Context: an optimization exercise on an open-source flow, tuned for small area. The choices shown serve that exercise and are no tape-out recipe. At most, simulation tests tie the RTL to the original design; equivalence was not proved. Not every run is shown, and edits may drop behaviour that the tests do not exercise. Only the layout flow was run in run 2; the RTL was not checked for function there.

$ cat design/flow/design.v
module fir_filt
#(
	parameter sig_width = 12,
	parameter reg_width = 32,
	parameter coef_width = 24,
	parameter coef_count = 8,
	localparam coef_id_w = $clog2(coef_count),
	parameter max_shift = 32,
	localparam max_shift_w = $clog2(max_shift)
)
(
	input rst,
	input flush,
	input clk,
	input [coef_id_w-1:0] addr,
	input [coef_width-1:0] coef,
	input coef_ready,
	output reg coef_done,
	output [coef_width-1:0] coef_r,
	input result_shift_ready,
	input [max_shift_w-1:0] result_shift_i,
	output reg result_shift_done,
	output reg [max_shift_w-1:0] result_shift,
	input conv_done,
	input [sig_width-1:0] adc_in_a,
	input [sig_width-1:0] adc_in_b,
	output [sig_width-1:0] filt_out_a,
	output [sig_width-1:0] filt_out_b,
	output reg filt_done
);
	integer i;
	reg cc_r;
	always @(posedge clk) cc_r <= conv_done;
	wire take = conv_done & ~cc_r & ~flush & ~rst;	 
	wire clr = rst | flush;
	reg [coef_width-1:0] coeffs [0:coef_count-1];
	always @(posedge clk) begin
		for (i = 0; i < coef_count; i = i + 1)
			if (rst)
				coeffs[i] <= (i == 0) ? 1 : 0;
			else if (coef_ready && addr == i)
				coeffs[i] <= coef;
		coef_done <= ~rst & coef_ready;
	end
	reg [coef_id_w-1:0] addr_r;
	always @(posedge clk) addr_r <= addr;
	assign coef_r = coeffs[addr_r];
	always @(posedge clk) begin
		if (rst)
			result_shift <= 0;
		else if (result_shift_ready)
			result_shift <= result_shift_i;
		result_shift_done <= ~rst & result_shift_ready;
	end
	reg [2:0] cnt;
	reg live;		 
	wire idle = (cnt == 7);
	always @(posedge clk) begin
		if (rst)
			cnt <= 7;
		else if (take | ~idle)
			cnt <= cnt + 1;
		live <= ~clr & (take | live);
		filt_done <= ~clr & live & (cnt == 5);
	end
	reg [2:0] ha;
	reg [3:0] nv;
	always @(posedge clk) begin
		if (clr) nv <= 0;
		else if (take && nv != 8) nv <= nv + 1;
		if (rst) ha <= 0;
		else ha <= (ha + 1 + take) % 7;
	end
	wire [2:0] hs = idle ? ((ha == 6) ? 0 : ha + 1) : ha;
	wire last = (cnt == 6);			 
	wire [2:0] hage = (hs == 0 && !last) ? 7 : hs;
	wire [3:0] nvs = idle ? ((nv == 8) ? 8 : nv + 1) : nv;
	wire head_ok = {1'b0, hage} < nvs;
	wire ins = (hs == 0) & (take | (cnt < 6));	 
	reg [sig_width-1:0] ring_a [0:6];
	reg [sig_width-1:0] ring_b [0:6];
	reg [sig_width-1:0] stg_a, stg_b;
	wire [sig_width-1:0] head_a = head_ok ? ring_a[6] : 0;
	wire [sig_width-1:0] head_b = head_ok ? ring_b[6] : 0;
	always @(posedge clk) begin
		if (take) begin
			stg_a <= adc_in_a;
			stg_b <= adc_in_b;
		end
		for (i = 1; i < 7; i = i + 1) begin
			ring_a[i] <= ring_a[i-1];
			ring_b[i] <= ring_b[i-1];
		end
		ring_a[0] <= ins ? (take ? adc_in_a : stg_a) : head_a;
		ring_b[0] <= ins ? (take ? adc_in_b : stg_b) : head_b;
	end
	wire [coef_id_w-1:0] cidx = last ? 0 : hage;
	wire [coef_width-1:0] cm = coeffs[cidx];
	wire [sig_width-1:0] xa = last ? stg_a : head_a;
	wire [sig_width-1:0] xb = last ? stg_b : head_b;
	reg [reg_width-1:0] acc_a, acc_b;
	wire [reg_width-1:0] sum_a = (idle ? 0 : acc_a) + xa * cm;
	wire [reg_width-1:0] sum_b = (idle ? 0 : acc_b) + xb * cm;
	always @(posedge clk) begin
		acc_a <= sum_a;
		acc_b <= sum_b;
	end
	wire [reg_width-1:0] sh_a = sum_a >> result_shift;
	wire [reg_width-1:0] sh_b = sum_b >> result_shift;
	assign filt_out_a = sh_a[sig_width-1:0];
	assign filt_out_b = sh_b[sig_width-1:0];
endmodule
$ cat design/flow/run.sh
#!/bin/bash
# synth_recipe.tcl (not shown) runs the flow's synth.tcl, then flattens the netlist and writes it again
# the make line also repeats each setting of config.mk as NAME=value (left out here)
make -C /OpenROAD-flow-scripts/flow DESIGN_CONFIG=/design/flow/config.mk WORK_HOME=/design/flow/orfs CLKGATE_MAP_FILE= SYNTH_SCRIPT=/design/flow/synth_recipe.tcl finish
$ cat design/flow/config.mk
export PLATFORM = sky130hd
export DESIGN_NAME = fir_filt
export DESIGN_NICKNAME = fir_filt
export VERILOG_FILES = /design/flow/design.v
export SDC_FILE = /design/flow/constraint.sdc
export NUM_CORES = 4
export LEC_CHECK = 0
export CAP_MARGIN = 20
export CORE_MARGIN = 2
export CORE_UTILIZATION = 40
export SLEW_MARGIN = 20
$ cat design/flow/constraint.sdc
create_clock -name core_clock -period 10.0 [get_ports {clk}]
set_input_delay 2.0000 -clock core_clock [delete_from_list [all_inputs] [get_ports {clk}]]
set_output_delay 2.0000 -clock core_clock [all_outputs]
set_load 0.01 [all_outputs]
run_1/drive_strength.png
Bar = 100 um.
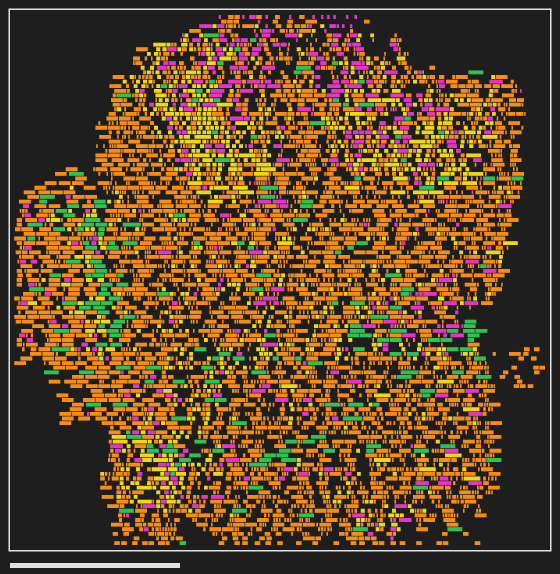
size	colour	cells	share	most used
drive 1 or less	orange	4054	74%	nand2_1
drive 3 to 4	yellow	813	15%	buf_4
drive 2	magenta	381	7.0%	mux2_2
drive 6 and up	green	197	3.6%	buf_12
area growth from synthesis to final layout: 32.28%
post-route cell area: 0.05226 sq mm
worst-case setup margin in the final layout: -1498 ps
non-clock buffer total of the final layout: 912

run_1/metal_stack.png
Bar = 100 um. Two of the layers only.
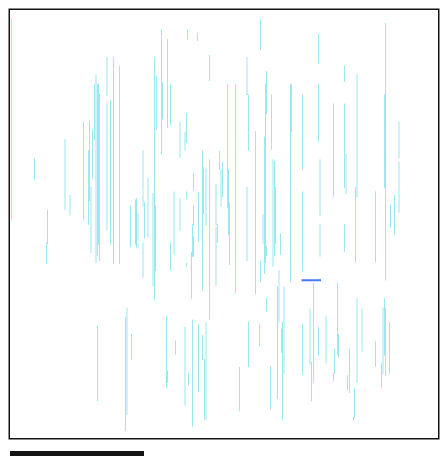
layer	colour	wire length
met5	blue	12.9 um
met4	cyan	7350 um
GRT Total Usage: 26.70%
via count: 36180

==> flow_metrics.env, run 1 <==
export IMPL_run_status="finished with violations"
export IMPL_so_faults="negative setup slack"
export IMPL_tritoncts_num_sinks=471
export IMPL_synth_xor_area_share_pct=1.641
export IMPL_synth_cell_type_count=86
export IMPL_diodes=0
export IMPL_timing_setup_critical_path_class="reg -> reg"
export IMPL_finalWorstPathRequiredPeriod_ps=11500
export IMPL_core_rowCount=115
export IMPL_seq_area_frac_synth_pct=23.87
export IMPL_number_of_endpoints_with_negative_hold_slack_in_the_final_report=0
export IMPL_report_final_setup_viol=25
export IMPL_core_area_sq_mm=0.09813
export IMPL_die_y_um=318.3
export IMPL_post_route_worst_setup_slack_ps=-1498
export IMPL_cp_slowest_cell="fa_1"
export IMPL_drt_met1_wl_mm=54.26
export IMPL_initial_antenna_violation_count=1
export IMPL_met2RoutedLength_mm=64.14
export IMPL_grt_overflow=0
export IMPL_fin_worst_hold_slack_ps=315.1
export IMPL_multi_input_area_sq_mm=0.02874
export IMPL_die_area_sq_mm=0.1013
export IMPL_fill_cells=9023
export IMPL_cell_mode_on_critical_path="buf_4"
export IMPL_synth_ff_type="dfxtp_1"
export IMPL_clkLatencyLatePin_ps=650
export IMPL_global_route_wire_length_before_repair_mm=210.7
export IMPL_number_of_nets_in_the_layout=6092
export IMPL_via_per_inst=5.374
export IMPL_placement_setup_worst_slack_ps=-1549
export IMPL_mappedNetlistNets=5421
export IMPL_start_util_pct=40.26
export IMPL_cts_path_max_buffers=3
export IMPL_grt_pass1_vias=37060
export IMPL_placement_cell_area_sq_mm=0.04772
export IMPL_inv_count=638
export IMPL_cts_tree="built"
export IMPL_comb_multi_input_count=3328
export IMPL_critical_path_arrival_ps=12000
export IMPL_largest_class="multi-input gates"
export IMPL_post_synth_inst_count=4732
export IMPL_yosys_cell_count_top_type="nand2_1"
export IMPL_setup_worst_path_end_class="flop"
export IMPL_layout_core_utilization_pct=53.26
export IMPL_wl_met3_mm=11.56
export IMPL_area_sequential_sq_mm=0.009445
export IMPL_chipWidth_um=318.3
export IMPL_post_synth_top_area_cell="fa_1"
export IMPL_yosys_register_bits=471
export IMPL_synth_simple_gate_area_share_pct=17.08
export IMPL_synth_compound_area_share_pct=13.78
export IMPL_non_clock_buffer_area_share_pct=15.91
export IMPL_muxShareOfSynthArea_pct=5.508
export IMPL_dr_first_iter_drc_count=3015
run_1/port_nets.png
Bar = 100 um.
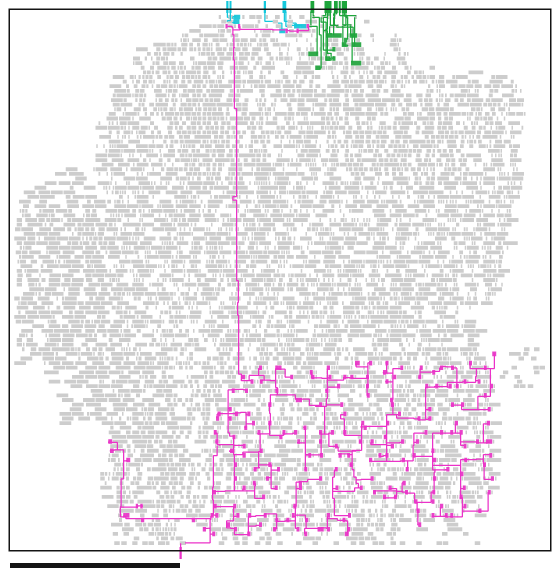
port	colour	bits	direction	edge	end cells	buffers	wire
filt_out_a	green	12	output	top	12	12	344 um
rst	magenta	1	input	bottom	207	3	2250 um
result_shift_i	cyan	5	input	top	5	5	64.3 um
num ports: 118
total of buffers placed on input and output ports: 117

[run 1: flip-flops by register name, summed over array words and instances (netlist names), 4 cells and up]
name	flops
acc_b	32
acc_a	32
stg_a	12
result_shift	5
nv	4
ring_b	84
stg_b	12
coeffs	192
ring_a	84
[run 1: placed cells by master, fill, tap and decap left out, drive strengths merged, types with 91 or more instances in the layout]
| master | synthesis | layout |
|---|---|---|
| clkdlybuf4s50 | 0 | 92 |
| inv | 637 | 639 |
| ha | 137 | 137 |
| dfxtp | 471 | 471 |
| o21ai | 104 | 104 |
| nand2 | 944 | 944 |
| mux2i | 91 | 91 |
| fa | 490 | 490 |
| nor2 | 374 | 374 |
| buf | 35 | 812 |
| a21oi | 350 | 350 |
[run 1: path summary, 6_finish.rpt]
path | startpoint | to | slack, ps | cells past startpoint
max | cnt[0]$_SDFFE_PP1P_ | acc_b[21]$_DFF_P_ | -1500 | 67
min | ring_a[5][0]$_DFF_P_ | ring_a[6][0]$_DFF_P_ | 320 | 0
max reg2reg | cnt[0]$_SDFFE_PP1P_ | acc_b[21]$_DFF_P_ | -1500 | 67
min reg2reg | ring_a[5][0]$_DFF_P_ | ring_a[6][0]$_DFF_P_ | 320 | 0
[run 1: worst max-delay path, delay by kind of cell, from the launching register on]
family / cells / cell delay, ps
XOR/XNOR: 1 / 220
AND/OR/NAND/NOR: 6 / 1090
flip-flops: 1 / 350
buffers and inverters: 45 / 5630
AO/OA/AOI/OAI: 7 / 1060
adder cells (fa/ha/maj): 8 / 2940
[run 1: what timing repair did]
item                       4_1_cts  5_1_grt
setup buffers                   97       55
gates resized for setup        289      163
pin swaps                       92      119
gates cloned                     3        2
setup endpoints to repair       24       25
hold buffers                     0        0
[run 1: through the flow]
step | instances
after floorplan | 4732
after global placement | 6485
after detailed placement | 6485
after CTS | 6677
after global routing | 6732
final | 6732
[run 1: cells by family (layout without fill, tap and decap cells)]
| family | count (synthesis) | in the layout |
|---|---|---|
| AND/OR/NAND/NOR | 1616 | 1616 |
| buffers and inverters | 933 | 1646 |
| AO/OA/AOI/OAI | 844 | 844 |
| adder cells (fa/ha/maj) | 627 | 627 |
| flip-flops | 471 | 471 |
| multiplexers | 171 | 171 |
| XOR/XNOR | 70 | 70 |
run_1/density.png
Bar = 100 um. The die is cut into 32 by 32 equal tiles; dark purple is low, yellow is high, 0 to 100% covered.
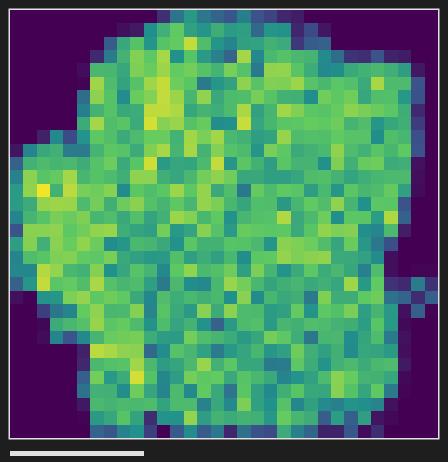

==> inputs of run 2 (changes only) <==
==> design/flow/design.v (replaced) <==
module fir_filt
#(
	parameter sig_width = 12,
	parameter reg_width = 32,
	parameter coef_width = 24,
	parameter coef_count = 8,
	localparam coef_id_w = $clog2(coef_count),
	parameter max_shift = 32,
	localparam max_shift_w = $clog2(max_shift),
	parameter stages = 4,
	localparam op_per_stage = coef_count/stages
)
(
	input rst,         
	input flush,       
	input clk,         
	input [coef_id_w-1:0] addr,          
	input [coef_width-1:0] coef,         
	input coef_ready,                    
	output reg coef_done,                
	output reg [coef_width-1:0] coef_r,  
	input result_shift_ready,						 
	input [max_shift_w-1:0] result_shift_i,			 
	output reg result_shift_done,					 
	output reg [max_shift_w-1:0] result_shift,	 
	input conv_done,								 
	input [sig_width-1:0] adc_in_a,					 
	input [sig_width-1:0] adc_in_b,					 
	output reg [sig_width-1:0] filt_out_a,			 
	output reg [sig_width-1:0] filt_out_b,			 
	output reg filt_done							 
);
	reg [coef_width-1:0] coeffs [0:coef_count-1];		 
	reg [sig_width-1:0] shift_reg_a [0:coef_count-1];	 
	reg [sig_width-1:0] shift_reg_b [0:coef_count-1];	 
	reg [reg_width-1:0] mac_a [stages-1:0];							 
	reg [reg_width-1:0] mac_b [stages-1:0];							 
	reg [stages:0] mac_valid;										 
	reg cc_r; always @(posedge clk) cc_r <= conv_done;
	wire cc_rising = {cc_r, conv_done} == 2'b01;
	integer i;
	always @(posedge clk) begin
		if (rst) begin
			coeffs[0] <= 1;   
			for (i = 1; i < coef_count; i = i + 1) coeffs[i] <= 0;   
			coef_done <= 0;
		end else if (coef_ready) begin
			coeffs[addr] <= coef;
			coef_done <= 1;
		end else begin
			coef_r <= coeffs[addr];
			coef_done <= 0;
		end
	 end
	always @(posedge clk) begin
		if (rst) begin
			result_shift <= 0;
			result_shift_done <= 0;
		end else if (result_shift_ready) begin
			result_shift <= result_shift_i;
			result_shift_done <= 1;
		end else begin
			result_shift_done <= 0;
		end
	end
	integer j, k;
	always @(posedge clk) begin
		if (rst | flush) begin
			for (j = 0; j < coef_count; j = j + 1) begin
				shift_reg_a[j] <= 0;
				shift_reg_b[j] <= 0;
			end
		end else if (cc_rising) begin
			for (k = coef_count-1; k > 0; k = k - 1) begin
				shift_reg_a[k] <= shift_reg_a[k-1];
				shift_reg_b[k] <= shift_reg_b[k-1];
			end
			shift_reg_a[0] <= adc_in_a;
			shift_reg_b[0] <= adc_in_b;
		end
	end
	integer l, m, stage;
	reg [reg_width-1:0] part_a [stages-1:0];
	reg [reg_width-1:0] part_b [stages-1:0];
	always @(*) begin
		for (l = 0; l < stages; l = l + 1) begin
			part_a[l] = (l == 0) ? {reg_width{1'b0}} : mac_a[(l == 0) ? 0 : l - 1];
			part_b[l] = (l == 0) ? {reg_width{1'b0}} : mac_b[(l == 0) ? 0 : l - 1];
		end
		for (m = 0; m < coef_count; m = m + 1) begin
			stage = m / op_per_stage;
			part_a[stage] = part_a[stage] + shift_reg_a[m] * coeffs[m];
			part_b[stage] = part_b[stage] + shift_reg_b[m] * coeffs[m];
		end
	end
	always @(posedge clk) begin
		if (rst | flush) begin
			for (l = 0; l < stages; l = l + 1) begin
				mac_a[l] <= 0;
				mac_b[l] <= 0;
			end
			mac_valid <= 0;
		end else begin
			mac_valid <= {mac_valid[stages-1:0], cc_rising};
			for (l = 0; l < stages; l = l + 1) begin
				if (mac_valid[l]) begin
					mac_a[l] <= part_a[l];
					mac_b[l] <= part_b[l];
				end
			end
		end
	end
	always @(posedge clk) begin
		if (rst | flush) begin
			filt_out_a <= 0;
			filt_out_b <= 0;
			filt_done <= 0;
		end else if (mac_valid[stages]) begin
			if (result_shift != 0) begin
				filt_out_a <= mac_a[stages-1] >> result_shift;
				filt_out_b <= mac_b[stages-1] >> result_shift;
			end else begin
				filt_out_a <= mac_a[stages-1][sig_width-1:0];
				filt_out_b <= mac_b[stages-1][sig_width-1:0];
			end
			filt_done <= 1;
		end else begin
			filt_done <= 0;
		end
	end
endmodule
run_2/density.png
Bar = 200 um. The die is cut into 33 by 33 equal tiles; dark purple is low, yellow is high, 0 to 100% covered.
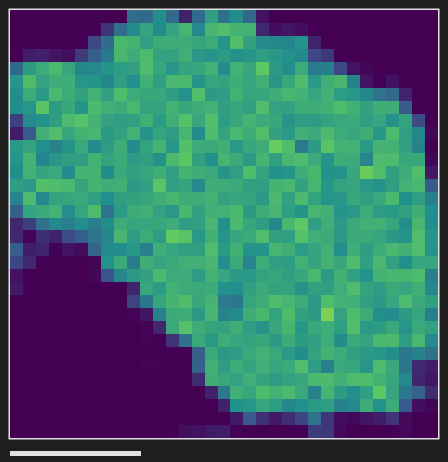
mean over tiles	41%
fullest tile	80%
nearly empty tiles	24%
Util after Layout: 42.93%
Floorplan Core Area: 0.4208 sq mm
initial core utilization: 40.24%

run_2/metal_stack.png
Bar = 200 um. Two of the layers only.
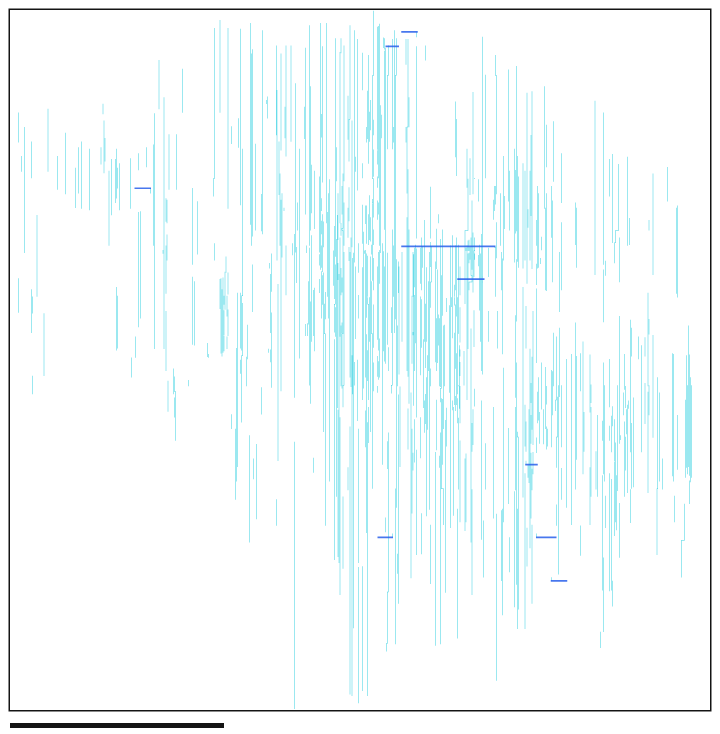
layer	colour	wire length
met4	cyan	44.2 mm
met5	blue	203 um
via count: 124900
Routed Wire Length: 571.4 mm
GRT Total Usage: 27.12%
average wire length per cell after detail routing: 23.97 um

run_2/port_nets.png
Bar = 200 um.
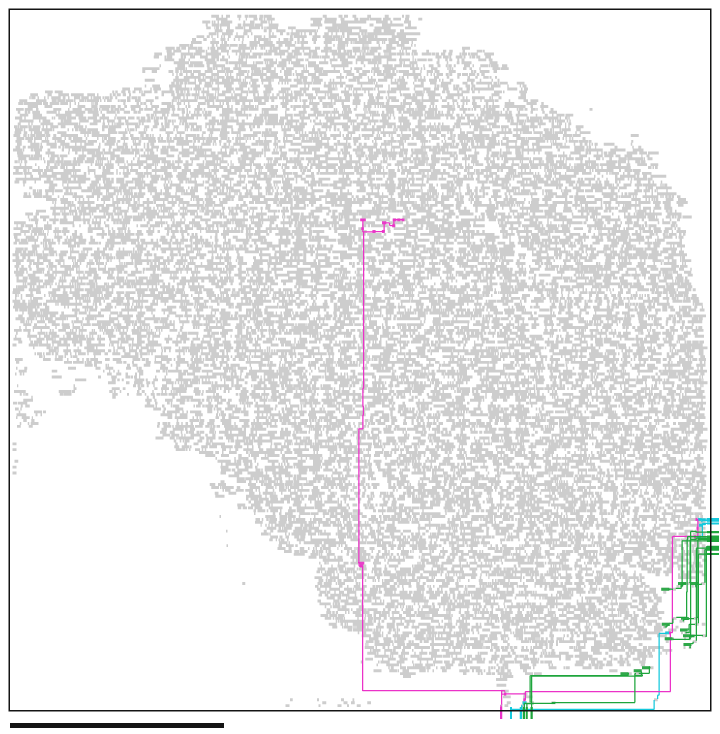
port	colour	bits	direction	edge	end cells	buffers	wire
rst	magenta	1	input	bottom	18	2	1010 um
result_shift_i	cyan	5	input	3 right, 2 bottom	5	5	275 um
filt_out_a	green	12	output	9 right, 3 bottom	12	12	1290 um

run_2/final_congestion.png
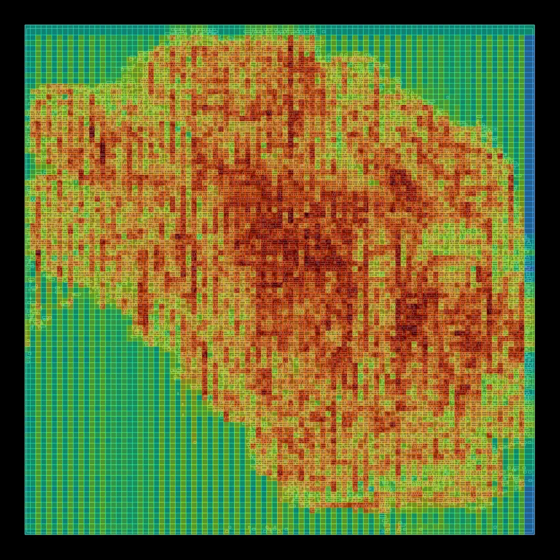
met3 routing resource usage after global routing: 5.404%
met2 demand-to-capacity share in global routing: 43.86%
Top Usage Layer GRT: met2
met1 track demand over resource in global routing: 33.30%

==> flow_metrics.env, run 2 <==
export IMPL_run_status="timing/DRC/antenna clean"
export IMPL_yosys_cell_count_top_type="inv_1"
export IMPL_number_of_nets_in_the_layout=22980
export IMPL_layout_common_cells="inv_1 (4293), fa_1 (4056), nand2_1 (2988), and2_1 (2107), ha_1 (800)"
export IMPL_hold_path_cell_count=2
export IMPL_grt_overflow=0
export IMPL_worst_r2r_cell_count=22
export IMPL_synth_xor_area_share_pct=1.723
export IMPL_synth_simple_gate_area_share_pct=16.94
export IMPL_yosys_register_bits=702
export IMPL_cts_hold_fix_buffers=0
export IMPL_initial_antenna_violation_count=65
export IMPL_synth_ff_type="dfxtp_1"
export IMPL_postCtsSetupRepairBufs=0
export IMPL_global_route_wire_length_before_repair_mm=859.4
export IMPL_setup_worst_path_end_class="flop"
export IMPL_final_common_cell="inv_1"
export IMPL_number_of_endpoints_with_negative_hold_slack_in_the_final_report=0
export IMPL_seq_area_frac_synth_pct=9.578
export IMPL_dr_first_iter_drc_count=10190
export IMPL_grt_pass1_vias=132400
export IMPL_place_inst=23590
export IMPL_mappedNetlistNets=23400
export IMPL_chipWidth_um=654.6
export IMPL_critical_path_arrival_ps=8880
export IMPL_io_pin_count=118
export IMPL_cp_slowest_cell="edfxtp_1"
export IMPL_synthToLayoutAreaGrowth_pct=6.702
export IMPL_largest_register="coeffs"
export IMPL_fill_cells=41320
export IMPL_largest_registers="coeffs (192), mac_a (128), mac_b (128)"
export IMPL_cts_path_max_buffers=4
export IMPL_stdcell_count=23840
export IMPL_clkLatencyLatePin_ps=910
export IMPL_synth_cell_type_count=81
export IMPL_core_rowCount=238
export IMPL_report_final_setup_viol=0
export IMPL_finalWorstPathRequiredPeriod_ps=8204
export IMPL_crit_path_buf_inv_count=4
export IMPL_post_synth_top_area_cell="fa_1"
export IMPL_muxShareOfSynthArea_pct=2.118
export IMPL_largest_reg_flops=192
export IMPL_tritoncts_num_sinks=702
export IMPL_die_y_um=654.6
export IMPL_cell_mode_on_critical_path="fa_1"
export IMPL_synth_compound_area_share_pct=3.831
-- run 2: path summary, 6_finish.rpt --
path	start	end	slack, ps
worst max register to register	coeffs[1][2]$_SDFFCE_PN0P_	mac_a[0][31]$_SDFFE_PP0P_	1800
worst min-delay path	shift_reg_b[4][3]$_SDFFE_PP0P_	shift_reg_b[4][3]$_SDFFE_PP0P_	450
worst min register to register	shift_reg_b[4][3]$_SDFFE_PP0P_	shift_reg_b[4][3]$_SDFFE_PP0P_	450
worst max-delay path	coeffs[1][2]$_SDFFCE_PN0P_	mac_a[0][31]$_SDFFE_PP0P_	1800
-- run 2: layout make-up --
type                            count  area [sq um]  share of cell area [%]
Inverter                         4297         16140                   8.933
Antenna cell                       53         132.6                 0.07342
Tap cell                         5640          7057                   3.906
Timing Repair Buffer              556          4663                   2.581
Sequential cell                   702         16260                   9.001
Clock buffer                      122          2750                   1.522
Clock inverter                     65         681.9                  0.3775
Multi-Input combinational cell  12400        133000                   73.61
-- run 2: through the flow --
stage / util (%) / hold slack (ps) / setup slack, ps / area, sq um
CTS: 42.89 / 454.5 / 1934 / 180400
global route: 42.92 / 472.4 / 1453 / 180600
global placement: 42.04 / 441.7 / 1790 / 176900
finish: 42.93 / 453.0 / 1796 / 180600
floorplan: - / 425.0 / 3123 / 169300
detailed placement: 42.07 / 446.6 / 1964 / 177000
-- run 2: worst reg2reg max path: stages (launching register included) --
cell and delay, ps:
edfxtp_1 1040, buf_4 400, nand2_1 120, fa_1 540, fa_1 500, inv_1 60, fa_1 470, fa_1 520
fa_1 460, fa_1 520, inv_1 60, fa_1 500, inv_1 50, ha_1 320, nand2_1 100, o21ai_0 150
a31oi_1 400, o31a_1 360, o221ai_1 240, o41ai_1 500, o21ai_0 210, xnor2_1 330, o21ai_0 110
-- run 2: routing by layer --
metal / up-vias / GRT usage [%] / part of all wire [%]
met5: - / 0 / 0.036
met4: 18 / 16.94 / 7.7
met3: 1353 / 5.404 / 8.5
met2: 5508 / 43.86 / 46
met1: 65090 / 33.30 / 37
li1: 52980 / - / -
==> run 3: too many edits to list; what changed since run 2 <==
design/flow/design.v: 131 -> 944 lines; modules unchanged: 0
  fir_filt: edited, 131 -> 141 lines
  fir_mac: new, 803 lines
==> module fir_filt as of run 3 <==
module fir_filt
#(
	parameter sig_width = 12,
	parameter reg_width = 32,
	parameter coef_width = 24,
	parameter coef_count = 8,
	localparam coef_id_w = $clog2(coef_count),
	parameter max_shift = 32,
	localparam max_shift_w = $clog2(max_shift)
)
(
	input rst,
	input flush,
	input clk,
	input [coef_id_w-1:0] addr,
	input [coef_width-1:0] coef,
	input coef_ready,
	output reg coef_done,
	output [coef_width-1:0] coef_r,
	input result_shift_ready,
	input [max_shift_w-1:0] result_shift_i,
	output reg result_shift_done,
	output reg [max_shift_w-1:0] result_shift,
	input conv_done,
	input [sig_width-1:0] adc_in_a,
	input [sig_width-1:0] adc_in_b,
	output [sig_width-1:0] filt_out_a,
	output [sig_width-1:0] filt_out_b,
	output reg filt_done
);
	integer i;
	reg cc_r;
	always @(posedge clk) cc_r <= conv_done;
	wire take = conv_done & ~cc_r & ~flush & ~rst;	 
	wire clr = rst | flush;
	reg [coef_width-1:0] coeffs [0:coef_count-1];
	wire [coef_width-1:0] wdata = rst ? 0 : coef;
	always @(posedge clk) begin
		for (i = 0; i < coef_count; i = i + 1)
			if (rst | (coef_ready & (addr == i)))
				coeffs[i] <= (i == 0) ? {wdata[coef_width-1:1], wdata[0] | rst} : wdata;
		coef_done <= ~rst & coef_ready;
	end
	reg [coef_count-1:0] addr_oh;
	always @(posedge clk)
		for (i = 0; i < coef_count; i = i + 1)
			addr_oh[i] <= (addr == i);
	reg [coef_width-1:0] coef_rd;
	always @(*) begin
		coef_rd = 0;
		for (i = 0; i < coef_count; i = i + 1)
			coef_rd = coef_rd | ({coef_width{addr_oh[i]}} & coeffs[i]);
	end
	assign coef_r = coef_rd;
	always @(posedge clk) begin
		if (rst | result_shift_ready)
			result_shift <= rst ? 0 : result_shift_i;
		result_shift_done <= ~rst & result_shift_ready;
	end
	reg [2:0] cnt, ha;
	reg [3:0] nv;
	reg live;		 
	wire idle = (cnt == 7);
	reg [2:0] cnt_n, ha_n;
	reg [3:0] nv_n;
	always @(*) begin
		cnt_n = rst ? 3'd7 : (take | ~idle) ? cnt + 3'd1 : cnt;
		ha_n = rst ? 3'd0 : (ha == 6) ? (take ? 3'd1 : 3'd0) : (ha == 5 && take) ? 3'd0 : ha + 3'd1 + take;
		nv_n = clr ? 4'd0 : (take && nv != 8) ? nv + 4'd1 : nv;
	end
	always @(posedge clk) begin
		cnt <= cnt_n;
		ha <= ha_n;
		nv <= nv_n;
		live <= ~clr & (take | live);
		filt_done <= ~clr & live & (cnt == 5);
	end
	reg [2:0] hs_n, hage_n, cidx_n;
	reg [3:0] nvs_n;
	reg idle_nn, last_nn;
	always @(*) begin
		idle_nn = (cnt_n == 7);
		last_nn = (cnt_n == 6);
		hs_n = idle_nn ? ((ha_n == 6) ? 3'd0 : ha_n + 3'd1) : ha_n;
		hage_n = (hs_n == 0 && !last_nn) ? 3'd7 : hs_n;
		nvs_n = idle_nn ? ((nv_n == 8) ? 4'd8 : nv_n + 4'd1) : nv_n;
		cidx_n = last_nn ? 3'd0 : hage_n;
	end
	wire next_ok = {1'b0, hage_n} < nvs_n;
	reg first, last, head_ok, hs0;
	reg [coef_count-1:0] csel;	 
	always @(posedge clk) begin
		first <= idle_nn;
		last <= last_nn;
		head_ok <= next_ok;
		hs0 <= (hs_n == 0);
		for (i = 0; i < coef_count; i = i + 1)
			csel[i] <= (cidx_n == i);
	end
	wire ins = hs0 & (take | ~(first | last));	 
	reg [sig_width-1:0] ring_a [0:6];
	reg [sig_width-1:0] ring_b [0:6];
	reg [sig_width-1:0] stg_a, stg_b;
	wire [sig_width-1:0] head_a = head_ok ? ring_a[6] : 0;
	wire [sig_width-1:0] head_b = head_ok ? ring_b[6] : 0;
	always @(posedge clk) begin
		if (take) begin
			stg_a <= adc_in_a;
			stg_b <= adc_in_b;
		end
		for (i = 1; i < 7; i = i + 1) begin
			ring_a[i] <= ring_a[i-1];
			ring_b[i] <= ring_b[i-1];
		end
		ring_a[0] <= ins ? (take ? adc_in_a : stg_a) : head_a;
		ring_b[0] <= ins ? (take ? adc_in_b : stg_b) : head_b;
	end
	reg [coef_width-1:0] cm;
	always @(*) begin
		cm = 0;
		for (i = 0; i < coef_count; i = i + 1)
			cm = cm | ({coef_width{csel[i]}} & coeffs[i]);
	end
	reg [sig_width-1:0] xa, xb;
	always @(posedge clk) begin
		xa <= last_nn ? stg_a : next_ok ? ring_a[5] : 0;
		xb <= last_nn ? stg_b : next_ok ? ring_b[5] : 0;
	end
	reg [reg_width-1:0] acc_a, acc_b;
	wire [reg_width-1:0] sum_a, sum_b;
	fir_mac mac_a (.x(xa), .c(cm), .a(first ? {reg_width{1'b0}} : acc_a), .y(sum_a));
	fir_mac mac_b (.x(xb), .c(cm), .a(first ? {reg_width{1'b0}} : acc_b), .y(sum_b));
	always @(posedge clk) begin
		acc_a <= sum_a;
		acc_b <= sum_b;
	end
	wire [reg_width-1:0] sh_a = sum_a >> result_shift;
	wire [reg_width-1:0] sh_b = sum_b >> result_shift;
	assign filt_out_a = sh_a[sig_width-1:0];
	assign filt_out_b = sh_b[sig_width-1:0];
endmodule
--- a/design/flow/config.mk
+++ b/design/flow/config.mk
@@ -8,4 +8,6 @@
 export CAP_MARGIN = 20
 export CORE_MARGIN = 2
-export CORE_UTILIZATION = 40
+export CORE_UTILIZATION = 65
+export CTS_CLUSTER_DIAMETER = 100
+export CTS_CLUSTER_SIZE = 30
 export SLEW_MARGIN = 20
run_3/port_nets.png
Bar = 50 um.
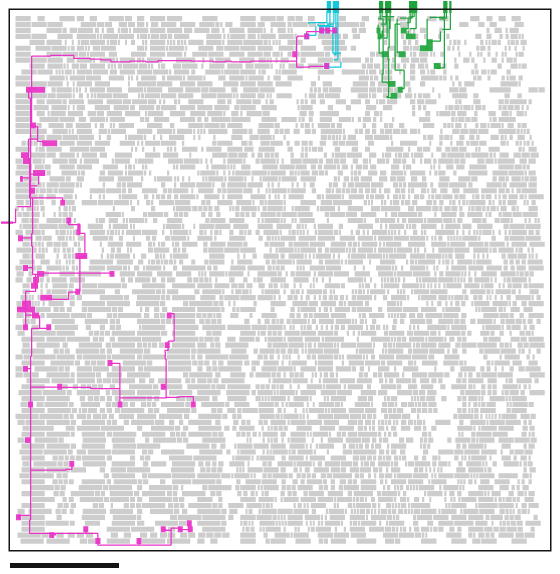
port	colour	bits	direction	edge	end cells	buffers	wire
filt_out_a	green	12	output	top	12	12	308 um
result_shift_i	cyan	5	input	top	5	5	126 um
rst	magenta	1	input	left	55	2	947 um

run_3/final_congestion.png
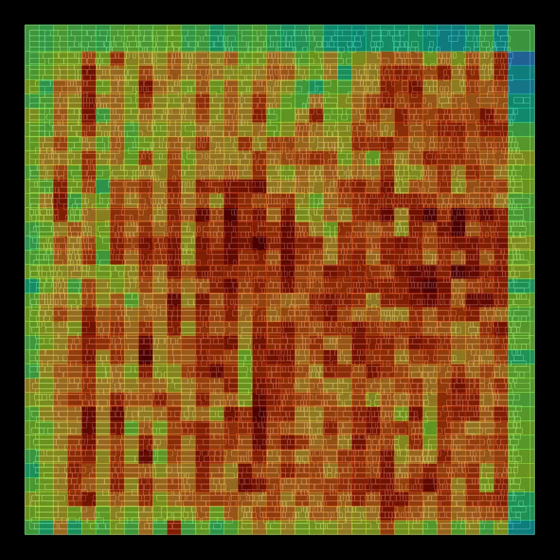
met2 demand-to-capacity share in global routing: 62.23%
Util after Layout: 73.73%

run_3/metal_stack.png
Bar = 50 um. Two of the layers only.
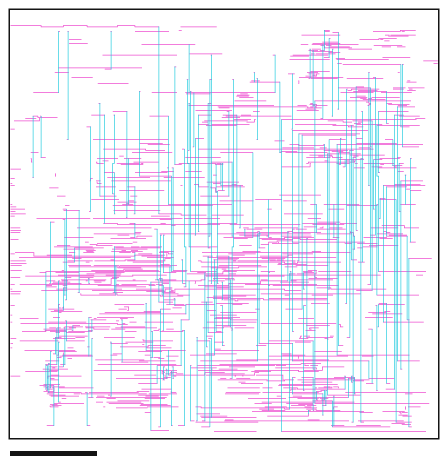
layer	colour	wire length
met3	magenta	12400 um
met4	cyan	8570 um
via count: 30010
GRT Total Usage: 38.99%

run_3/drive_strength.png
Bar = 50 um.
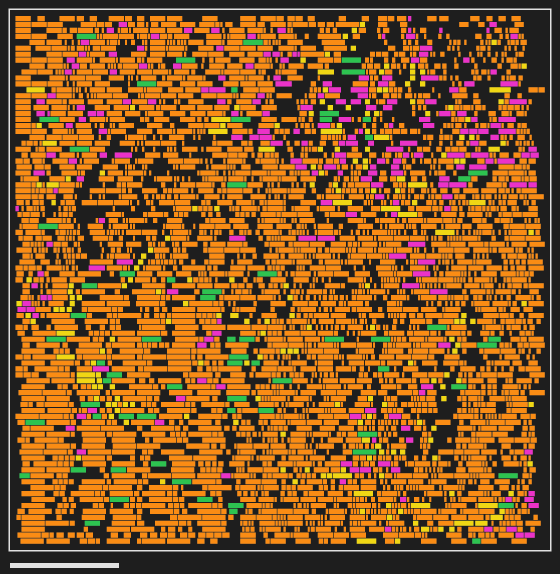
size	colour	cells	share	most used
drive 2	magenta	217	5.4%	mux2_2
drive 6 and up	green	67	1.7%	clkbuf_16
drive 3 to 4	yellow	209	5.2%	buf_4
drive 1 or less	orange	3510	88%	inv_1
non-clock buffer total of the final layout: 323
post-route cell area: 0.04335 sq mm
worst-case setup margin in the final layout: -202.5 ps
area growth from synthesis to final layout: 12.60%

==> flow_metrics.env, run 3 <==
export IMPL_finalWorstPathRequiredPeriod_ps=10200
export IMPL_drt_met1_wl_mm=43.26
export IMPL_dr_first_iter_drc_count=2998
export IMPL_wl_mm=119.0
export IMPL_number_of_nets_in_the_layout=4635
export IMPL_io_pin_count=118
export IMPL_cp_slowest_cell="xnor2_1"
export IMPL_run_status="finished with violations"
export IMPL_clkLatencyLatePin_ps=630
export IMPL_largest_reg_flops=192
export IMPL_mappedNetlistNets=4499
export IMPL_chipWidth_um=247.4
export IMPL_synth_simple_gate_area_share_pct=16.70
export IMPL_muxShareOfSynthArea_pct=3.429
export IMPL_met2RoutedLength_mm=54.75
export IMPL_synth_xor_area_share_pct=1.755
export IMPL_place_inst=4680
export IMPL_stdcell_count=4780
export IMPL_globalRoute_busiestLayer="met2"
export IMPL_start_util_pct=65.48
export IMPL_yosys_register_bits=511
export IMPL_synth_cell_type_count=86
export IMPL_post_synth_top_area_cell="fa_1"
export IMPL_fin_worst_hold_slack_ps=324.9
export IMPL_layout_common_cells="inv_1 (544), fa_1 (477), nand2_1 (381), and2_1 (379), dfxtp_1 (304)"
export IMPL_grtUsageMet3_pct=8.196
export IMPL_largest_registers="coeffs (192), ring_a (84), ring_b (84)"
export IMPL_grt_overflow=0
export IMPL_synth_compound_area_share_pct=10.48
export IMPL_so_faults="negative setup slack"
export IMPL_largest_register="coeffs"
export IMPL_number_of_endpoints_with_negative_hold_slack_in_the_final_report=0
export IMPL_cts_hold_fix_buffers=0
export IMPL_setup_total_negative_slack_ps=-202.5
export IMPL_report_final_setup_viol=1
export IMPL_post_route_worst_setup_slack_ps=-202.5
export IMPL_wl_met3_mm=12.42
export IMPL_seq_area_frac_synth_pct=31.69
export IMPL_post_dp_hpwl_mm=83.35
export IMPL_global_route_wire_length_before_repair_mm=180.0
export IMPL_use_met1_pct=48.89
export IMPL_setup_worst_path_end_class="output port"
export IMPL_synth_ff_type="dfxtp_1"
export IMPL_die_y_um=247.4
export IMPL_core_rowCount=89
export IMPL_placement_setup_worst_slack_ps=-71.46
export IMPL_final_common_cell="inv_1"
export IMPL_yosys_cell_count_top_type="inv_1"
export IMPL_cts_path_max_buffers=3
export IMPL_dr_max_layer_used="met4"
## run 3: cell count changes in the layout (fill, tap and decap cells not counted), moves of 80 or more
cell / change
inv_1: -3749
buf_4: -245
nand2_1: -2607
mux2i_1: -159
and2_1: -1728
fa_1: -3579
ha_1: -723
and3_1: -177
a22oi_1: +80
nor2_1: -178
xnor2_1: -214
dfxtp_1: -155
a21oi_1: -292
## run 3: worst paths after layout
kind	from	endpoint	slack, ps	cells after the start
worst max register to register	csel[5]$_DFF_P_	acc_a[28]$_DFF_P_	3520	23
worst min-delay path	ring_b[0][5]$_DFF_P_	ring_b[1][5]$_DFF_P_	320	0
worst max-delay path	csel[5]$_DFF_P_	filt_out_b[1]	-200	25
worst min register to register	ring_b[0][5]$_DFF_P_	ring_b[1][5]$_DFF_P_	320	0
## run 3: what timing repair did
action / 4_1_cts / 5_1_grt
gates cloned: 0 / 5
setup buffers: 18 / 33
setup endpoints to repair: 24 / 24
gates resized for setup: 87 / 150
pin swaps: 21 / 42
## run 3: area by class of cell
class	instances	area, sq um	share of cell area [%]
repair buffers	323	3040	7.014
flip-flops and latches	511	12220	28.20
multi-input cells	2581	24220	55.87
diodes	4	10.01	0.02309
inverters	548	2059	4.751
clock inverters	9	168.9	0.3897
clock buffers	31	658.1	1.518
well taps	773	967.2	2.231
## run 3: cells by family after synthesis
| group | Yosys count |
|---|---|
| DFF | 511 |
| AOI/OAI and AO/OA | 584 |
| and+or+nand+nor | 1231 |
| buffers and inverters | 762 |
| xor gates and xnor gates | 74 |
| muxes | 109 |
| adders and majority gates | 583 |
## run 3: worst reg2reg max path: stages, from the launching register on
cell and delay [ps]:
dfxtp_4 390, buf_12 160, a22oi_2 180, nand4_1 130, buf_6 160, buf_4 170
clkbuf_16 200, and2_1 190, fa_1 530, inv_1 50, fa_1 450, fa_1 540
inv_1 60, fa_1 520, fa_1 570, ha_2 330, and2_1 210, a311o_1 410
a21oi_2 170, a21boi_1 80, o31a_1 370, xnor2_4 280, buf_6 160, inv_1 50
run_3/density.png
Bar = 50 um. The die is cut into 25 by 25 equal tiles; dark purple is low, yellow is high, 0 to 100% covered.
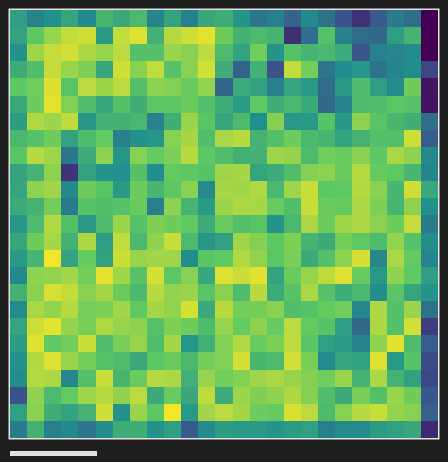

==> inputs of run 4 (changes only) <==
--- a/design/flow/config.mk
+++ b/design/flow/config.mk
@@ -8,6 +8,4 @@
 export CAP_MARGIN = 20
 export CORE_MARGIN = 2
-export CORE_UTILIZATION = 65
-export CTS_CLUSTER_DIAMETER = 100
-export CTS_CLUSTER_SIZE = 30
+export CORE_UTILIZATION = 40
 export SLEW_MARGIN = 20
run_4/density.png
Bar = 100 um. The die is cut into 31 by 31 equal tiles; dark purple is low, yellow is high, 0 to 100% covered.
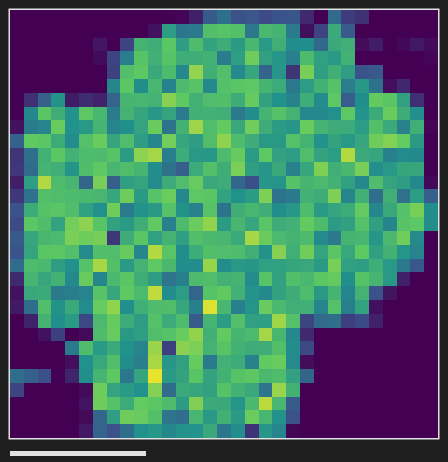
mean over tiles	44%
fullest tile	97%
nearly empty tiles	22%
initial core utilization: 40.46%
Util after Layout: 47.14%

run_4/drive_strength.png
Bar = 100 um.
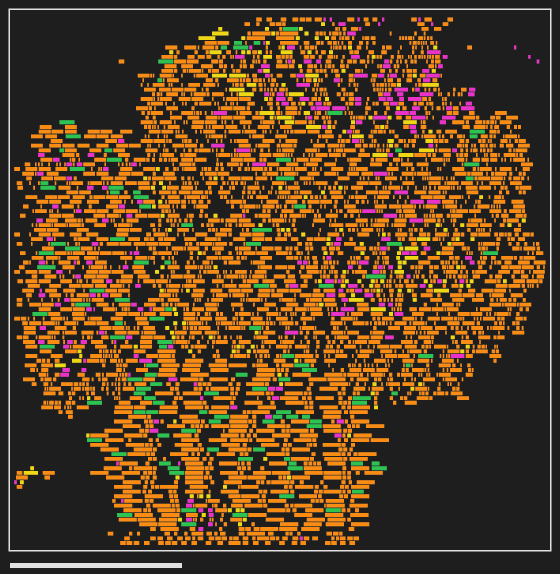
size	colour	cells	share	most used
drive 1 or less	orange	3526	87%	inv_1
drive 3 to 4	yellow	196	4.8%	buf_4
drive 2	magenta	214	5.3%	mux2_2
drive 6 and up	green	112	2.8%	clkbuf_16
area growth from synthesis to final layout: 16.52%
non-clock buffer total of the final layout: 306
post-route cell area: 0.04486 sq mm
worst-case setup margin in the final layout: 67.76 ps

==> flow_metrics.env, run 4 <==
export IMPL_number_of_nets_in_the_layout=4648
export IMPL_fin_worst_hold_slack_ps=302.3
export IMPL_report_final_setup_viol=0
export IMPL_cts_path_max_buffers=3
export IMPL_yosys_register_bits=511
export IMPL_run_status="timing/DRC/antenna clean"
export IMPL_die_y_um=314.2
export IMPL_post_synth_top_area_cell="fa_1"
export IMPL_setup_worst_path_end_class="output port"
export IMPL_largest_reg_flops=192
export IMPL_layout_common_cells="inv_1 (544), fa_1 (471), nand2_1 (380), and2_1 (379), dfxtp_1 (313)"
export IMPL_largest_register="coeffs"
export IMPL_stdcell_count=5314
export IMPL_dr_first_iter_drc_count=2683
export IMPL_final_common_cell="inv_1"
export IMPL_number_of_endpoints_with_negative_hold_slack_in_the_final_report=0
export IMPL_core_rowCount=113
export IMPL_chipWidth_um=314.2
export IMPL_clkLatencyLatePin_ps=650
export IMPL_io_pin_count=118
export IMPL_mappedNetlistNets=4499
export IMPL_placement_setup_worst_slack_ps=98.19
export IMPL_cp_slowest_cell="fa_1"
export IMPL_synth_cell_type_count=86
export IMPL_yosys_cell_count_top_type="inv_1"
export IMPL_globalRoute_busiestLayer="met2"
export IMPL_global_route_wire_length_before_repair_mm=176.0
export IMPL_synth_ff_type="dfxtp_1"
export IMPL_finalWorstPathRequiredPeriod_ps=9932
run_4/metal_stack.png
Bar = 100 um. Two of the layers only.
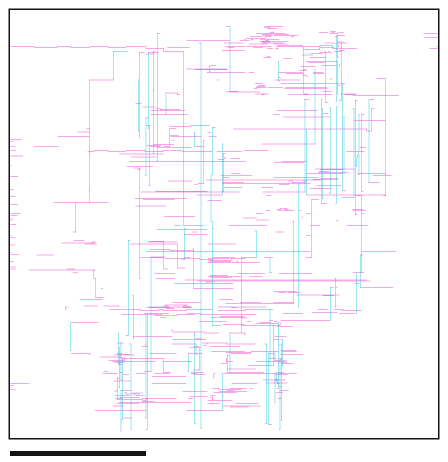
layer	colour	wire length
met3	magenta	6910 um
met4	cyan	4300 um
GRT Total Usage: 23.08%
via count: 28820
average wire length per cell after detail routing: 21.22 um
Routed Wire Length: 112.8 mm

run_4/final_congestion.png
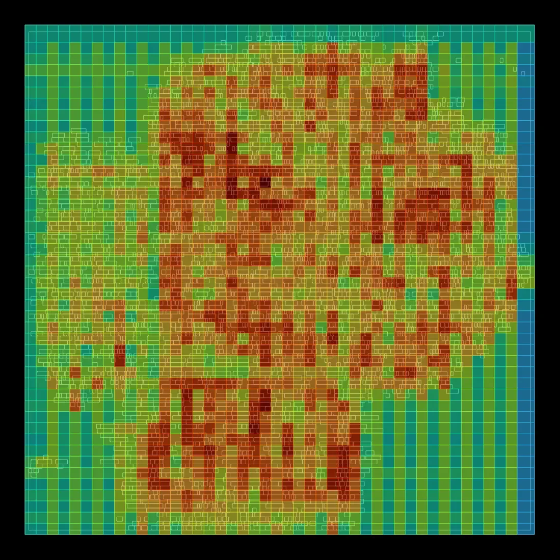
met1 track demand over resource in global routing: 31.04%
met2 demand-to-capacity share in global routing: 38.21%
met3 routing resource usage after global routing: 3.169%

[run 4: cell types whose count changed in the layout (fill, tap and decap cells not counted), sizes merged]
| cell | change |
|---|---|
| buf | -14 |
| bufbuf | +2 |
| bufinv | +2 |
| clkbuf | +49 |
| clkdlybuf4s15 | -1 |
| clkdlybuf4s50 | +1 |
| clkinv | +12 |
| diode | -3 |
| dlygate4sd2 | -2 |
| dlymetal6s2s | -4 |
[run 4: worst paths after layout]
| path | startpoint | to | slack (ps) | cells past startpoint |
|---|---|---|---|---|
| worst max-delay path | csel[4]$_DFF_P_ | filt_out_a[2] | 70 | 27 |
| worst min-delay path | ring_b[2][4]$_DFF_P_ | ring_b[3][4]$_DFF_P_ | 300 | 0 |
| worst max register to register | csel[4]$_DFF_P_ | acc_a[28]$_DFF_P_ | 3490 | 25 |
| worst min register to register | ring_b[2][4]$_DFF_P_ | ring_b[3][4]$_DFF_P_ | 300 | 0 |
[run 4: metal layers]
metal,vias up,part of all wire [%]
li1,12910,-
met1,14630,43
met2,1056,47
met3,219,6.1
met4,0,3.8
met5,-,0
[run 4: timing repair]
action | CTS | global route
endpoints found under the setup margin | 24 | 24
setup buffers | 19 | 16
gates cloned | 2 | 1
resized for setup | 95 | 133
pin swaps | 19 | 25
hold buffers | 0 | 0
[run 4: final cells by class]
| type | instances | area, sq um |
|---|---|---|
| sequential | 511 | 12200 |
| inverter | 548 | 2059 |
| fill | 8917 | 50290 |
| timing repair buffer | 306 | 2962 |
| antenna | 1 | 2.502 |
| tap | 1265 | 1583 |
| clock inverter | 23 | 232.7 |
| multi-input combinational | 2581 | 24210 |
| clock buffer | 79 | 1608 |
[run 4: kinds of logic (layout without fill, tap and decap cells)]
logic type	after synthesis	count (layout)	share of synthesized area, %
compound gates	584	584	10.48
xor+xnor	74	74	1.755
fa+ha+maj	583	583	28.42
buf+inv	762	956	7.514
flops	511	511	31.69
mux	109	109	3.429
other cells	0	1	0
simple gates	1231	1231	16.70
run_4/port_nets.png
Bar = 100 um.
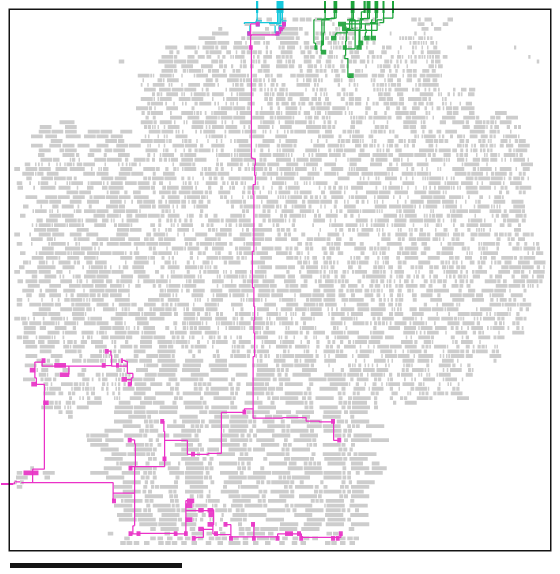

==> inputs of run 5 (changes only) <==
==> design/flow/flow/run.sh (new file) <==
#!/bin/bash
# The standard synthesis, then polarity.py drops inverters from its netlist
# (full adders and gates with a complemented twin change polarity), then the
# standard layout of that netlist.
set -euo pipefail
R=orfs/results/${FLOW_PLATFORM}/fir_filt/base
LIB=${FLOW_HOME}/platforms/${FLOW_PLATFORM}/lib/sky130_fd_sc_hd__tt_025C_1v80.lib
bash standard.sh synth > synth.log 2>&1
cp $R/1_2_yosys.v $R/1_2_yosys.standard.v
python3 flow/polarity.py $LIB $R/1_2_yosys.standard.v $R/1_2_yosys.v > polarity.log 2>&1
rm -f $R/1_synth.odb $R/1_synth.sdc
bash standard.sh > layout.log 2>&1
==> design/flow/flow/polarity.py (new file) <==
#!/usr/bin/env python3
"""Re-chooses the output polarity of full adders and of gates that have a
complemented twin in the library, to drop inverters from a mapped netlist.

A full adder is self-dual: with all three inputs inverted, both outputs come
out inverted. A gate such as and2 has a twin, nand2, with the same inputs and
the complemented output. Every inverter of the netlist is taken out; each
signal is then driven in one polarity, and one inverter is put back for a
signal only where some load needs the other polarity. A local search picks
the polarities that minimise the area of the cells that change.

usage: polarity.py LIB IN.v OUT.v
"""
import re, sys, random, collections

LIB, SRC, DST = sys.argv[1:4]
P = "sky130_fd_sc_hd__"

# --- library: area, pins, and functions of one-output cells ---------------
lib = open(LIB).read()
cells = {}
for m in re.finditer(r'\n\s*cell\s*\(\s*"?(\w+)"?\s*\)\s*\{', lib):
    name = m.group(1)
    start = m.end()
    # find the end of this cell: next "cell (" at the same level
    nxt = re.search(r'\n\s*cell\s*\(', lib[start:])
    body = lib[start:start + nxt.start()] if nxt else lib[start:]
    area = float(re.search(r'area\s*:\s*([\d.]+)', body).group(1))
    pins = {}
    for pm in re.finditer(r'\n\s*pin\s*\(\s*"?(\w+)"?\s*\)\s*\{', body):
        pb = body[pm.end():pm.end() + 4000]
        d = re.search(r'direction\s*:\s*"?(\w+)"?', pb).group(1)
        f = re.search(r'function\s*:\s*"([^"]*)"', pb.split('\n\s*pin')[0]) if d == 'output' else None
        pins[pm.group(1)] = (d, f.group(1) if f else None)
    cells[name] = dict(area=area, pins=pins, ff=('ff (' in body or 'ff(' in body or 'latch' in body))

def truth(func, ins):
    expr = func.replace('!', ' not ').replace('&', ' and ').replace('|', ' or ').replace('+', ' or ')
    expr = re.sub(r'\b([A-Z]\w*)\b', lambda m: f'v["{m.group(1)}"]', expr)
    tt = 0
    for i in range(1 << len(ins)):
        v = {p: bool((i >> k) & 1) for k, p in enumerate(ins)}
        tt |= int(bool(eval(expr))) << i
    return tt

bad = re.compile(r'lpflow|probe|dly|clkdly|conb|tap|fill|decap|diode|sdf|dfx|dfr|dfs|dfb|edf|dl[xr]|ebuf|einv|mux2i|macro')
func1 = {}
for n, c in cells.items():
    if not n.startswith(P) or bad.search(n) or c['ff']:
        continue
    outs = [p for p, (d, f) in c['pins'].items() if d == 'output']
    ins = sorted(p for p, (d, f) in c['pins'].items() if d == 'input')
    if len(outs) != 1 or c['pins'][outs[0]][1] is None or len(ins) > 6:
        continue
    try:
        tt = truth(c['pins'][outs[0]][1], ins)
    except Exception:
        continue
    func1[n] = (tuple(ins), outs[0], tt)

twin = {}
for n, (ins, o, tt) in func1.items():
    comp = tt ^ ((1 << (1 << len(ins))) - 1)
    best = None
    for m, (ins2, o2, tt2) in func1.items():
        if ins2 == ins and tt2 == comp:
            if best is None or cells[m]['area'] < cells[best]['area']:
                best = m
    if best:
        twin[n] = (best, o, func1[best][1])

INV = P + "inv_1"
A_INV = cells[INV]['area']

# --- netlist ----------------------------------------------------------------
src = open(SRC).read()
mods = re.findall(r'\nmodule ', src)
assert len(mods) <= 1 and src.count('module ') == 1, "one module expected"
assert not re.search(r'^\s*assign\s', src, re.M), "assign statements not handled"
assert not re.search(r"\d'[bh]", src), "constants not handled"
head_end = re.search(r'\n\s*' + P + r'\w+\s+\S+\s*\(', src).start()
head = src[:head_end]
tail = '\nendmodule\n'
inst = []
for m in re.finditer(r'\n\s*(' + P + r'\w+)\s+(\S+)\s*\((.*?)\);', src[head_end:], re.S):
    t, name, body = m.groups()
    pins = {}
    for pm in re.finditer(r'\.(\w+)\(\s*([^()]*?)\s*\)', body):
        pins[pm.group(1)] = pm.group(2)
    inst.append([t, name, pins])

ports_out = set()
ports_in = set()
for m in re.finditer(r'^\s*(input|output)\s*(\[(\d+):(\d+)\])?\s*(\w+);', head, re.M):
    d, _, hi, lo, nm = m.groups()
    names = [nm] if hi is None else [f"{nm}[{i}]" for i in range(int(lo), int(hi) + 1)]
    (ports_out if d == 'output' else ports_in).update(names)

def outpins(t):
    return [p for p, (d, f) in cells[t]['pins'].items() if d == 'output']

driver = {}
loads = collections.defaultdict(list)
for i, (t, name, pins) in enumerate(inst):
    ops = outpins(t)
    for p, n in pins.items():
        if n == '':
            continue
        if p in ops:
            driver[n] = (i, p)
        else:
            loads[n].append((i, p))

is_inv = lambda t: re.fullmatch(P + r'(inv|clkinv)_\d+', t) is not None
is_fa = lambda t: re.fullmatch(P + r'fa_\d+', t) is not None

# base signal of each net through inverters
base = {}
def get_base(n):
    if n in base:
        return base[n]
    d = driver.get(n)
    if d is not None and is_inv(inst[d[0]][0]) and n not in ports_out:
        b, k = get_base(inst[d[0]][2]['A'])
        r = (b, k ^ 1)
    else:
        r = (n, 0)
    base[n] = r
    return r

nets = set(driver) | set(loads)
for n in nets:
    get_base(n)

# variables: FA cells (flip all) and twin cells (flip output)
var = {}
for i, (t, name, pins) in enumerate(inst):
    if is_fa(t) or (t in twin and not is_inv(t)):
        var[i] = 0
# a driver whose signal reaches an output port keeps its polarity
fixed = set()
for n in ports_out:
    b, k = base.get(n, (n, 0))
    d = driver.get(b)
    if d is not None and d[0] in var:
        fixed.add(d[0])

# loads of each base signal: (cell index, pin, parity); cell -1 = output port
bl = collections.defaultdict(list)
for n in nets:
    b, k = base[n]
    for (i, p) in loads[n]:
        if is_inv(inst[i][0]) and inst[i][2]['Y'] not in ports_out:
            continue
        bl[b].append((i, p, k))
    if n in ports_out:
        bl[b].append((-1, n, k))

def produced(b):
    d = driver.get(b)
    if d is None:
        return 0
    return var.get(d[0], 0)

def need(i, k):
    return k ^ (var.get(i, 0) if i >= 0 and is_fa(inst[i][0]) else 0)

def cost_b(b):
    q = produced(b)
    return A_INV if any(need(i, k) != q for (i, p, k) in bl[b]) else 0.0

def cell_cost(i):
    t = inst[i][0]
    if var.get(i) and t in twin:
        return cells[twin[t][0]]['area'] - cells[t]['area']
    return 0.0

# bases touched by a variable
touch = collections.defaultdict(set)
for i in var:
    t, name, pins = inst[i]
    for p, n in pins.items():
        if n == '' or n not in base:
            continue
        b = base[n][0]
        if p in outpins(t):
            touch[i].add(b)
        elif is_fa(t):
            touch[i].add(b)

def total():
    return sum(cost_b(b) for b in bl) + sum(cell_cost(i) for i in var)

before = total() + 0.0
orig_inv = sum(A_INV if is_inv(t) else 0 for t, _, _ in inst)
random.seed(1)
order = [i for i in var if i not in fixed]
def delta_flip(i):
    old = sum(cost_b(b) for b in touch[i]) + cell_cost(i)
    var[i] ^= 1
    new = sum(cost_b(b) for b in touch[i]) + cell_cost(i)
    return new - old
# simulated annealing over single flips, then greedy descent
import math
cur = total()
best = cur
best_var = dict(var)
steps = 400 * len(order)
for s_ in range(steps):
    T = 4.0 * (0.002 ** (s_ / steps))
    i = random.choice(order)
    d = delta_flip(i)
    if d <= 0 or random.random() < math.exp(-d / T):
        cur += d
        if cur < best - 1e-9:
            best = cur
            best_var = dict(var)
    else:
        var[i] ^= 1
var.update(best_var)
for it in range(30):
    random.shuffle(order)
    changed = 0
    for i in order:
        d = delta_flip(i)
        if d < -1e-9:
            changed += 1
        else:
            var[i] ^= 1
    if not changed:
        break
after = total()

# --- rebuild ----------------------------------------------------------------
newinst = []
extra_wires = []
cnt = [0]
inv_net = {}
def inverted(b):
    if b not in inv_net:
        cnt[0] += 1
        w = f"_pol{cnt[0]}_"
        extra_wires.append(w)
        src_net = b
        newinst.append([INV, f"_polinv{cnt[0]}_", {"A": src_net, "Y": w}])
        inv_net[b] = w
    return inv_net[b]

# net names: a base's driver keeps the base's net name, carrying its produced
# polarity; the other polarity is an inverter's output.
out_port_driver = {}
for i, (t, name, pins) in enumerate(inst):
    if is_inv(t) and pins['Y'] not in ports_out:
        continue
    t2 = t
    np = {}
    flip_out = var.get(i, 0) and t in twin
    if flip_out:
        t2, oldo, newo = twin[t]
    for p, n in pins.items():
        if n == '' or n not in base:
            np[p] = n
            continue
        if p in outpins(t):
            np[newo if flip_out and p == oldo else p] = n
            continue
        b, k = base[n]
        want = need(i, k)
        np[p] = b if want == produced(b) else inverted(b)
    newinst.append([t2, name, np])

# output ports: the port net must carry the true value
for n in ports_out:
    b, k = base.get(n, (n, 0))
    if b == n:
        continue
    q = produced(b)
    srcn = b if k == q else inverted(b)
    # drive the port from srcn with an inverter pair would add cells; instead
    # re-point: the port net name is driven by an inverter of the other polarity
    if k != q:
        raise SystemExit("port polarity case not handled")
    cnt[0] += 1
    newinst.append([P + "buf_1", f"_polbuf{cnt[0]}_", {"A": b, "X": n}])

def fmt(n):
    return n + ' ' if n.startswith('\\') else n
out = [head]
for w in extra_wires:
    out.append(f"  wire {w};\n")
for t, name, pins in newinst:
    ps = ",\n".join(f"    .{p}({fmt(n)})" for p, n in pins.items())
    out.append(f"  {t} {fmt(name)} (\n{ps}\n  );\n")
out.append("endmodule\n")
open(DST, 'w').write("".join(out))
nfa = sum(1 for i in var if is_fa(inst[i][0]) and var[i])
ntw = sum(1 for i in var if not is_fa(inst[i][0]) and var[i])
print(f"inverters before {orig_inv/A_INV:.0f}, after {len(inv_net)}; flipped {nfa} adders, {ntw} gates; "
      f"area change {after - before - orig_inv + 0.0:+.1f} (model {before:.1f} -> {after:.1f})")
==> design/flow/standard.sh (new file) <==
#!/bin/bash
# synth_recipe.tcl (not shown) runs the flow's synth.tcl, then flattens the netlist and writes it again
# the make line also repeats each setting of config.mk as NAME=value (left out here)
make -C /OpenROAD-flow-scripts/flow DESIGN_CONFIG=/design/flow/config.mk WORK_HOME=/design/flow/orfs CLKGATE_MAP_FILE= SYNTH_SCRIPT=/design/flow/synth_recipe.tcl "${@:-finish}"
--- a/design/flow/config.mk
+++ b/design/flow/config.mk
@@ -8,4 +8,4 @@
 export CAP_MARGIN = 20
 export CORE_MARGIN = 2
-export CORE_UTILIZATION = 40
+export CORE_UTILIZATION = 55
 export SLEW_MARGIN = 20
removed: design/flow/run.sh
run_5/port_nets.png
Bar = 100 um.
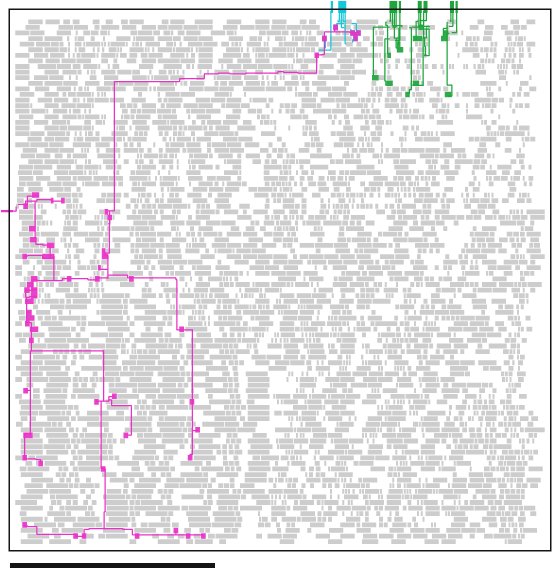
port	colour	bits	direction	edge	end cells	buffers	wire
result_shift_i	cyan	5	input	top	5	5	86.7 um
rst	magenta	1	input	left	55	2	930 um
filt_out_a	green	12	output	top	12	12	378 um

run_5/final_congestion.png
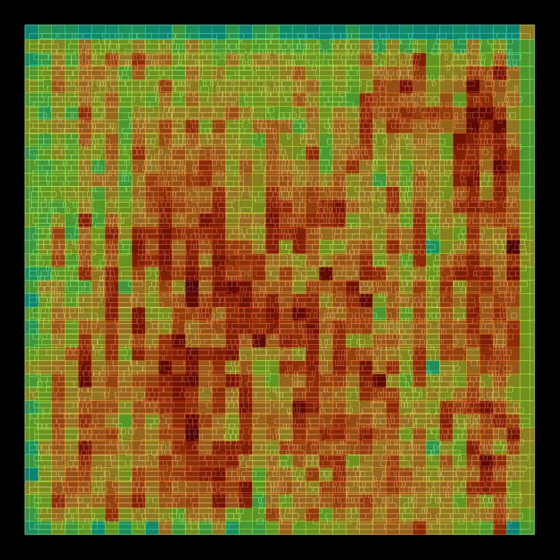
GRT Total Usage: 33.62%
met3 routing resource usage after global routing: 5.875%
met2 demand-to-capacity share in global routing: 54.43%
met1 track demand over resource in global routing: 43.76%

==> flow_metrics.env, run 5 <==
export IMPL_finalWorstPathRequiredPeriod_ps=9921
export IMPL_fmaxAchievable_mhz=100.8
export IMPL_wl_mm=118.7
export IMPL_cts_path_max_buffers=3
export IMPL_chipWidth_um=262.8
export IMPL_run_status="timing/DRC/antenna clean"
export IMPL_setup_worst_path_end_class="output port"
export IMPL_antenna_left=0
export IMPL_report_final_setup_viol=0
export IMPL_fill_cells=5079
export IMPL_yosysWarningCount=4
export IMPL_global_route_wire_length_before_repair_mm=178.1
export IMPL_placement_setup_worst_slack_ps=-95.96
export IMPL_layout_common_cells="fa_1 (472), nand2_1 (450), dfxtp_1 (307), and2_1 (225), edfxtp_1 (197)"
export IMPL_destination_of_the_worst_register_to_register_timing_path="acc_a[28]$_DFF_P_"
export IMPL_cts_hold_fix_buffers=0
export IMPL_clkLatencyLatePin_ps=650
export IMPL_critPathLaunch="csel[0]$_DFF_P_"
export IMPL_core_rowCount=94
export IMPL_place_inst=4408
export IMPL_io_pin_count=118
export IMPL_timing_max_transition_violations_final=0
export IMPL_dr_first_iter_drc_count=3162
export IMPL_drt_wirelength_per_cell_um=25.98
export IMPL_grt_setup_unrepaired="yes"
export IMPL_mappedNetlistNets=4116
export IMPL_largest_register="coeffs"
export IMPL_crit_reg2reg_launch="csel[4]$_DFF_P_"
export IMPL_cp_slowest_cell="fa_1"
export IMPL_number_of_endpoints_with_negative_hold_slack_in_the_final_report=0
export IMPL_crit_cells=26
export IMPL_gp_routability_congestion=0.9084
export IMPL_ff2ff_setup_slack_ps=3520
export IMPL_worstMarginPinSlew_ps=1061
export IMPL_die_y_um=262.8
export IMPL_initial_antenna_violation_count=2
export IMPL_number_of_nets_in_the_layout=4304
export IMPL_fin_worst_hold_slack_ps=322.1
export IMPL_endpoint="filt_out_b[9]"
export IMPL_vias=28430
export IMPL_final_common_cell="fa_1"
export IMPL_worst_r2r_cell_count=22
export IMPL_stdcell_count=4569
export IMPL_diodes=0
export IMPL_largest_reg_flops=192
run_5/density.png
Bar = 100 um. The die is cut into 26 by 26 equal tiles; dark purple is low, yellow is high, 0 to 100% covered.
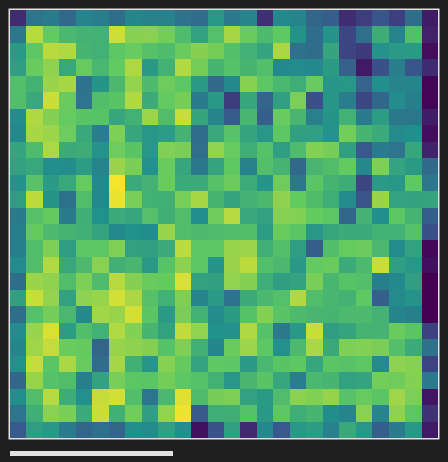
mean over tiles	61%
nearly empty tiles	0.70%
tiles over 75% full	27%
emptiest ninth of the die	upper right
fullest tile	98%
Floorplan Core Area: 0.06598 sq mm
initial core utilization: 55.82%
Util after Layout: 65.47%

run_5/drive_strength.png
Bar = 100 um.
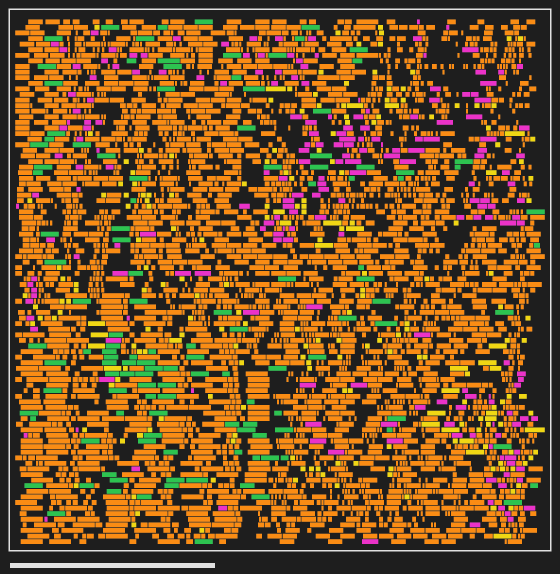
size	colour	cells	share	most used
drive 1 or less	orange	3159	85%	fa_1
drive 3 to 4	yellow	217	5.9%	buf_4
drive 6 and up	green	124	3.3%	clkbuf_16
drive 2	magenta	205	5.5%	mux2_2
area growth from synthesis to final layout: 17.29%
non-clock buffer total of the final layout: 338
post-route cell area: 0.04320 sq mm
worst-case setup margin in the final layout: 78.99 ps

run 5: stage by stage:
step                instance area [sq um]  setup TNS, ps
finish                              43200              0
global route                        43200         -505.0
CTS                                 42050         -212.4
detailed placement                  39750         -95.96
global placement                    39750         -48.18
floorplan                           36830              0
run 5: metal layers:
| layer | wire [um] | global-route usage, % | up-vias |
|---|---|---|---|
| li1 | - | - | 12210 |
| met1 | 46560 | 43.76 | 14270 |
| met2 | 54830 | 54.43 | 1568 |
| met3 | 10140 | 5.875 | 369 |
| met4 | 7171 | 16.99 | 2 |
| met5 | 13 | 0 | - |
run 5: final cells by class:
cell class	instances	area, sq um	share of cell area (%)
multi-input cells	2581	23950	55.45
well taps	864	1081	2.502
clock buffers	69	1551	3.592
inverters	172	645.6	1.495
repair buffers	338	3346	7.745
flip-flops and latches	511	12220	28.29
clock inverters	34	400.4	0.9268
run 5: timing repair:
action,4_1_cts,5_1_grt
setup endpoints to repair,24,24
gates cloned,0,12
pin swaps,6,57
setup buffers,10,36
hold endpoints to repair,0,0
resized for setup,69,158
run 5: worst min path at each step:
stage	startpoint	slack (ps)	endpoint	depth (start not counted)
finish	ring_b[2][9]$_DFF_P_	320	ring_b[3][9]$_DFF_P_	0
global route	ring_a[4][6]$_DFF_P_	320	ring_a[5][6]$_DFF_P_	0
CTS	ring_b[2][9]$_DFF_P_	320	ring_b[3][9]$_DFF_P_	0
detailed placement	ring_a[2][5]$_DFF_P_	310	ring_a[3][5]$_DFF_P_	0
global placement	ring_b[0][10]$_DFF_P_	310	ring_b[1][10]$_DFF_P_	0
floorplan	ring_a[0][0]$_DFF_P_	310	ring_a[1][0]$_DFF_P_	0
run_5/metal_stack.png
Bar = 100 um. Two of the layers only.
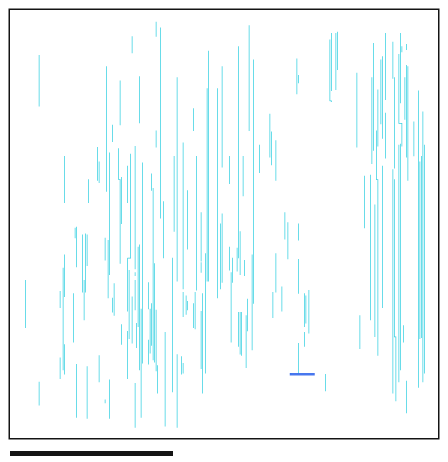

==> inputs of run 6 (changes only) <==
--- a/design/flow/flow/run.sh
+++ b/design/flow/flow/run.sh
@@ -10,3 +10,3 @@
 python3 flow/polarity.py $LIB $R/1_2_yosys.standard.v $R/1_2_yosys.v > polarity.log 2>&1
 rm -f $R/1_synth.odb $R/1_synth.sdc
-bash standard.sh > layout.log 2>&1
+bash standard.sh "BUFFER_PORTS_ARGS=-buffer_cell sky130_fd_sc_hd__buf_2" finish > layout.log 2>&1
run_6/metal_stack.png
Bar = 100 um. Two of the layers only.
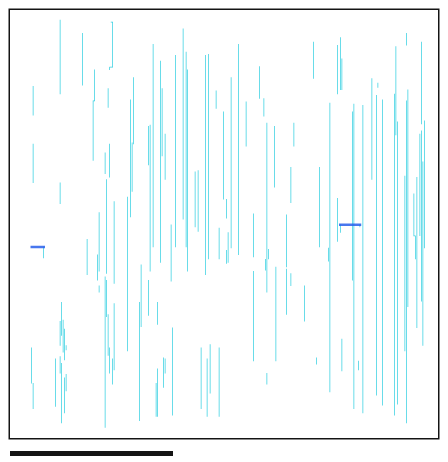
layer	colour	wire length
met5	blue	19.3 um
met4	cyan	6400 um
Routed Wire Length: 115.4 mm
GRT Total Usage: 33.54%
via count: 28000
average wire length per cell after detail routing: 25.45 um

run_6/density.png
Bar = 100 um. The die is cut into 26 by 26 equal tiles; dark purple is low, yellow is high, 0 to 100% covered.
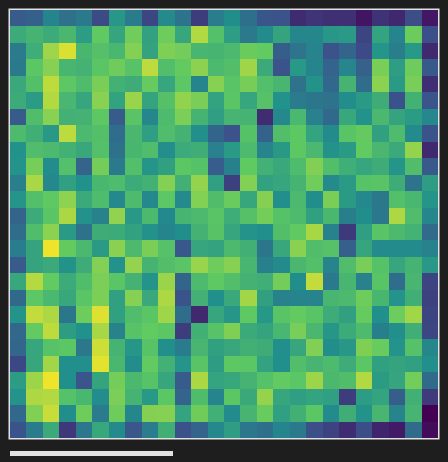
fullest tile	98%
tiles over 75% full	18%
emptiest ninth of the die	upper right
nearly empty tiles	0.10%
mean over tiles	58%
Util after Layout: 62.76%

==> flow_metrics.env, run 6 <==
export IMPL_placement_setup_worst_slack_ps=411.2
export IMPL_place_inst=4426
export IMPL_placement_cell_area_sq_mm=0.03929
export IMPL_run_status="timing/DRC/antenna clean"
export IMPL_setup_total_negative_slack_ps=0
export IMPL_io_pin_count=118
export IMPL_number_of_nets_in_the_layout=4270
export IMPL_die_y_um=262.8
export IMPL_worst_r2r_cell_count=21
export IMPL_grt_setup_unrepaired="yes"
export IMPL_global_route_wire_length_before_repair_mm=176.7
export IMPL_finalWorstPathRequiredPeriod_ps=9775
export IMPL_cts_path_max_buffers=3
export IMPL_dr_first_iter_drc_count=2878
export IMPL_number_of_endpoints_with_negative_hold_slack_in_the_final_report=0
export IMPL_chipWidth_um=262.8
export IMPL_postLayoutCellArea_sq_mm=0.04141
export IMPL_fill_cells=5351
export IMPL_yosysWarningCount=4
export IMPL_critPathLaunch="csel[0]$_DFF_P_"
export IMPL_report_final_setup_viol=0
export IMPL_gp_routability_congestion=0.9548
export IMPL_initial_antenna_violation_count=3
export IMPL_post_route_worst_setup_slack_ps=224.9
export IMPL_antenna_left=0
run_6/final_congestion.png
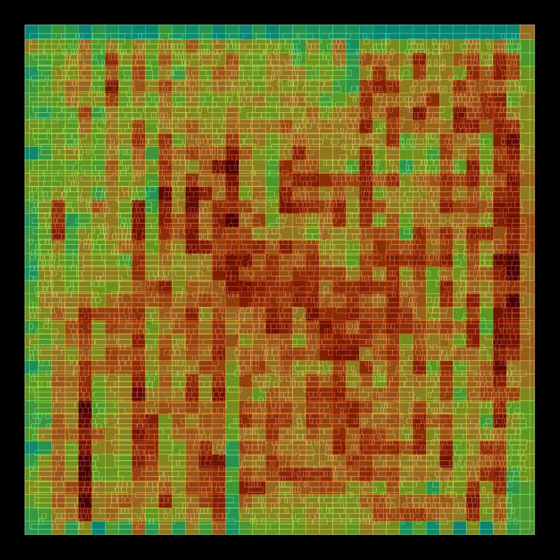
met3 routing resource usage after global routing: 4.798%
met1 track demand over resource in global routing: 43.59%

run_6/port_nets.png
Bar = 100 um.
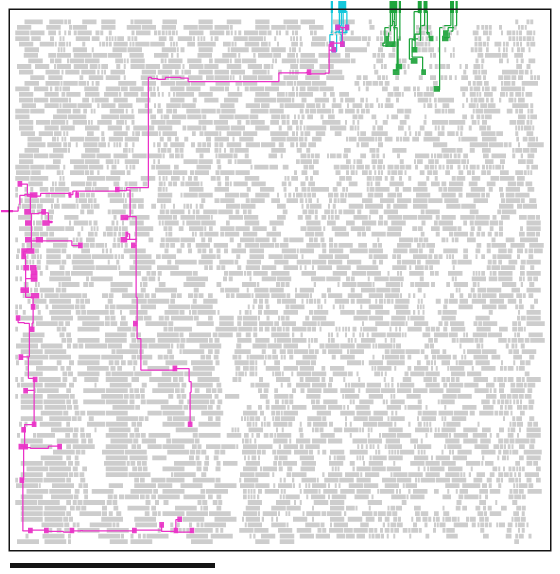
port	colour	bits	direction	edge	end cells	buffers	wire
rst	magenta	1	input	left	55	2	824 um
filt_out_a	green	12	output	top	12	12	296 um
result_shift_i	cyan	5	input	top	5	5	87.1 um

run 6: routing by layer:
layer	GRT usage [%]	share of wire, %	vias up
li1	-	-	12110
met1	43.59	39	14250
met2	54.98	48	1360
met3	4.798	7.6	271
met4	17.46	5.5	4
met5	0	0.016	-
run 6: worst min-delay path by stage:
stage          slack, ps  cells past startpoint                     to                  start
5_1_grt              320                      0   ring_b[5][1]$_DFF_P_   ring_b[4][1]$_DFF_P_
2_1_floorplan        310                      0   ring_a[1][0]$_DFF_P_   ring_a[0][0]$_DFF_P_
4_1_cts              320                      0   ring_b[1][6]$_DFF_P_   ring_b[0][6]$_DFF_P_
3_5_place_dp         310                      0  ring_a[3][11]$_DFF_P_  ring_a[2][11]$_DFF_P_
3_3_place_gp         310                      0  ring_a[4][10]$_DFF_P_  ring_a[3][10]$_DFF_P_
6_report             320                      0  ring_a[4][10]$_DFF_P_  ring_a[3][10]$_DFF_P_
run 6: repair_timing:
item / in CTS / in global routing
gates resized for setup: 8 / 79
endpoints found under the setup margin: 23 / 24
pin swaps: 2 / 10
endpoints found under the hold margin: 0 / 0
setup buffers: 2 / 5
gates cloned: 0 / 1
run 6: critical path: stages (launching register included):
cell and delay [ps]:
dfxtp_4 410, buf_4 160, a22oi_1 180, nand4_1 370, buf_4 330, and2_1 170, ha_1 310, fa_1 450
fa_1 510, fa_1 530, fa_1 510, ha_1 380, a21oi_1 220, nor2b_1 60, or3_1 300, inv_1 140
a21oi_2 120, buf_4 170, nor4_1 310, nor3_2 100, buf_4 180, mux2_2 280, a22o_1 250, a221o_1 290
o211ai_1 120, o22ai_1 130, buf_2 170
run 6: layout make-up:
type	count	area (sq um)	area share, %
repair buffers	306	2248	5.430
multi-input cells	2581	23530	56.82
well taps	864	1081	2.611
inverters	172	645.6	1.559
clock inverters	28	274.0	0.6618
clock buffers	71	1414	3.415
flip-flops and latches	511	12220	29.51
run_6/drive_strength.png
Bar = 100 um.
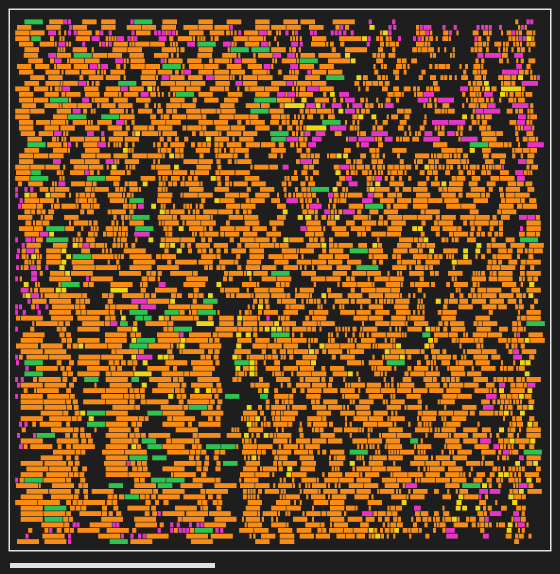

==> inputs of run 7 (changes only) <==
--- a/design/flow/config.mk
+++ b/design/flow/config.mk
@@ -8,4 +8,5 @@
 export CAP_MARGIN = 20
 export CORE_MARGIN = 2
-export CORE_UTILIZATION = 55
+export CORE_UTILIZATION = 60
+export CTS_BUF_LIST = sky130_fd_sc_hd__clkbuf_8
 export SLEW_MARGIN = 20
run_7/drive_strength.png
Bar = 100 um.
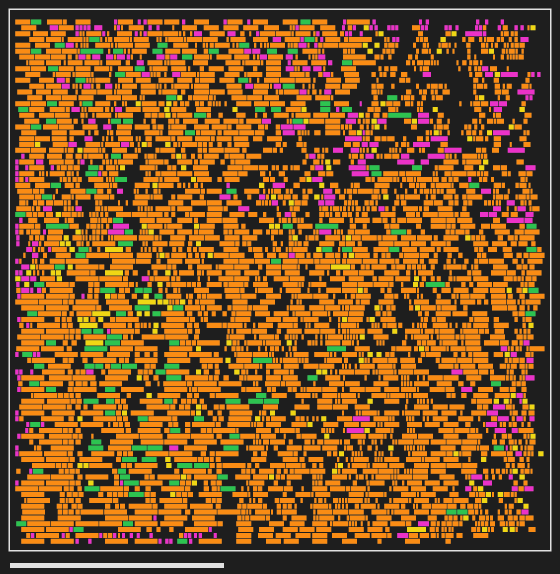
size	colour	cells	share	most used
drive 6 and up	green	143	3.8%	clkbuf_8
drive 1 or less	orange	3132	84%	fa_1
drive 2	magenta	283	7.6%	buf_2
drive 3 to 4	yellow	178	4.8%	buf_4
post-route cell area: 0.04160 sq mm
area growth from synthesis to final layout: 12.96%

run_7/metal_stack.png
Bar = 100 um. Two of the layers only.
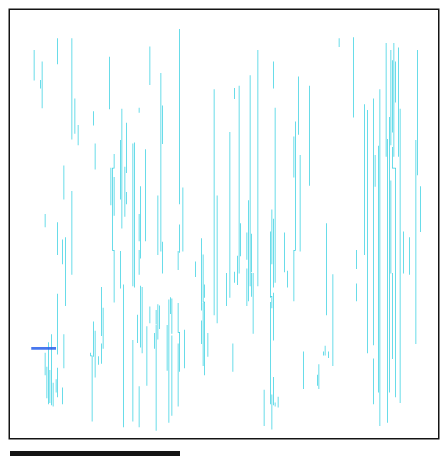
layer	colour	wire length
met4	cyan	6580 um
met5	blue	12.9 um
Routed Wire Length: 112.1 mm
GRT Total Usage: 35.73%
average wire length per cell after detail routing: 24.81 um
via count: 28220

==> flow_metrics.env, run 7 <==
export IMPL_initial_antenna_violation_count=3
export IMPL_dr_max_layer_used="met5"
export IMPL_grt_setup_unrepaired="yes"
export IMPL_setup_total_negative_slack_ps=0
export IMPL_worst_r2r_cell_count=21
export IMPL_chipWidth_um=251.8
export IMPL_wl_met3_mm=9.247
export IMPL_core_area_sq_mm=0.06047
export IMPL_post_route_worst_setup_slack_ps=199.0
export IMPL_report_final_setup_viol=0
export IMPL_io_pin_count=118
export IMPL_number_of_endpoints_with_negative_hold_slack_in_the_final_report=0
export IMPL_antenna_left=0
export IMPL_dr_first_iter_drc_count=2385
export IMPL_critPathLaunch="csel[5]$_DFF_P_"
export IMPL_use_met1_pct=45.55
export IMPL_global_route_wire_length_before_repair_mm=172.5
export IMPL_place_inst=4330
export IMPL_gp_routability_congestion=0.9231
export IMPL_placement_cell_area_sq_mm=0.03912
export IMPL_die_y_um=251.8
export IMPL_run_status="timing/DRC/antenna clean"
export IMPL_globalRoute_busiestLayer="met2"
export IMPL_met2RoutedLength_mm=52.91
run_7/port_nets.png
Bar = 100 um.
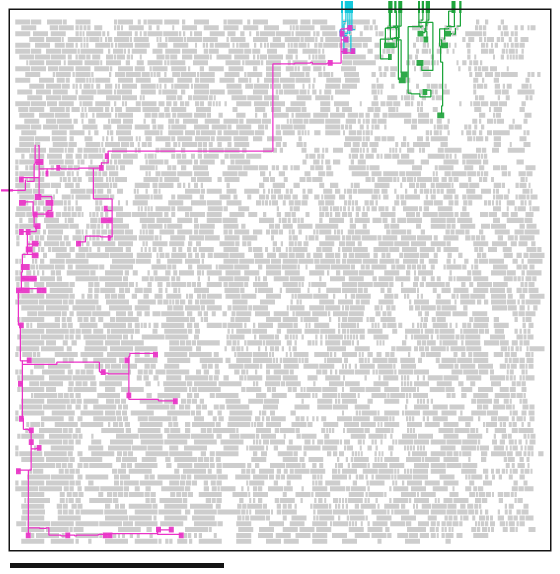
port	colour	bits	direction	edge	end cells	buffers	wire
result_shift_i	cyan	5	input	top	5	5	78.8 um
filt_out_a	green	12	output	top	12	14	370 um
rst	magenta	1	input	left	55	2	814 um

run_7/final_congestion.png
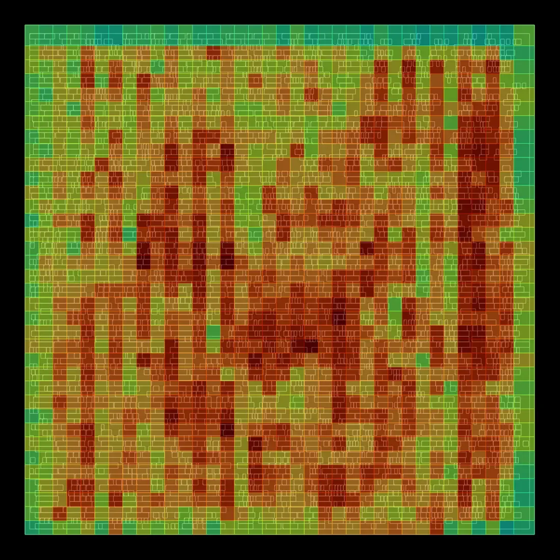
met2 demand-to-capacity share in global routing: 58.43%
Util after Layout: 68.80%
met3 routing resource usage after global routing: 6.561%

## run 7: cell count changes in the layout (fill, tap and decap cells not counted), sizes merged
| cell | previous run | this run |
|---|---|---|
| bufinv | 3 | 4 |
| clkbuf | 72 | 100 |
| buf | 305 | 317 |
| inv | 167 | 198 |
| clkinvlp | 3 | 1 |
| clkinv | 27 | 24 |
## run 7: critical path, cell delays in order, from the launching register on
cell and delay, ps:
dfxtp_4 460, clkbuf_8 240, a22oi_1 100, nand4_1 170, buf_12 220, nand2_1 100, fa_1 550, fa_1 470
fa_1 510, fa_1 550, inv_1 60, fa_1 470, ha_1 420, and4_1 330, nor2b_1 170, o211ai_1 170
a21oi_2 220, a21o_1 240, a31oi_1 160, xnor2_2 340, o22ai_1 160, a221o_1 350, o2111a_1 260, nor4_1 170
buf_2 180
## run 7: timing repair
action,CTS,global route
gates cloned,0,3
pin swaps,1,23
setup endpoints to repair,24,24
gates resized for setup,14,88
buffers inserted,1,33
## run 7: area by class of cell
type | instances | area, sq um | area share (%)
Inverter | 172 | 645.6 | 1.552
Clock buffer | 96 | 1321 | 3.176
Sequential cell | 511 | 12230 | 29.39
Multi-Input combinational cell | 2581 | 23490 | 56.47
Timing Repair Buffer | 321 | 2506 | 6.024
Tap cell | 782 | 978.4 | 2.352
Clock inverter | 55 | 432.9 | 1.041
## run 7: worst min path at each step
stage	slack [ps]	end	depth (start not counted)	from
floorplan	310	ring_a[1][0]$_DFF_P_	0	ring_a[0][0]$_DFF_P_
finish	280	ring_b[3][5]$_DFF_P_	0	ring_b[2][5]$_DFF_P_
global placement	310	ring_a[3][7]$_DFF_P_	0	ring_a[2][7]$_DFF_P_
global route	310	ring_b[3][5]$_DFF_P_	0	ring_b[2][5]$_DFF_P_
CTS	270	ring_b[3][5]$_DFF_P_	0	ring_b[2][5]$_DFF_P_
detailed placement	310	ring_a[2][0]$_DFF_P_	0	ring_a[1][0]$_DFF_P_
run_7/density.png
Bar = 100 um. The die is cut into 25 by 25 equal tiles; dark purple is low, yellow is high, 0 to 100% covered.
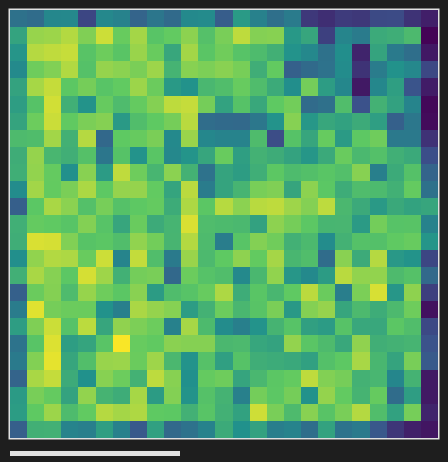

==> inputs of run 8 (changes only) <==
--- a/design/flow/design.v
+++ b/design/flow/design.v
@@ -87,5 +87,4 @@
 		cidx_n = last_nn ? 3'd0 : hage_n;
 	end
-	wire next_ok = {1'b0, hage_n} < nvs_n;
 	reg first, last, head_ok, hs0;
 	reg [coef_count-1:0] csel;	 
@@ -93,5 +92,5 @@
 		first <= idle_nn;
 		last <= last_nn;
-		head_ok <= next_ok;
+		head_ok <= {1'b0, hage_n} < nvs_n;
 		hs0 <= (hs_n == 0);
 		for (i = 0; i < coef_count; i = i + 1)
@@ -122,9 +121,6 @@
 			cm = cm | ({coef_width{csel[i]}} & coeffs[i]);
 	end
-	reg [sig_width-1:0] xa, xb;
-	always @(posedge clk) begin
-		xa <= last_nn ? stg_a : next_ok ? ring_a[5] : 0;
-		xb <= last_nn ? stg_b : next_ok ? ring_b[5] : 0;
-	end
+	wire [sig_width-1:0] xa = last ? stg_a : head_a;
+	wire [sig_width-1:0] xb = last ? stg_b : head_b;
 	reg [reg_width-1:0] acc_a, acc_b;
 	wire [reg_width-1:0] sum_a, sum_b;
--- a/design/flow/config.mk
+++ b/design/flow/config.mk
@@ -8,5 +8,5 @@
 export CAP_MARGIN = 20
 export CORE_MARGIN = 2
-export CORE_UTILIZATION = 60
-export CTS_BUF_LIST = sky130_fd_sc_hd__clkbuf_8
+export CORE_UTILIZATION = 55
+export GPL_TIMING_DRIVEN = 0
 export SLEW_MARGIN = 20
run_8/density.png
Bar = 100 um. The die is cut into 26 by 26 equal tiles; dark purple is low, yellow is high, 0 to 100% covered.
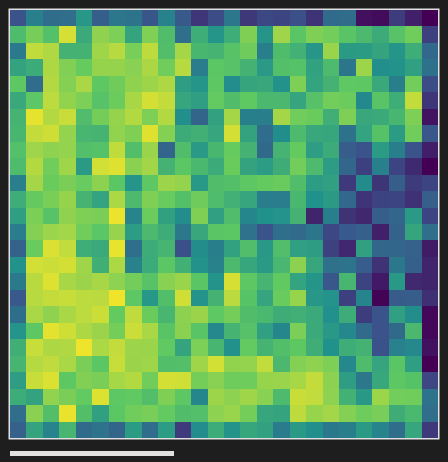
emptiest ninth of the die	middle right
fullest tile	98%
mean over tiles	62%
nearly empty tiles	0.60%
Util after Layout: 66.85%
Floorplan Core Area: 0.06470 sq mm

run_8/metal_stack.png
Bar = 100 um. Two of the layers only.
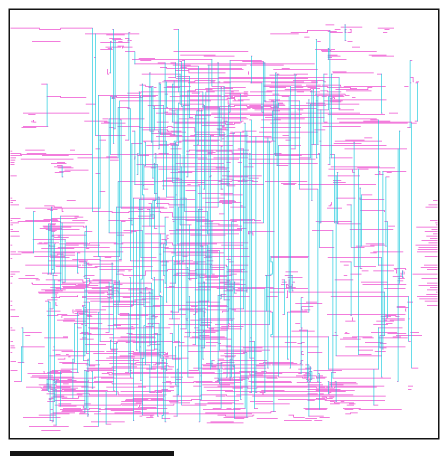
layer	colour	wire length
met4	cyan	13400 um
met3	magenta	16000 um
Routed Wire Length: 141.8 mm
GRT Total Usage: 41.69%
via count: 30940
average wire length per cell after detail routing: 30.35 um

run_8/final_congestion.png
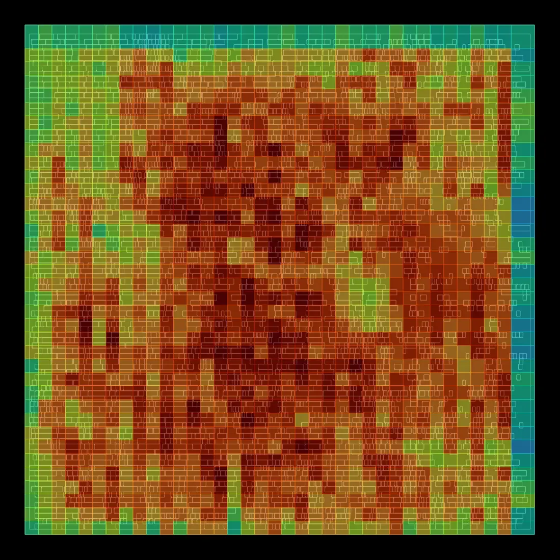
met3 routing resource usage after global routing: 9.664%
met2 demand-to-capacity share in global routing: 63.97%
met1 track demand over resource in global routing: 51.80%

run_8/drive_strength.png
Bar = 100 um.
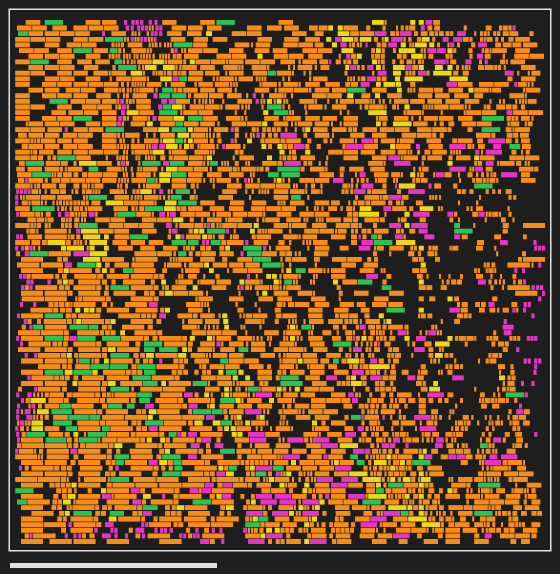
size	colour	cells	share	most used
drive 6 and up	green	158	4.1%	clkbuf_16
drive 1 or less	orange	3031	79%	nor2_1
drive 2	magenta	360	9.4%	buf_2
drive 3 to 4	yellow	267	7.0%	buf_4
worst-case setup margin in the final layout: -46.58 ps
non-clock buffer total of the final layout: 476
area growth from synthesis to final layout: 19.72%
post-route cell area: 0.04325 sq mm

==> flow_metrics.env, run 8 <==
export IMPL_run_status="finished with violations"
export IMPL_so_faults="negative setup slack"
export IMPL_post_synth_inst_count=3456
export IMPL_fmaxAchievable_mhz=99.54
export IMPL_die_y_um=260.3
export IMPL_post_route_worst_setup_slack_ps=-46.58
export IMPL_whs_endpoint="ring_a[5][11]$_DFF_P_"
export IMPL_cp_top_family="adder cells"
export IMPL_worst_r2r_cell_count=22
export IMPL_cell_mode_on_critical_path="fa_1"
export IMPL_hold_path_cell_count=0
export IMPL_core_rowCount=93
export IMPL_critPathMaxStageDelay_ps=540
export IMPL_antenna_left=0
export IMPL_grt_setup_unrepaired="yes"
export IMPL_chipWidth_um=260.3
export IMPL_crit_path_buf_inv_count=6
export IMPL_start_point_of_the_worst_hold_path="ring_a[4][11]$_DFF_P_"
export IMPL_dr_first_iter_drc_count=3916
export IMPL_placement_cell_area_sq_mm=0.03798
export IMPL_number_of_endpoints_with_negative_hold_slack_in_the_final_report=0
export IMPL_die_area_sq_mm=0.06775
export IMPL_initial_antenna_violation_count=2
export IMPL_cp_slowest_cell="fa_1"
export IMPL_io_pin_count=118
export IMPL_report_final_setup_viol=2
export IMPL_gp_routability_congestion=1.032
-- run 8: metal layers --
layer	routed length [um]	track usage, %
met5	0	0
met4	13360	30.86
met3	16020	9.664
met1	50300	51.80
met2	62130	63.97
-- run 8: stage by stage --
step,cells
floorplan,3456
CTS,4594
global route,4671
finish,4673
detailed placement,4435
global placement,4427
-- run 8: timing repair --
action | in CTS | in global routing
gates resized for setup | 418 | 201
setup buffers | 90 | 73
pin swaps | 62 | 88
gates cloned | 0 | 8
endpoints found under the hold margin | 0 | 0
setup endpoints to repair | 24 | 24
-- run 8: worst max-delay path by stage --
| stage | from | to | cells after the start |
|---|---|---|---|
| after detailed placement | csel[7]$_DFF_P_ | filt_out_b[3] | 26 |
| after global placement | csel[7]$_DFF_P_ | filt_out_b[3] | 26 |
| after floorplan | csel[6]$_DFF_P_ | filt_out_a[7] | 28 |
| final | csel[7]$_DFF_P_ | filt_out_a[7] | 25 |
| after CTS | csel[0]$_DFF_P_ | filt_out_a[7] | 27 |
| after global routing | csel[6]$_DFF_P_ | filt_out_a[7] | 26 |
-- run 8: layout make-up --
| type | instances | area [sq um] | area share (%) |
|---|---|---|---|
| Inverter | 93 | 356.6 | 0.8245 |
| Multi-Input combinational cell | 2664 | 24500 | 56.65 |
| Buffer | 181 | 1516 | 3.506 |
| Sequential cell | 488 | 11780 | 27.23 |
| Timing Repair Buffer | 295 | 2275 | 5.259 |
| Clock inverter | 29 | 326.6 | 0.7551 |
| Tap cell | 855 | 1070 | 2.474 |
| Clock buffer | 66 | 1425 | 3.295 |
| Antenna cell | 2 | 5.005 | 0.01157 |
run_8/port_nets.png
Bar = 100 um.
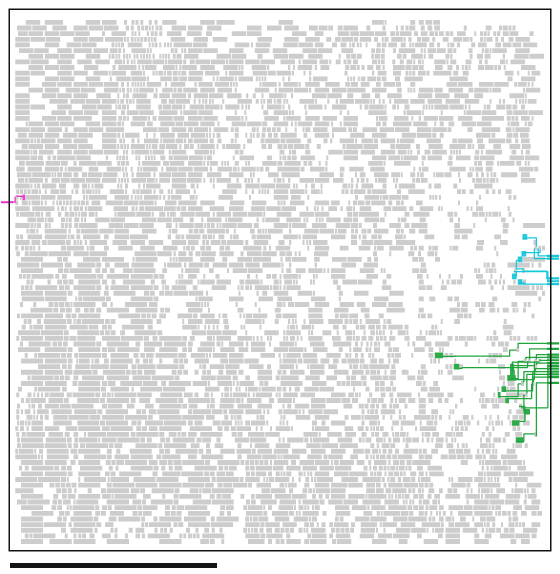

==> inputs of run 9 (changes only) <==
--- a/design/flow/config.mk
+++ b/design/flow/config.mk
@@ -9,4 +9,3 @@
 export CORE_MARGIN = 2
 export CORE_UTILIZATION = 55
-export GPL_TIMING_DRIVEN = 0
 export SLEW_MARGIN = 20
run_9/port_nets.png
Bar = 100 um.
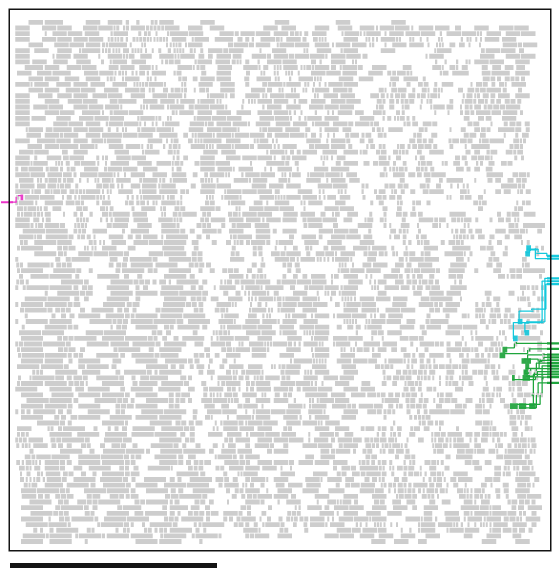
port	colour	bits	direction	edge	end cells	buffers	wire
result_shift_i	cyan	5	input	right	5	5	149 um
filt_out_a	green	12	output	right	12	12	224 um
rst	magenta	1	input	left	1	1	6.50 um

run_9/drive_strength.png
Bar = 100 um.
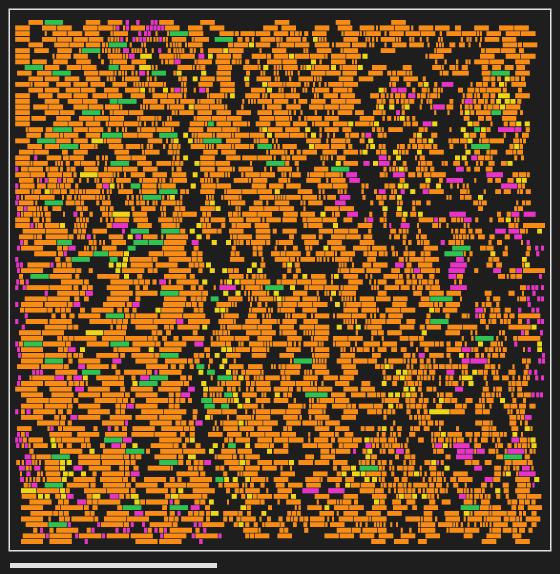
size	colour	cells	share	most used
drive 2	magenta	256	6.9%	buf_2
drive 6 and up	green	79	2.1%	clkbuf_16
drive 1 or less	orange	3114	84%	nor2_1
drive 3 to 4	yellow	259	7.0%	buf_4
worst-case setup margin in the final layout: 192.1 ps
area growth from synthesis to final layout: 13.37%
non-clock buffer total of the final layout: 375
post-route cell area: 0.04095 sq mm

==> flow_metrics.env, run 9 <==
export IMPL_antenna_left=0
export IMPL_post_synth_inst_count=3456
export IMPL_start_util_pct=55.84
export IMPL_grt_setup_unrepaired="yes"
export IMPL_dr_first_iter_drc_count=3346
export IMPL_cts_path_max_buffers=3
export IMPL_stdcell_count=4564
export IMPL_number_of_endpoints_with_negative_hold_slack_in_the_final_report=0
export IMPL_port_buffers=117
export IMPL_report_final_setup_viol=0
export IMPL_timing_critical_path_fanout_max=16
export IMPL_fin_worst_hold_slack_ps=317.5
export IMPL_core_rowCount=93
export IMPL_cell_mode_on_critical_path="fa_1"
export IMPL_grt_overflow=0
export IMPL_cts_tree="built"
export IMPL_yosysWarningCount=4
export IMPL_finalWorstPathRequiredPeriod_ps=9808
export IMPL_layout_worst_path_cycle_share_pct=98.08
export IMPL_initial_antenna_violation_count=1
export IMPL_cp_slowest_cell="fa_1"
export IMPL_syn_area_sq_mm=0.03613
export IMPL_io_pin_count=118
export IMPL_path_cells="buf_4 -> a22oi_1 -> and4_4 -> buf_12 -> nor2_1 -> fa_1 -> fa_1 -> fa_1 -> fa_1 -> fa_1 -> ha_2 -> and4_2 -> nand2_1 -> a211o_1 -> inv_2 -> o21ai_2 -> a311o_1 -> a21oi_4 -> xor2_1 -> mux2i_1 -> a2111oi_2 -> a311o_1 -> buf_2"
export IMPL_critPathMaxStageDelay_ps=550
export IMPL_gp_routability_congestion=0.9568
export IMPL_largest_registers="coeffs (192), ring_a (84), ring_b (84)"
export IMPL_hold_path_class="reg -> reg"
export IMPL_core_area_sq_mm=0.06470
export IMPL_chipWidth_um=260.3
export IMPL_dr_pass1_iters=6
export IMPL_fmaxAchievable_mhz=102.0
export IMPL_run_status="timing/DRC/antenna clean"
export IMPL_place_inst=4454
export IMPL_maximum_number_of_pins_on_one_net_before_global_route_repair=62
export IMPL_die_y_um=260.3
export IMPL_die_area_sq_mm=0.06775
export IMPL_post_dp_hpwl_mm=92.65
run_9/final_congestion.png
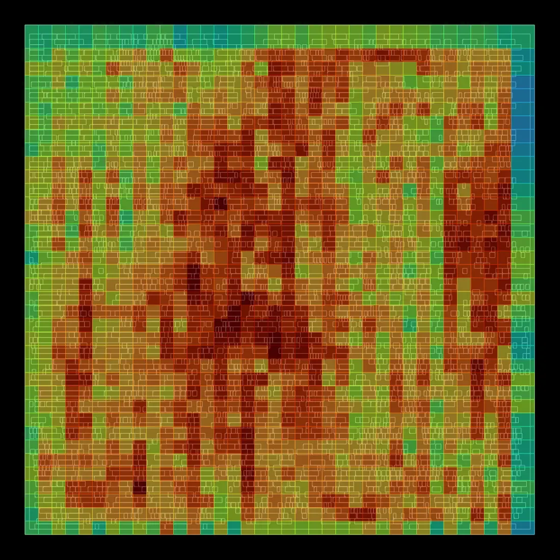
average wire length per cell after detail routing: 27.25 um
met3 routing resource usage after global routing: 8.644%

run_9/metal_stack.png
Bar = 100 um. Two of the layers only.
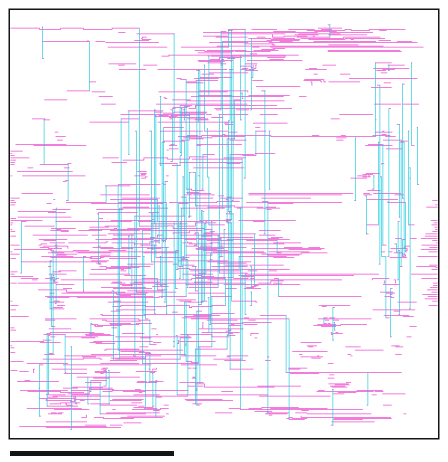
layer	colour	wire length
met4	cyan	7240 um
met3	magenta	13400 um
Routed Wire Length: 124.4 mm
via count: 29310
GRT Total Usage: 37.16%

run 9: what timing repair did:
item                                    4_1_cts  5_1_grt
gates resized for setup                      12       96
pin swaps                                     4       15
endpoints found under the setup margin       19       23
buffers inserted                             10       10
run 9: area by class of cell:
cell class | instances | area [sq um]
clock inverters | 22 | 187.7
repair buffers | 375 | 2676
inverters | 93 | 349.1
diodes | 1 | 2.502
clock buffers | 66 | 1374
fillers | 5285 | 23740
well taps | 855 | 1070
flip-flops and latches | 488 | 11750
multi-input cells | 2664 | 23540
run 9: worst paths after layout:
check / end / slack (ps) / cells past startpoint / start
setup reg to reg: acc_b[29]$_DFF_P_ / 3590 / 20 / csel[1]$_DFF_P_
setup / recovery: filt_out_b[3] / 190 / 23 / csel[1]$_DFF_P_
hold reg to reg: ring_a[4][8]$_DFF_P_ / 320 / 0 / ring_a[3][8]$_DFF_P_
hold / removal: ring_a[4][8]$_DFF_P_ / 320 / 0 / ring_a[3][8]$_DFF_P_
run 9: critical path: cells and delay by family, from the launching register on:
family,cells,cell delay [ps]
XOR/XNOR,1,250
flip-flops,1,420
multiplexers,1,180
buffers and inverters,4,670
AO/OA/AOI/OAI,7,1900
AND/OR/NAND/NOR,4,780
adder cells (fa/ha/maj),6,2980
run 9: routing by layer:
layer  wire length [um]  vias up  GRT usage [%]
met5                  0        -              0
met4               7237        0          17.71
met3              13360      396          8.644
met2              54750     1883          57.26
met1              49020    14590          49.97
li1                   -    12440              -
run 9: through the flow:
| step | setup TNS, ps | area (sq um) | utilization [%] |
|---|---|---|---|
| after CTS | 0 | 40560 | 62.70 |
| final | 0 | 40950 | 63.30 |
| after global placement | 0 | 38880 | 60.10 |
| after floorplan | 0 | 36130 | - |
| after detailed placement | 0 | 38880 | 60.10 |
| after global routing | -166.7 | 40950 | 63.30 |
run_9/density.png
Bar = 100 um. The die is cut into 26 by 26 equal tiles; dark purple is low, yellow is high, 0 to 100% covered.
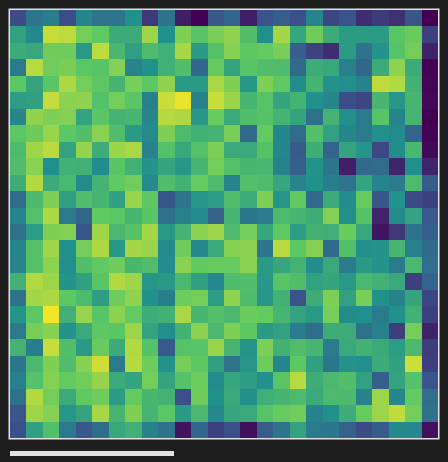

==> inputs of run 10 (changes only) <==
--- a/design/flow/design.v
+++ b/design/flow/design.v
@@ -131,8 +131,14 @@
 		acc_b <= sum_b;
 	end
-	wire [reg_width-1:0] sh_a = sum_a >> result_shift;
-	wire [reg_width-1:0] sh_b = sum_b >> result_shift;
-	assign filt_out_a = sh_a[sig_width-1:0];
-	assign filt_out_b = sh_b[sig_width-1:0];
+	wire [26:0] a4 = result_shift[4] ? {11'd0, sum_a[31:16]} : sum_a[26:0];
+	wire [18:0] a3 = result_shift[3] ? a4[26:8] : a4[18:0];
+	wire [14:0] a2 = result_shift[2] ? a3[18:4] : a3[14:0];
+	wire [12:0] a1 = result_shift[1] ? a2[14:2] : a2[12:0];
+	assign filt_out_a = result_shift[0] ? a1[12:1] : a1[11:0];
+	wire [26:0] b4 = result_shift[4] ? {11'd0, sum_b[31:16]} : sum_b[26:0];
+	wire [18:0] b3 = result_shift[3] ? b4[26:8] : b4[18:0];
+	wire [14:0] b2 = result_shift[2] ? b3[18:4] : b3[14:0];
+	wire [12:0] b1 = result_shift[1] ? b2[14:2] : b2[12:0];
+	assign filt_out_b = result_shift[0] ? b1[12:1] : b1[11:0];
 endmodule
 module fir_mac (input [11:0] x, input [23:0] c, input [31:0] a, output [31:0] y);
@@ -937,4 +943,197 @@
 	wire [31:0] r0 = {t514, t512, t510, t508, t506, t504, t502, t500, t498, t496, t494, t492, t490, t488, t486, t484, t482, t480, t478, t476, t474, t472, t470, t468, t466, t464, t462, t460, t458, t456, a[1], pp0_0};
 	wire [31:0] r1 = {t515, t513, t511, t509, t507, t505, t503, t501, t499, t497, t495, t493, t491, t489, t487, t485, t483, t481, t479, t477, t475, t473, t471, t469, t467, t465, t463, t461, t459, t457, t455, a[0]};
-	assign y = r0 + r1;
+	wire [31:0] g0 = r0 & r1;
+	wire [31:0] p0 = r0 ^ r1;
+	wire G1 = g0[1] | (p0[1] & g0[0]);
+	wire P1 = p0[1] & p0[0];
+	wire G2 = g0[3] | (p0[3] & g0[2]);
+	wire P2 = p0[3] & p0[2];
+	wire G3 = g0[5] | (p0[5] & g0[4]);
+	wire P3 = p0[5] & p0[4];
+	wire G4 = g0[7] | (p0[7] & g0[6]);
+	wire P4 = p0[7] & p0[6];
+	wire G5 = g0[9] | (p0[9] & g0[8]);
+	wire P5 = p0[9] & p0[8];
+	wire G6 = g0[11] | (p0[11] & g0[10]);
+	wire P6 = p0[11] & p0[10];
+	wire G7 = g0[13] | (p0[13] & g0[12]);
+	wire P7 = p0[13] & p0[12];
+	wire G8 = g0[15] | (p0[15] & g0[14]);
+	wire P8 = p0[15] & p0[14];
+	wire G9 = g0[17] | (p0[17] & g0[16]);
+	wire P9 = p0[17] & p0[16];
+	wire G10 = g0[19] | (p0[19] & g0[18]);
+	wire P10 = p0[19] & p0[18];
+	wire G11 = g0[21] | (p0[21] & g0[20]);
+	wire P11 = p0[21] & p0[20];
+	wire G12 = g0[23] | (p0[23] & g0[22]);
+	wire P12 = p0[23] & p0[22];
+	wire G13 = g0[25] | (p0[25] & g0[24]);
+	wire P13 = p0[25] & p0[24];
+	wire G14 = g0[27] | (p0[27] & g0[26]);
+	wire P14 = p0[27] & p0[26];
+	wire G15 = g0[29] | (p0[29] & g0[28]);
+	wire P15 = p0[29] & p0[28];
+	wire G16 = g0[31] | (p0[31] & g0[30]);
+	wire P16 = p0[31] & p0[30];
+	wire G17 = g0[2] | (p0[2] & G1);
+	wire P17 = p0[2] & P1;
+	wire G18 = G2 | (P2 & G1);
+	wire P18 = P2 & P1;
+	wire G19 = g0[6] | (p0[6] & G3);
+	wire P19 = p0[6] & P3;
+	wire G20 = G4 | (P4 & G3);
+	wire P20 = P4 & P3;
+	wire G21 = g0[10] | (p0[10] & G5);
+	wire P21 = p0[10] & P5;
+	wire G22 = G6 | (P6 & G5);
+	wire P22 = P6 & P5;
+	wire G23 = g0[14] | (p0[14] & G7);
+	wire P23 = p0[14] & P7;
+	wire G24 = G8 | (P8 & G7);
+	wire P24 = P8 & P7;
+	wire G25 = g0[18] | (p0[18] & G9);
+	wire P25 = p0[18] & P9;
+	wire G26 = G10 | (P10 & G9);
+	wire P26 = P10 & P9;
+	wire G27 = g0[22] | (p0[22] & G11);
+	wire P27 = p0[22] & P11;
+	wire G28 = G12 | (P12 & G11);
+	wire P28 = P12 & P11;
+	wire G29 = g0[26] | (p0[26] & G13);
+	wire P29 = p0[26] & P13;
+	wire G30 = G14 | (P14 & G13);
+	wire P30 = P14 & P13;
+	wire G31 = g0[30] | (p0[30] & G15);
+	wire P31 = p0[30] & P15;
+	wire G32 = G16 | (P16 & G15);
+	wire P32 = P16 & P15;
+	wire G33 = g0[4] | (p0[4] & G18);
+	wire P33 = p0[4] & P18;
+	wire G34 = G3 | (P3 & G18);
+	wire P34 = P3 & P18;
+	wire G35 = G19 | (P19 & G18);
+	wire P35 = P19 & P18;
+	wire G36 = G20 | (P20 & G18);
+	wire P36 = P20 & P18;
+	wire G37 = g0[12] | (p0[12] & G22);
+	wire P37 = p0[12] & P22;
+	wire G38 = G7 | (P7 & G22);
+	wire P38 = P7 & P22;
+	wire G39 = G23 | (P23 & G22);
+	wire P39 = P23 & P22;
+	wire G40 = G24 | (P24 & G22);
+	wire P40 = P24 & P22;
+	wire G41 = g0[20] | (p0[20] & G26);
+	wire P41 = p0[20] & P26;
+	wire G42 = G11 | (P11 & G26);
+	wire P42 = P11 & P26;
+	wire G43 = G27 | (P27 & G26);
+	wire P43 = P27 & P26;
+	wire G44 = G28 | (P28 & G26);
+	wire P44 = P28 & P26;
+	wire G45 = g0[28] | (p0[28] & G30);
+	wire P45 = p0[28] & P30;
+	wire G46 = G15 | (P15 & G30);
+	wire P46 = P15 & P30;
+	wire G47 = G31 | (P31 & G30);
+	wire P47 = P31 & P30;
+	wire G48 = G32 | (P32 & G30);
+	wire P48 = P32 & P30;
+	wire G49 = g0[8] | (p0[8] & G36);
+	wire P49 = p0[8] & P36;
+	wire G50 = G5 | (P5 & G36);
+	wire P50 = P5 & P36;
+	wire G51 = G21 | (P21 & G36);
+	wire P51 = P21 & P36;
+	wire G52 = G22 | (P22 & G36);
+	wire P52 = P22 & P36;
+	wire G53 = G37 | (P37 & G36);
+	wire P53 = P37 & P36;
+	wire G54 = G38 | (P38 & G36);
+	wire P54 = P38 & P36;
+	wire G55 = G39 | (P39 & G36);
+	wire P55 = P39 & P36;
+	wire G56 = G40 | (P40 & G36);
+	wire P56 = P40 & P36;
+	wire G57 = g0[24] | (p0[24] & G44);
+	wire P57 = p0[24] & P44;
+	wire G58 = G13 | (P13 & G44);
+	wire P58 = P13 & P44;
+	wire G59 = G29 | (P29 & G44);
+	wire P59 = P29 & P44;
+	wire G60 = G30 | (P30 & G44);
+	wire P60 = P30 & P44;
+	wire G61 = G45 | (P45 & G44);
+	wire P61 = P45 & P44;
+	wire G62 = G46 | (P46 & G44);
+	wire P62 = P46 & P44;
+	wire G63 = G47 | (P47 & G44);
+	wire P63 = P47 & P44;
+	wire G64 = G48 | (P48 & G44);
+	wire P64 = P48 & P44;
+	wire G65 = g0[16] | (p0[16] & G56);
+	wire P65 = p0[16] & P56;
+	wire G66 = G9 | (P9 & G56);
+	wire P66 = P9 & P56;
+	wire G67 = G25 | (P25 & G56);
+	wire P67 = P25 & P56;
+	wire G68 = G26 | (P26 & G56);
+	wire P68 = P26 & P56;
+	wire G69 = G41 | (P41 & G56);
+	wire P69 = P41 & P56;
+	wire G70 = G42 | (P42 & G56);
+	wire P70 = P42 & P56;
+	wire G71 = G43 | (P43 & G56);
+	wire P71 = P43 & P56;
+	wire G72 = G44 | (P44 & G56);
+	wire P72 = P44 & P56;
+	wire G73 = G57 | (P57 & G56);
+	wire P73 = P57 & P56;
+	wire G74 = G58 | (P58 & G56);
+	wire P74 = P58 & P56;
+	wire G75 = G59 | (P59 & G56);
+	wire P75 = P59 & P56;
+	wire G76 = G60 | (P60 & G56);
+	wire P76 = P60 & P56;
+	wire G77 = G61 | (P61 & G56);
+	wire P77 = P61 & P56;
+	wire G78 = G62 | (P62 & G56);
+	wire P78 = P62 & P56;
+	wire G79 = G63 | (P63 & G56);
+	wire P79 = P63 & P56;
+	wire G80 = G64 | (P64 & G56);
+	wire P80 = P64 & P56;
+	assign y[0] = p0[0];
+	assign y[1] = p0[1] ^ g0[0];
+	assign y[2] = p0[2] ^ G1;
+	assign y[3] = p0[3] ^ G17;
+	assign y[4] = p0[4] ^ G18;
+	assign y[5] = p0[5] ^ G33;
+	assign y[6] = p0[6] ^ G34;
+	assign y[7] = p0[7] ^ G35;
+	assign y[8] = p0[8] ^ G36;
+	assign y[9] = p0[9] ^ G49;
+	assign y[10] = p0[10] ^ G50;
+	assign y[11] = p0[11] ^ G51;
+	assign y[12] = p0[12] ^ G52;
+	assign y[13] = p0[13] ^ G53;
+	assign y[14] = p0[14] ^ G54;
+	assign y[15] = p0[15] ^ G55;
+	assign y[16] = p0[16] ^ G56;
+	assign y[17] = p0[17] ^ G65;
+	assign y[18] = p0[18] ^ G66;
+	assign y[19] = p0[19] ^ G67;
+	assign y[20] = p0[20] ^ G68;
+	assign y[21] = p0[21] ^ G69;
+	assign y[22] = p0[22] ^ G70;
+	assign y[23] = p0[23] ^ G71;
+	assign y[24] = p0[24] ^ G72;
+	assign y[25] = p0[25] ^ G73;
+	assign y[26] = p0[26] ^ G74;
+	assign y[27] = p0[27] ^ G75;
+	assign y[28] = p0[28] ^ G76;
+	assign y[29] = p0[29] ^ G77;
+	assign y[30] = p0[30] ^ G78;
+	assign y[31] = p0[31] ^ G79;
 endmodule
--- a/design/flow/config.mk
+++ b/design/flow/config.mk
@@ -6,6 +6,6 @@
 export NUM_CORES = 4
 export LEC_CHECK = 0
-export CAP_MARGIN = 20
+export CAP_MARGIN = 5
 export CORE_MARGIN = 2
 export CORE_UTILIZATION = 55
-export SLEW_MARGIN = 20
+export SLEW_MARGIN = 5
run_10/density.png
Bar = 100 um. The die is cut into 26 by 26 equal tiles; dark purple is low, yellow is high, 0 to 100% covered.
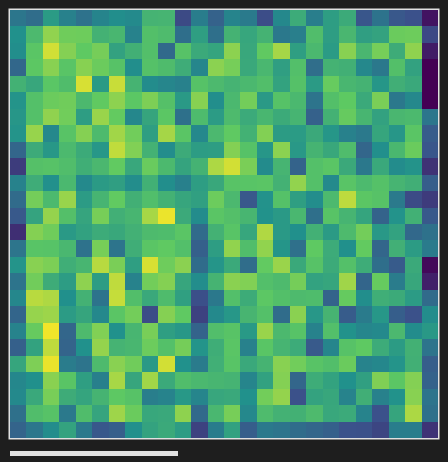
fullest tile	98%
mean over tiles	59%
tiles over 75% full	20%
nearly empty tiles	0.40%
Util after Layout: 63.46%
Floorplan Core Area: 0.06274 sq mm
initial core utilization: 55.41%

run_10/final_congestion.png
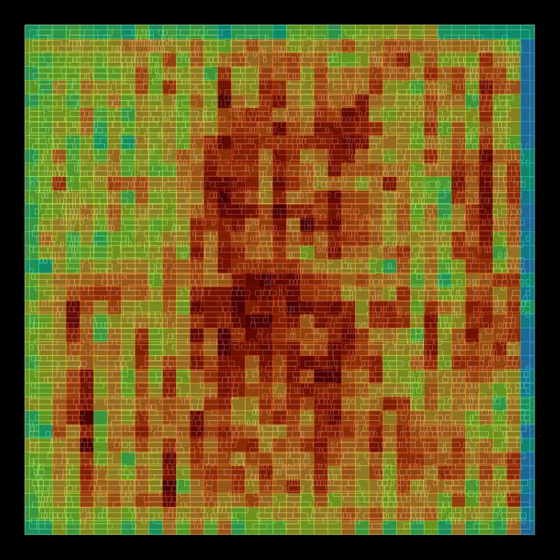
GRT Total Usage: 36.17%
met1 track demand over resource in global routing: 49.24%
met3 routing resource usage after global routing: 6.984%

==> flow_metrics.env, run 10 <==
export IMPL_run_status="timing/DRC/antenna clean"
export IMPL_crit_path_buf_inv_count=5
export IMPL_worst_r2r_cell_count=17
export IMPL_core_rowCount=92
export IMPL_stdcell_count=4349
export IMPL_start_point_of_the_worst_hold_path="ring_a[0][2]$_DFF_P_"
export IMPL_die_area_sq_mm=0.06523
export IMPL_gp_routability_congestion=0.9613
export IMPL_crit_cells=24
export IMPL_hold_path_cell_count=0
export IMPL_cp_top_family="adder cells"
export IMPL_dr_pass1_iters=6
export IMPL_io_pin_count=118
export IMPL_grt_overflow=0
export IMPL_port_buffers=117
export IMPL_place_inst=4241
export IMPL_chipWidth_um=255.4
export IMPL_timing_critical_path_fanout_max=13
export IMPL_globalRoute_busiestLayer="met2"
export IMPL_fin_worst_hold_slack_ps=304.8
run_10/metal_stack.png
Bar = 100 um. Two of the layers only.
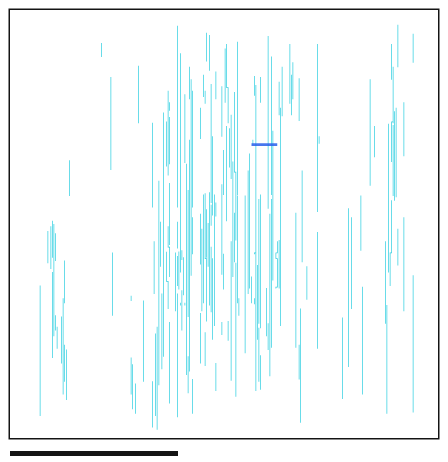
layer	colour	wire length
met4	cyan	7410 um
met5	blue	13.8 um
Routed Wire Length: 118.1 mm
via count: 27160
average wire length per cell after detail routing: 27.16 um

run_10/port_nets.png
Bar = 100 um.
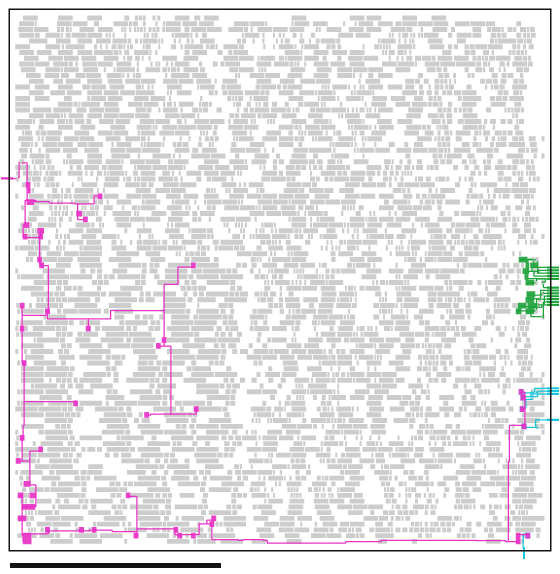
port	colour	bits	direction	edge	end cells	buffers	wire
filt_out_a	green	12	output	right	12	12	176 um
rst	magenta	1	input	left	51	2	908 um
result_shift_i	cyan	5	input	4 right, 1 bottom	5	5	80.1 um

[run 10: changes by cell type in the layout (fill, tap and decap cells not counted), sizes merged, moves of 9 or more]
cell,before,now
a21oi,124,69
and2,133,146
buf,374,365
inv,91,123
mux2i,51,33
nand2,265,300
nand2b,12,21
nand3,40,17
nor2,525,430
o21a,35,48
o21ai,94,60
xnor2,43,31
[run 10: repair_timing]
item | CTS | global route
pin swaps | 2 | 17
gates cloned | 0 | 1
setup endpoints to repair | 24 | 24
buffers inserted | 3 | 11
resized for setup | 17 | 57
[run 10: final cells by class]
cell class / instances / area (sq um)
clock buffer: 68 / 1420
clock inverter: 25 / 235.2
inverter: 120 / 450.4
timing repair buffer: 366 / 2766
fill: 5059 / 22920
tap: 846 / 1059
multi-input combinational: 2436 / 22140
sequential: 488 / 11750
[run 10: per-stage QoR]
stage               setup TNS, ps  setup WS, ps
floorplan                       0         280.1
global placement                0         404.6
detailed placement              0         311.1
CTS                             0         1.712
global route               -23.95        -14.76
finish                          0         216.4

## port drivers added, routing unchanged
In the flow no input, the clock included, has a driving cell. The finished layouts below were timed again as built, in two steps. Step 1: set_driving_cell puts a clkbuf_16 on clk and a buf_2 on each other input, an assumption about the parent block. Step 2 also shifts input and output timing later by t, the mid clock arrival at the registers, as if the neighbouring blocks saw the same clock. Three values: no drivers, after step 1, after step 2; two values: the first two.
run | t, ns | setup slack, ns | hold slack, ns
run 1 | 0.694 | -1.498 / -1.528 / -1.498 | 0.315 / 0.315 / 0.315
run 2 | 0.963 | 1.796 / 1.796 / 1.796 | 0.453 / 0.453 / 0.453
run 3 | 0.665 | -0.202 / -0.266 / 0.399 | 0.325 / 0.325 / 0.325
run 4 | 0.696 | 0.068 / -0.001 / 0.695 | 0.302 / 0.302 / 0.302
run 5 | 0.701 | 0.079 / 0.012 / 0.713 | 0.322 / 0.322 / 0.322
run 6 | 0.688 | 0.225 / 0.159 / 0.846 | 0.321 / 0.321 / 0.321
run 7 | 0.747 | 0.199 / 0.139 / 0.886 | 0.276 / 0.276 / 0.276
run 8 | 0.699 | -0.047 / -0.114 / 0.585 | 0.317 / 0.317 / 0.317
run 9 | 0.669 | 0.192 / 0.125 / 0.794 | 0.317 / 0.317 / 0.317
run 10 | 0.680 | 0.216 / 0.150 / 0.831 | 0.305 / 0.305 / 0.305
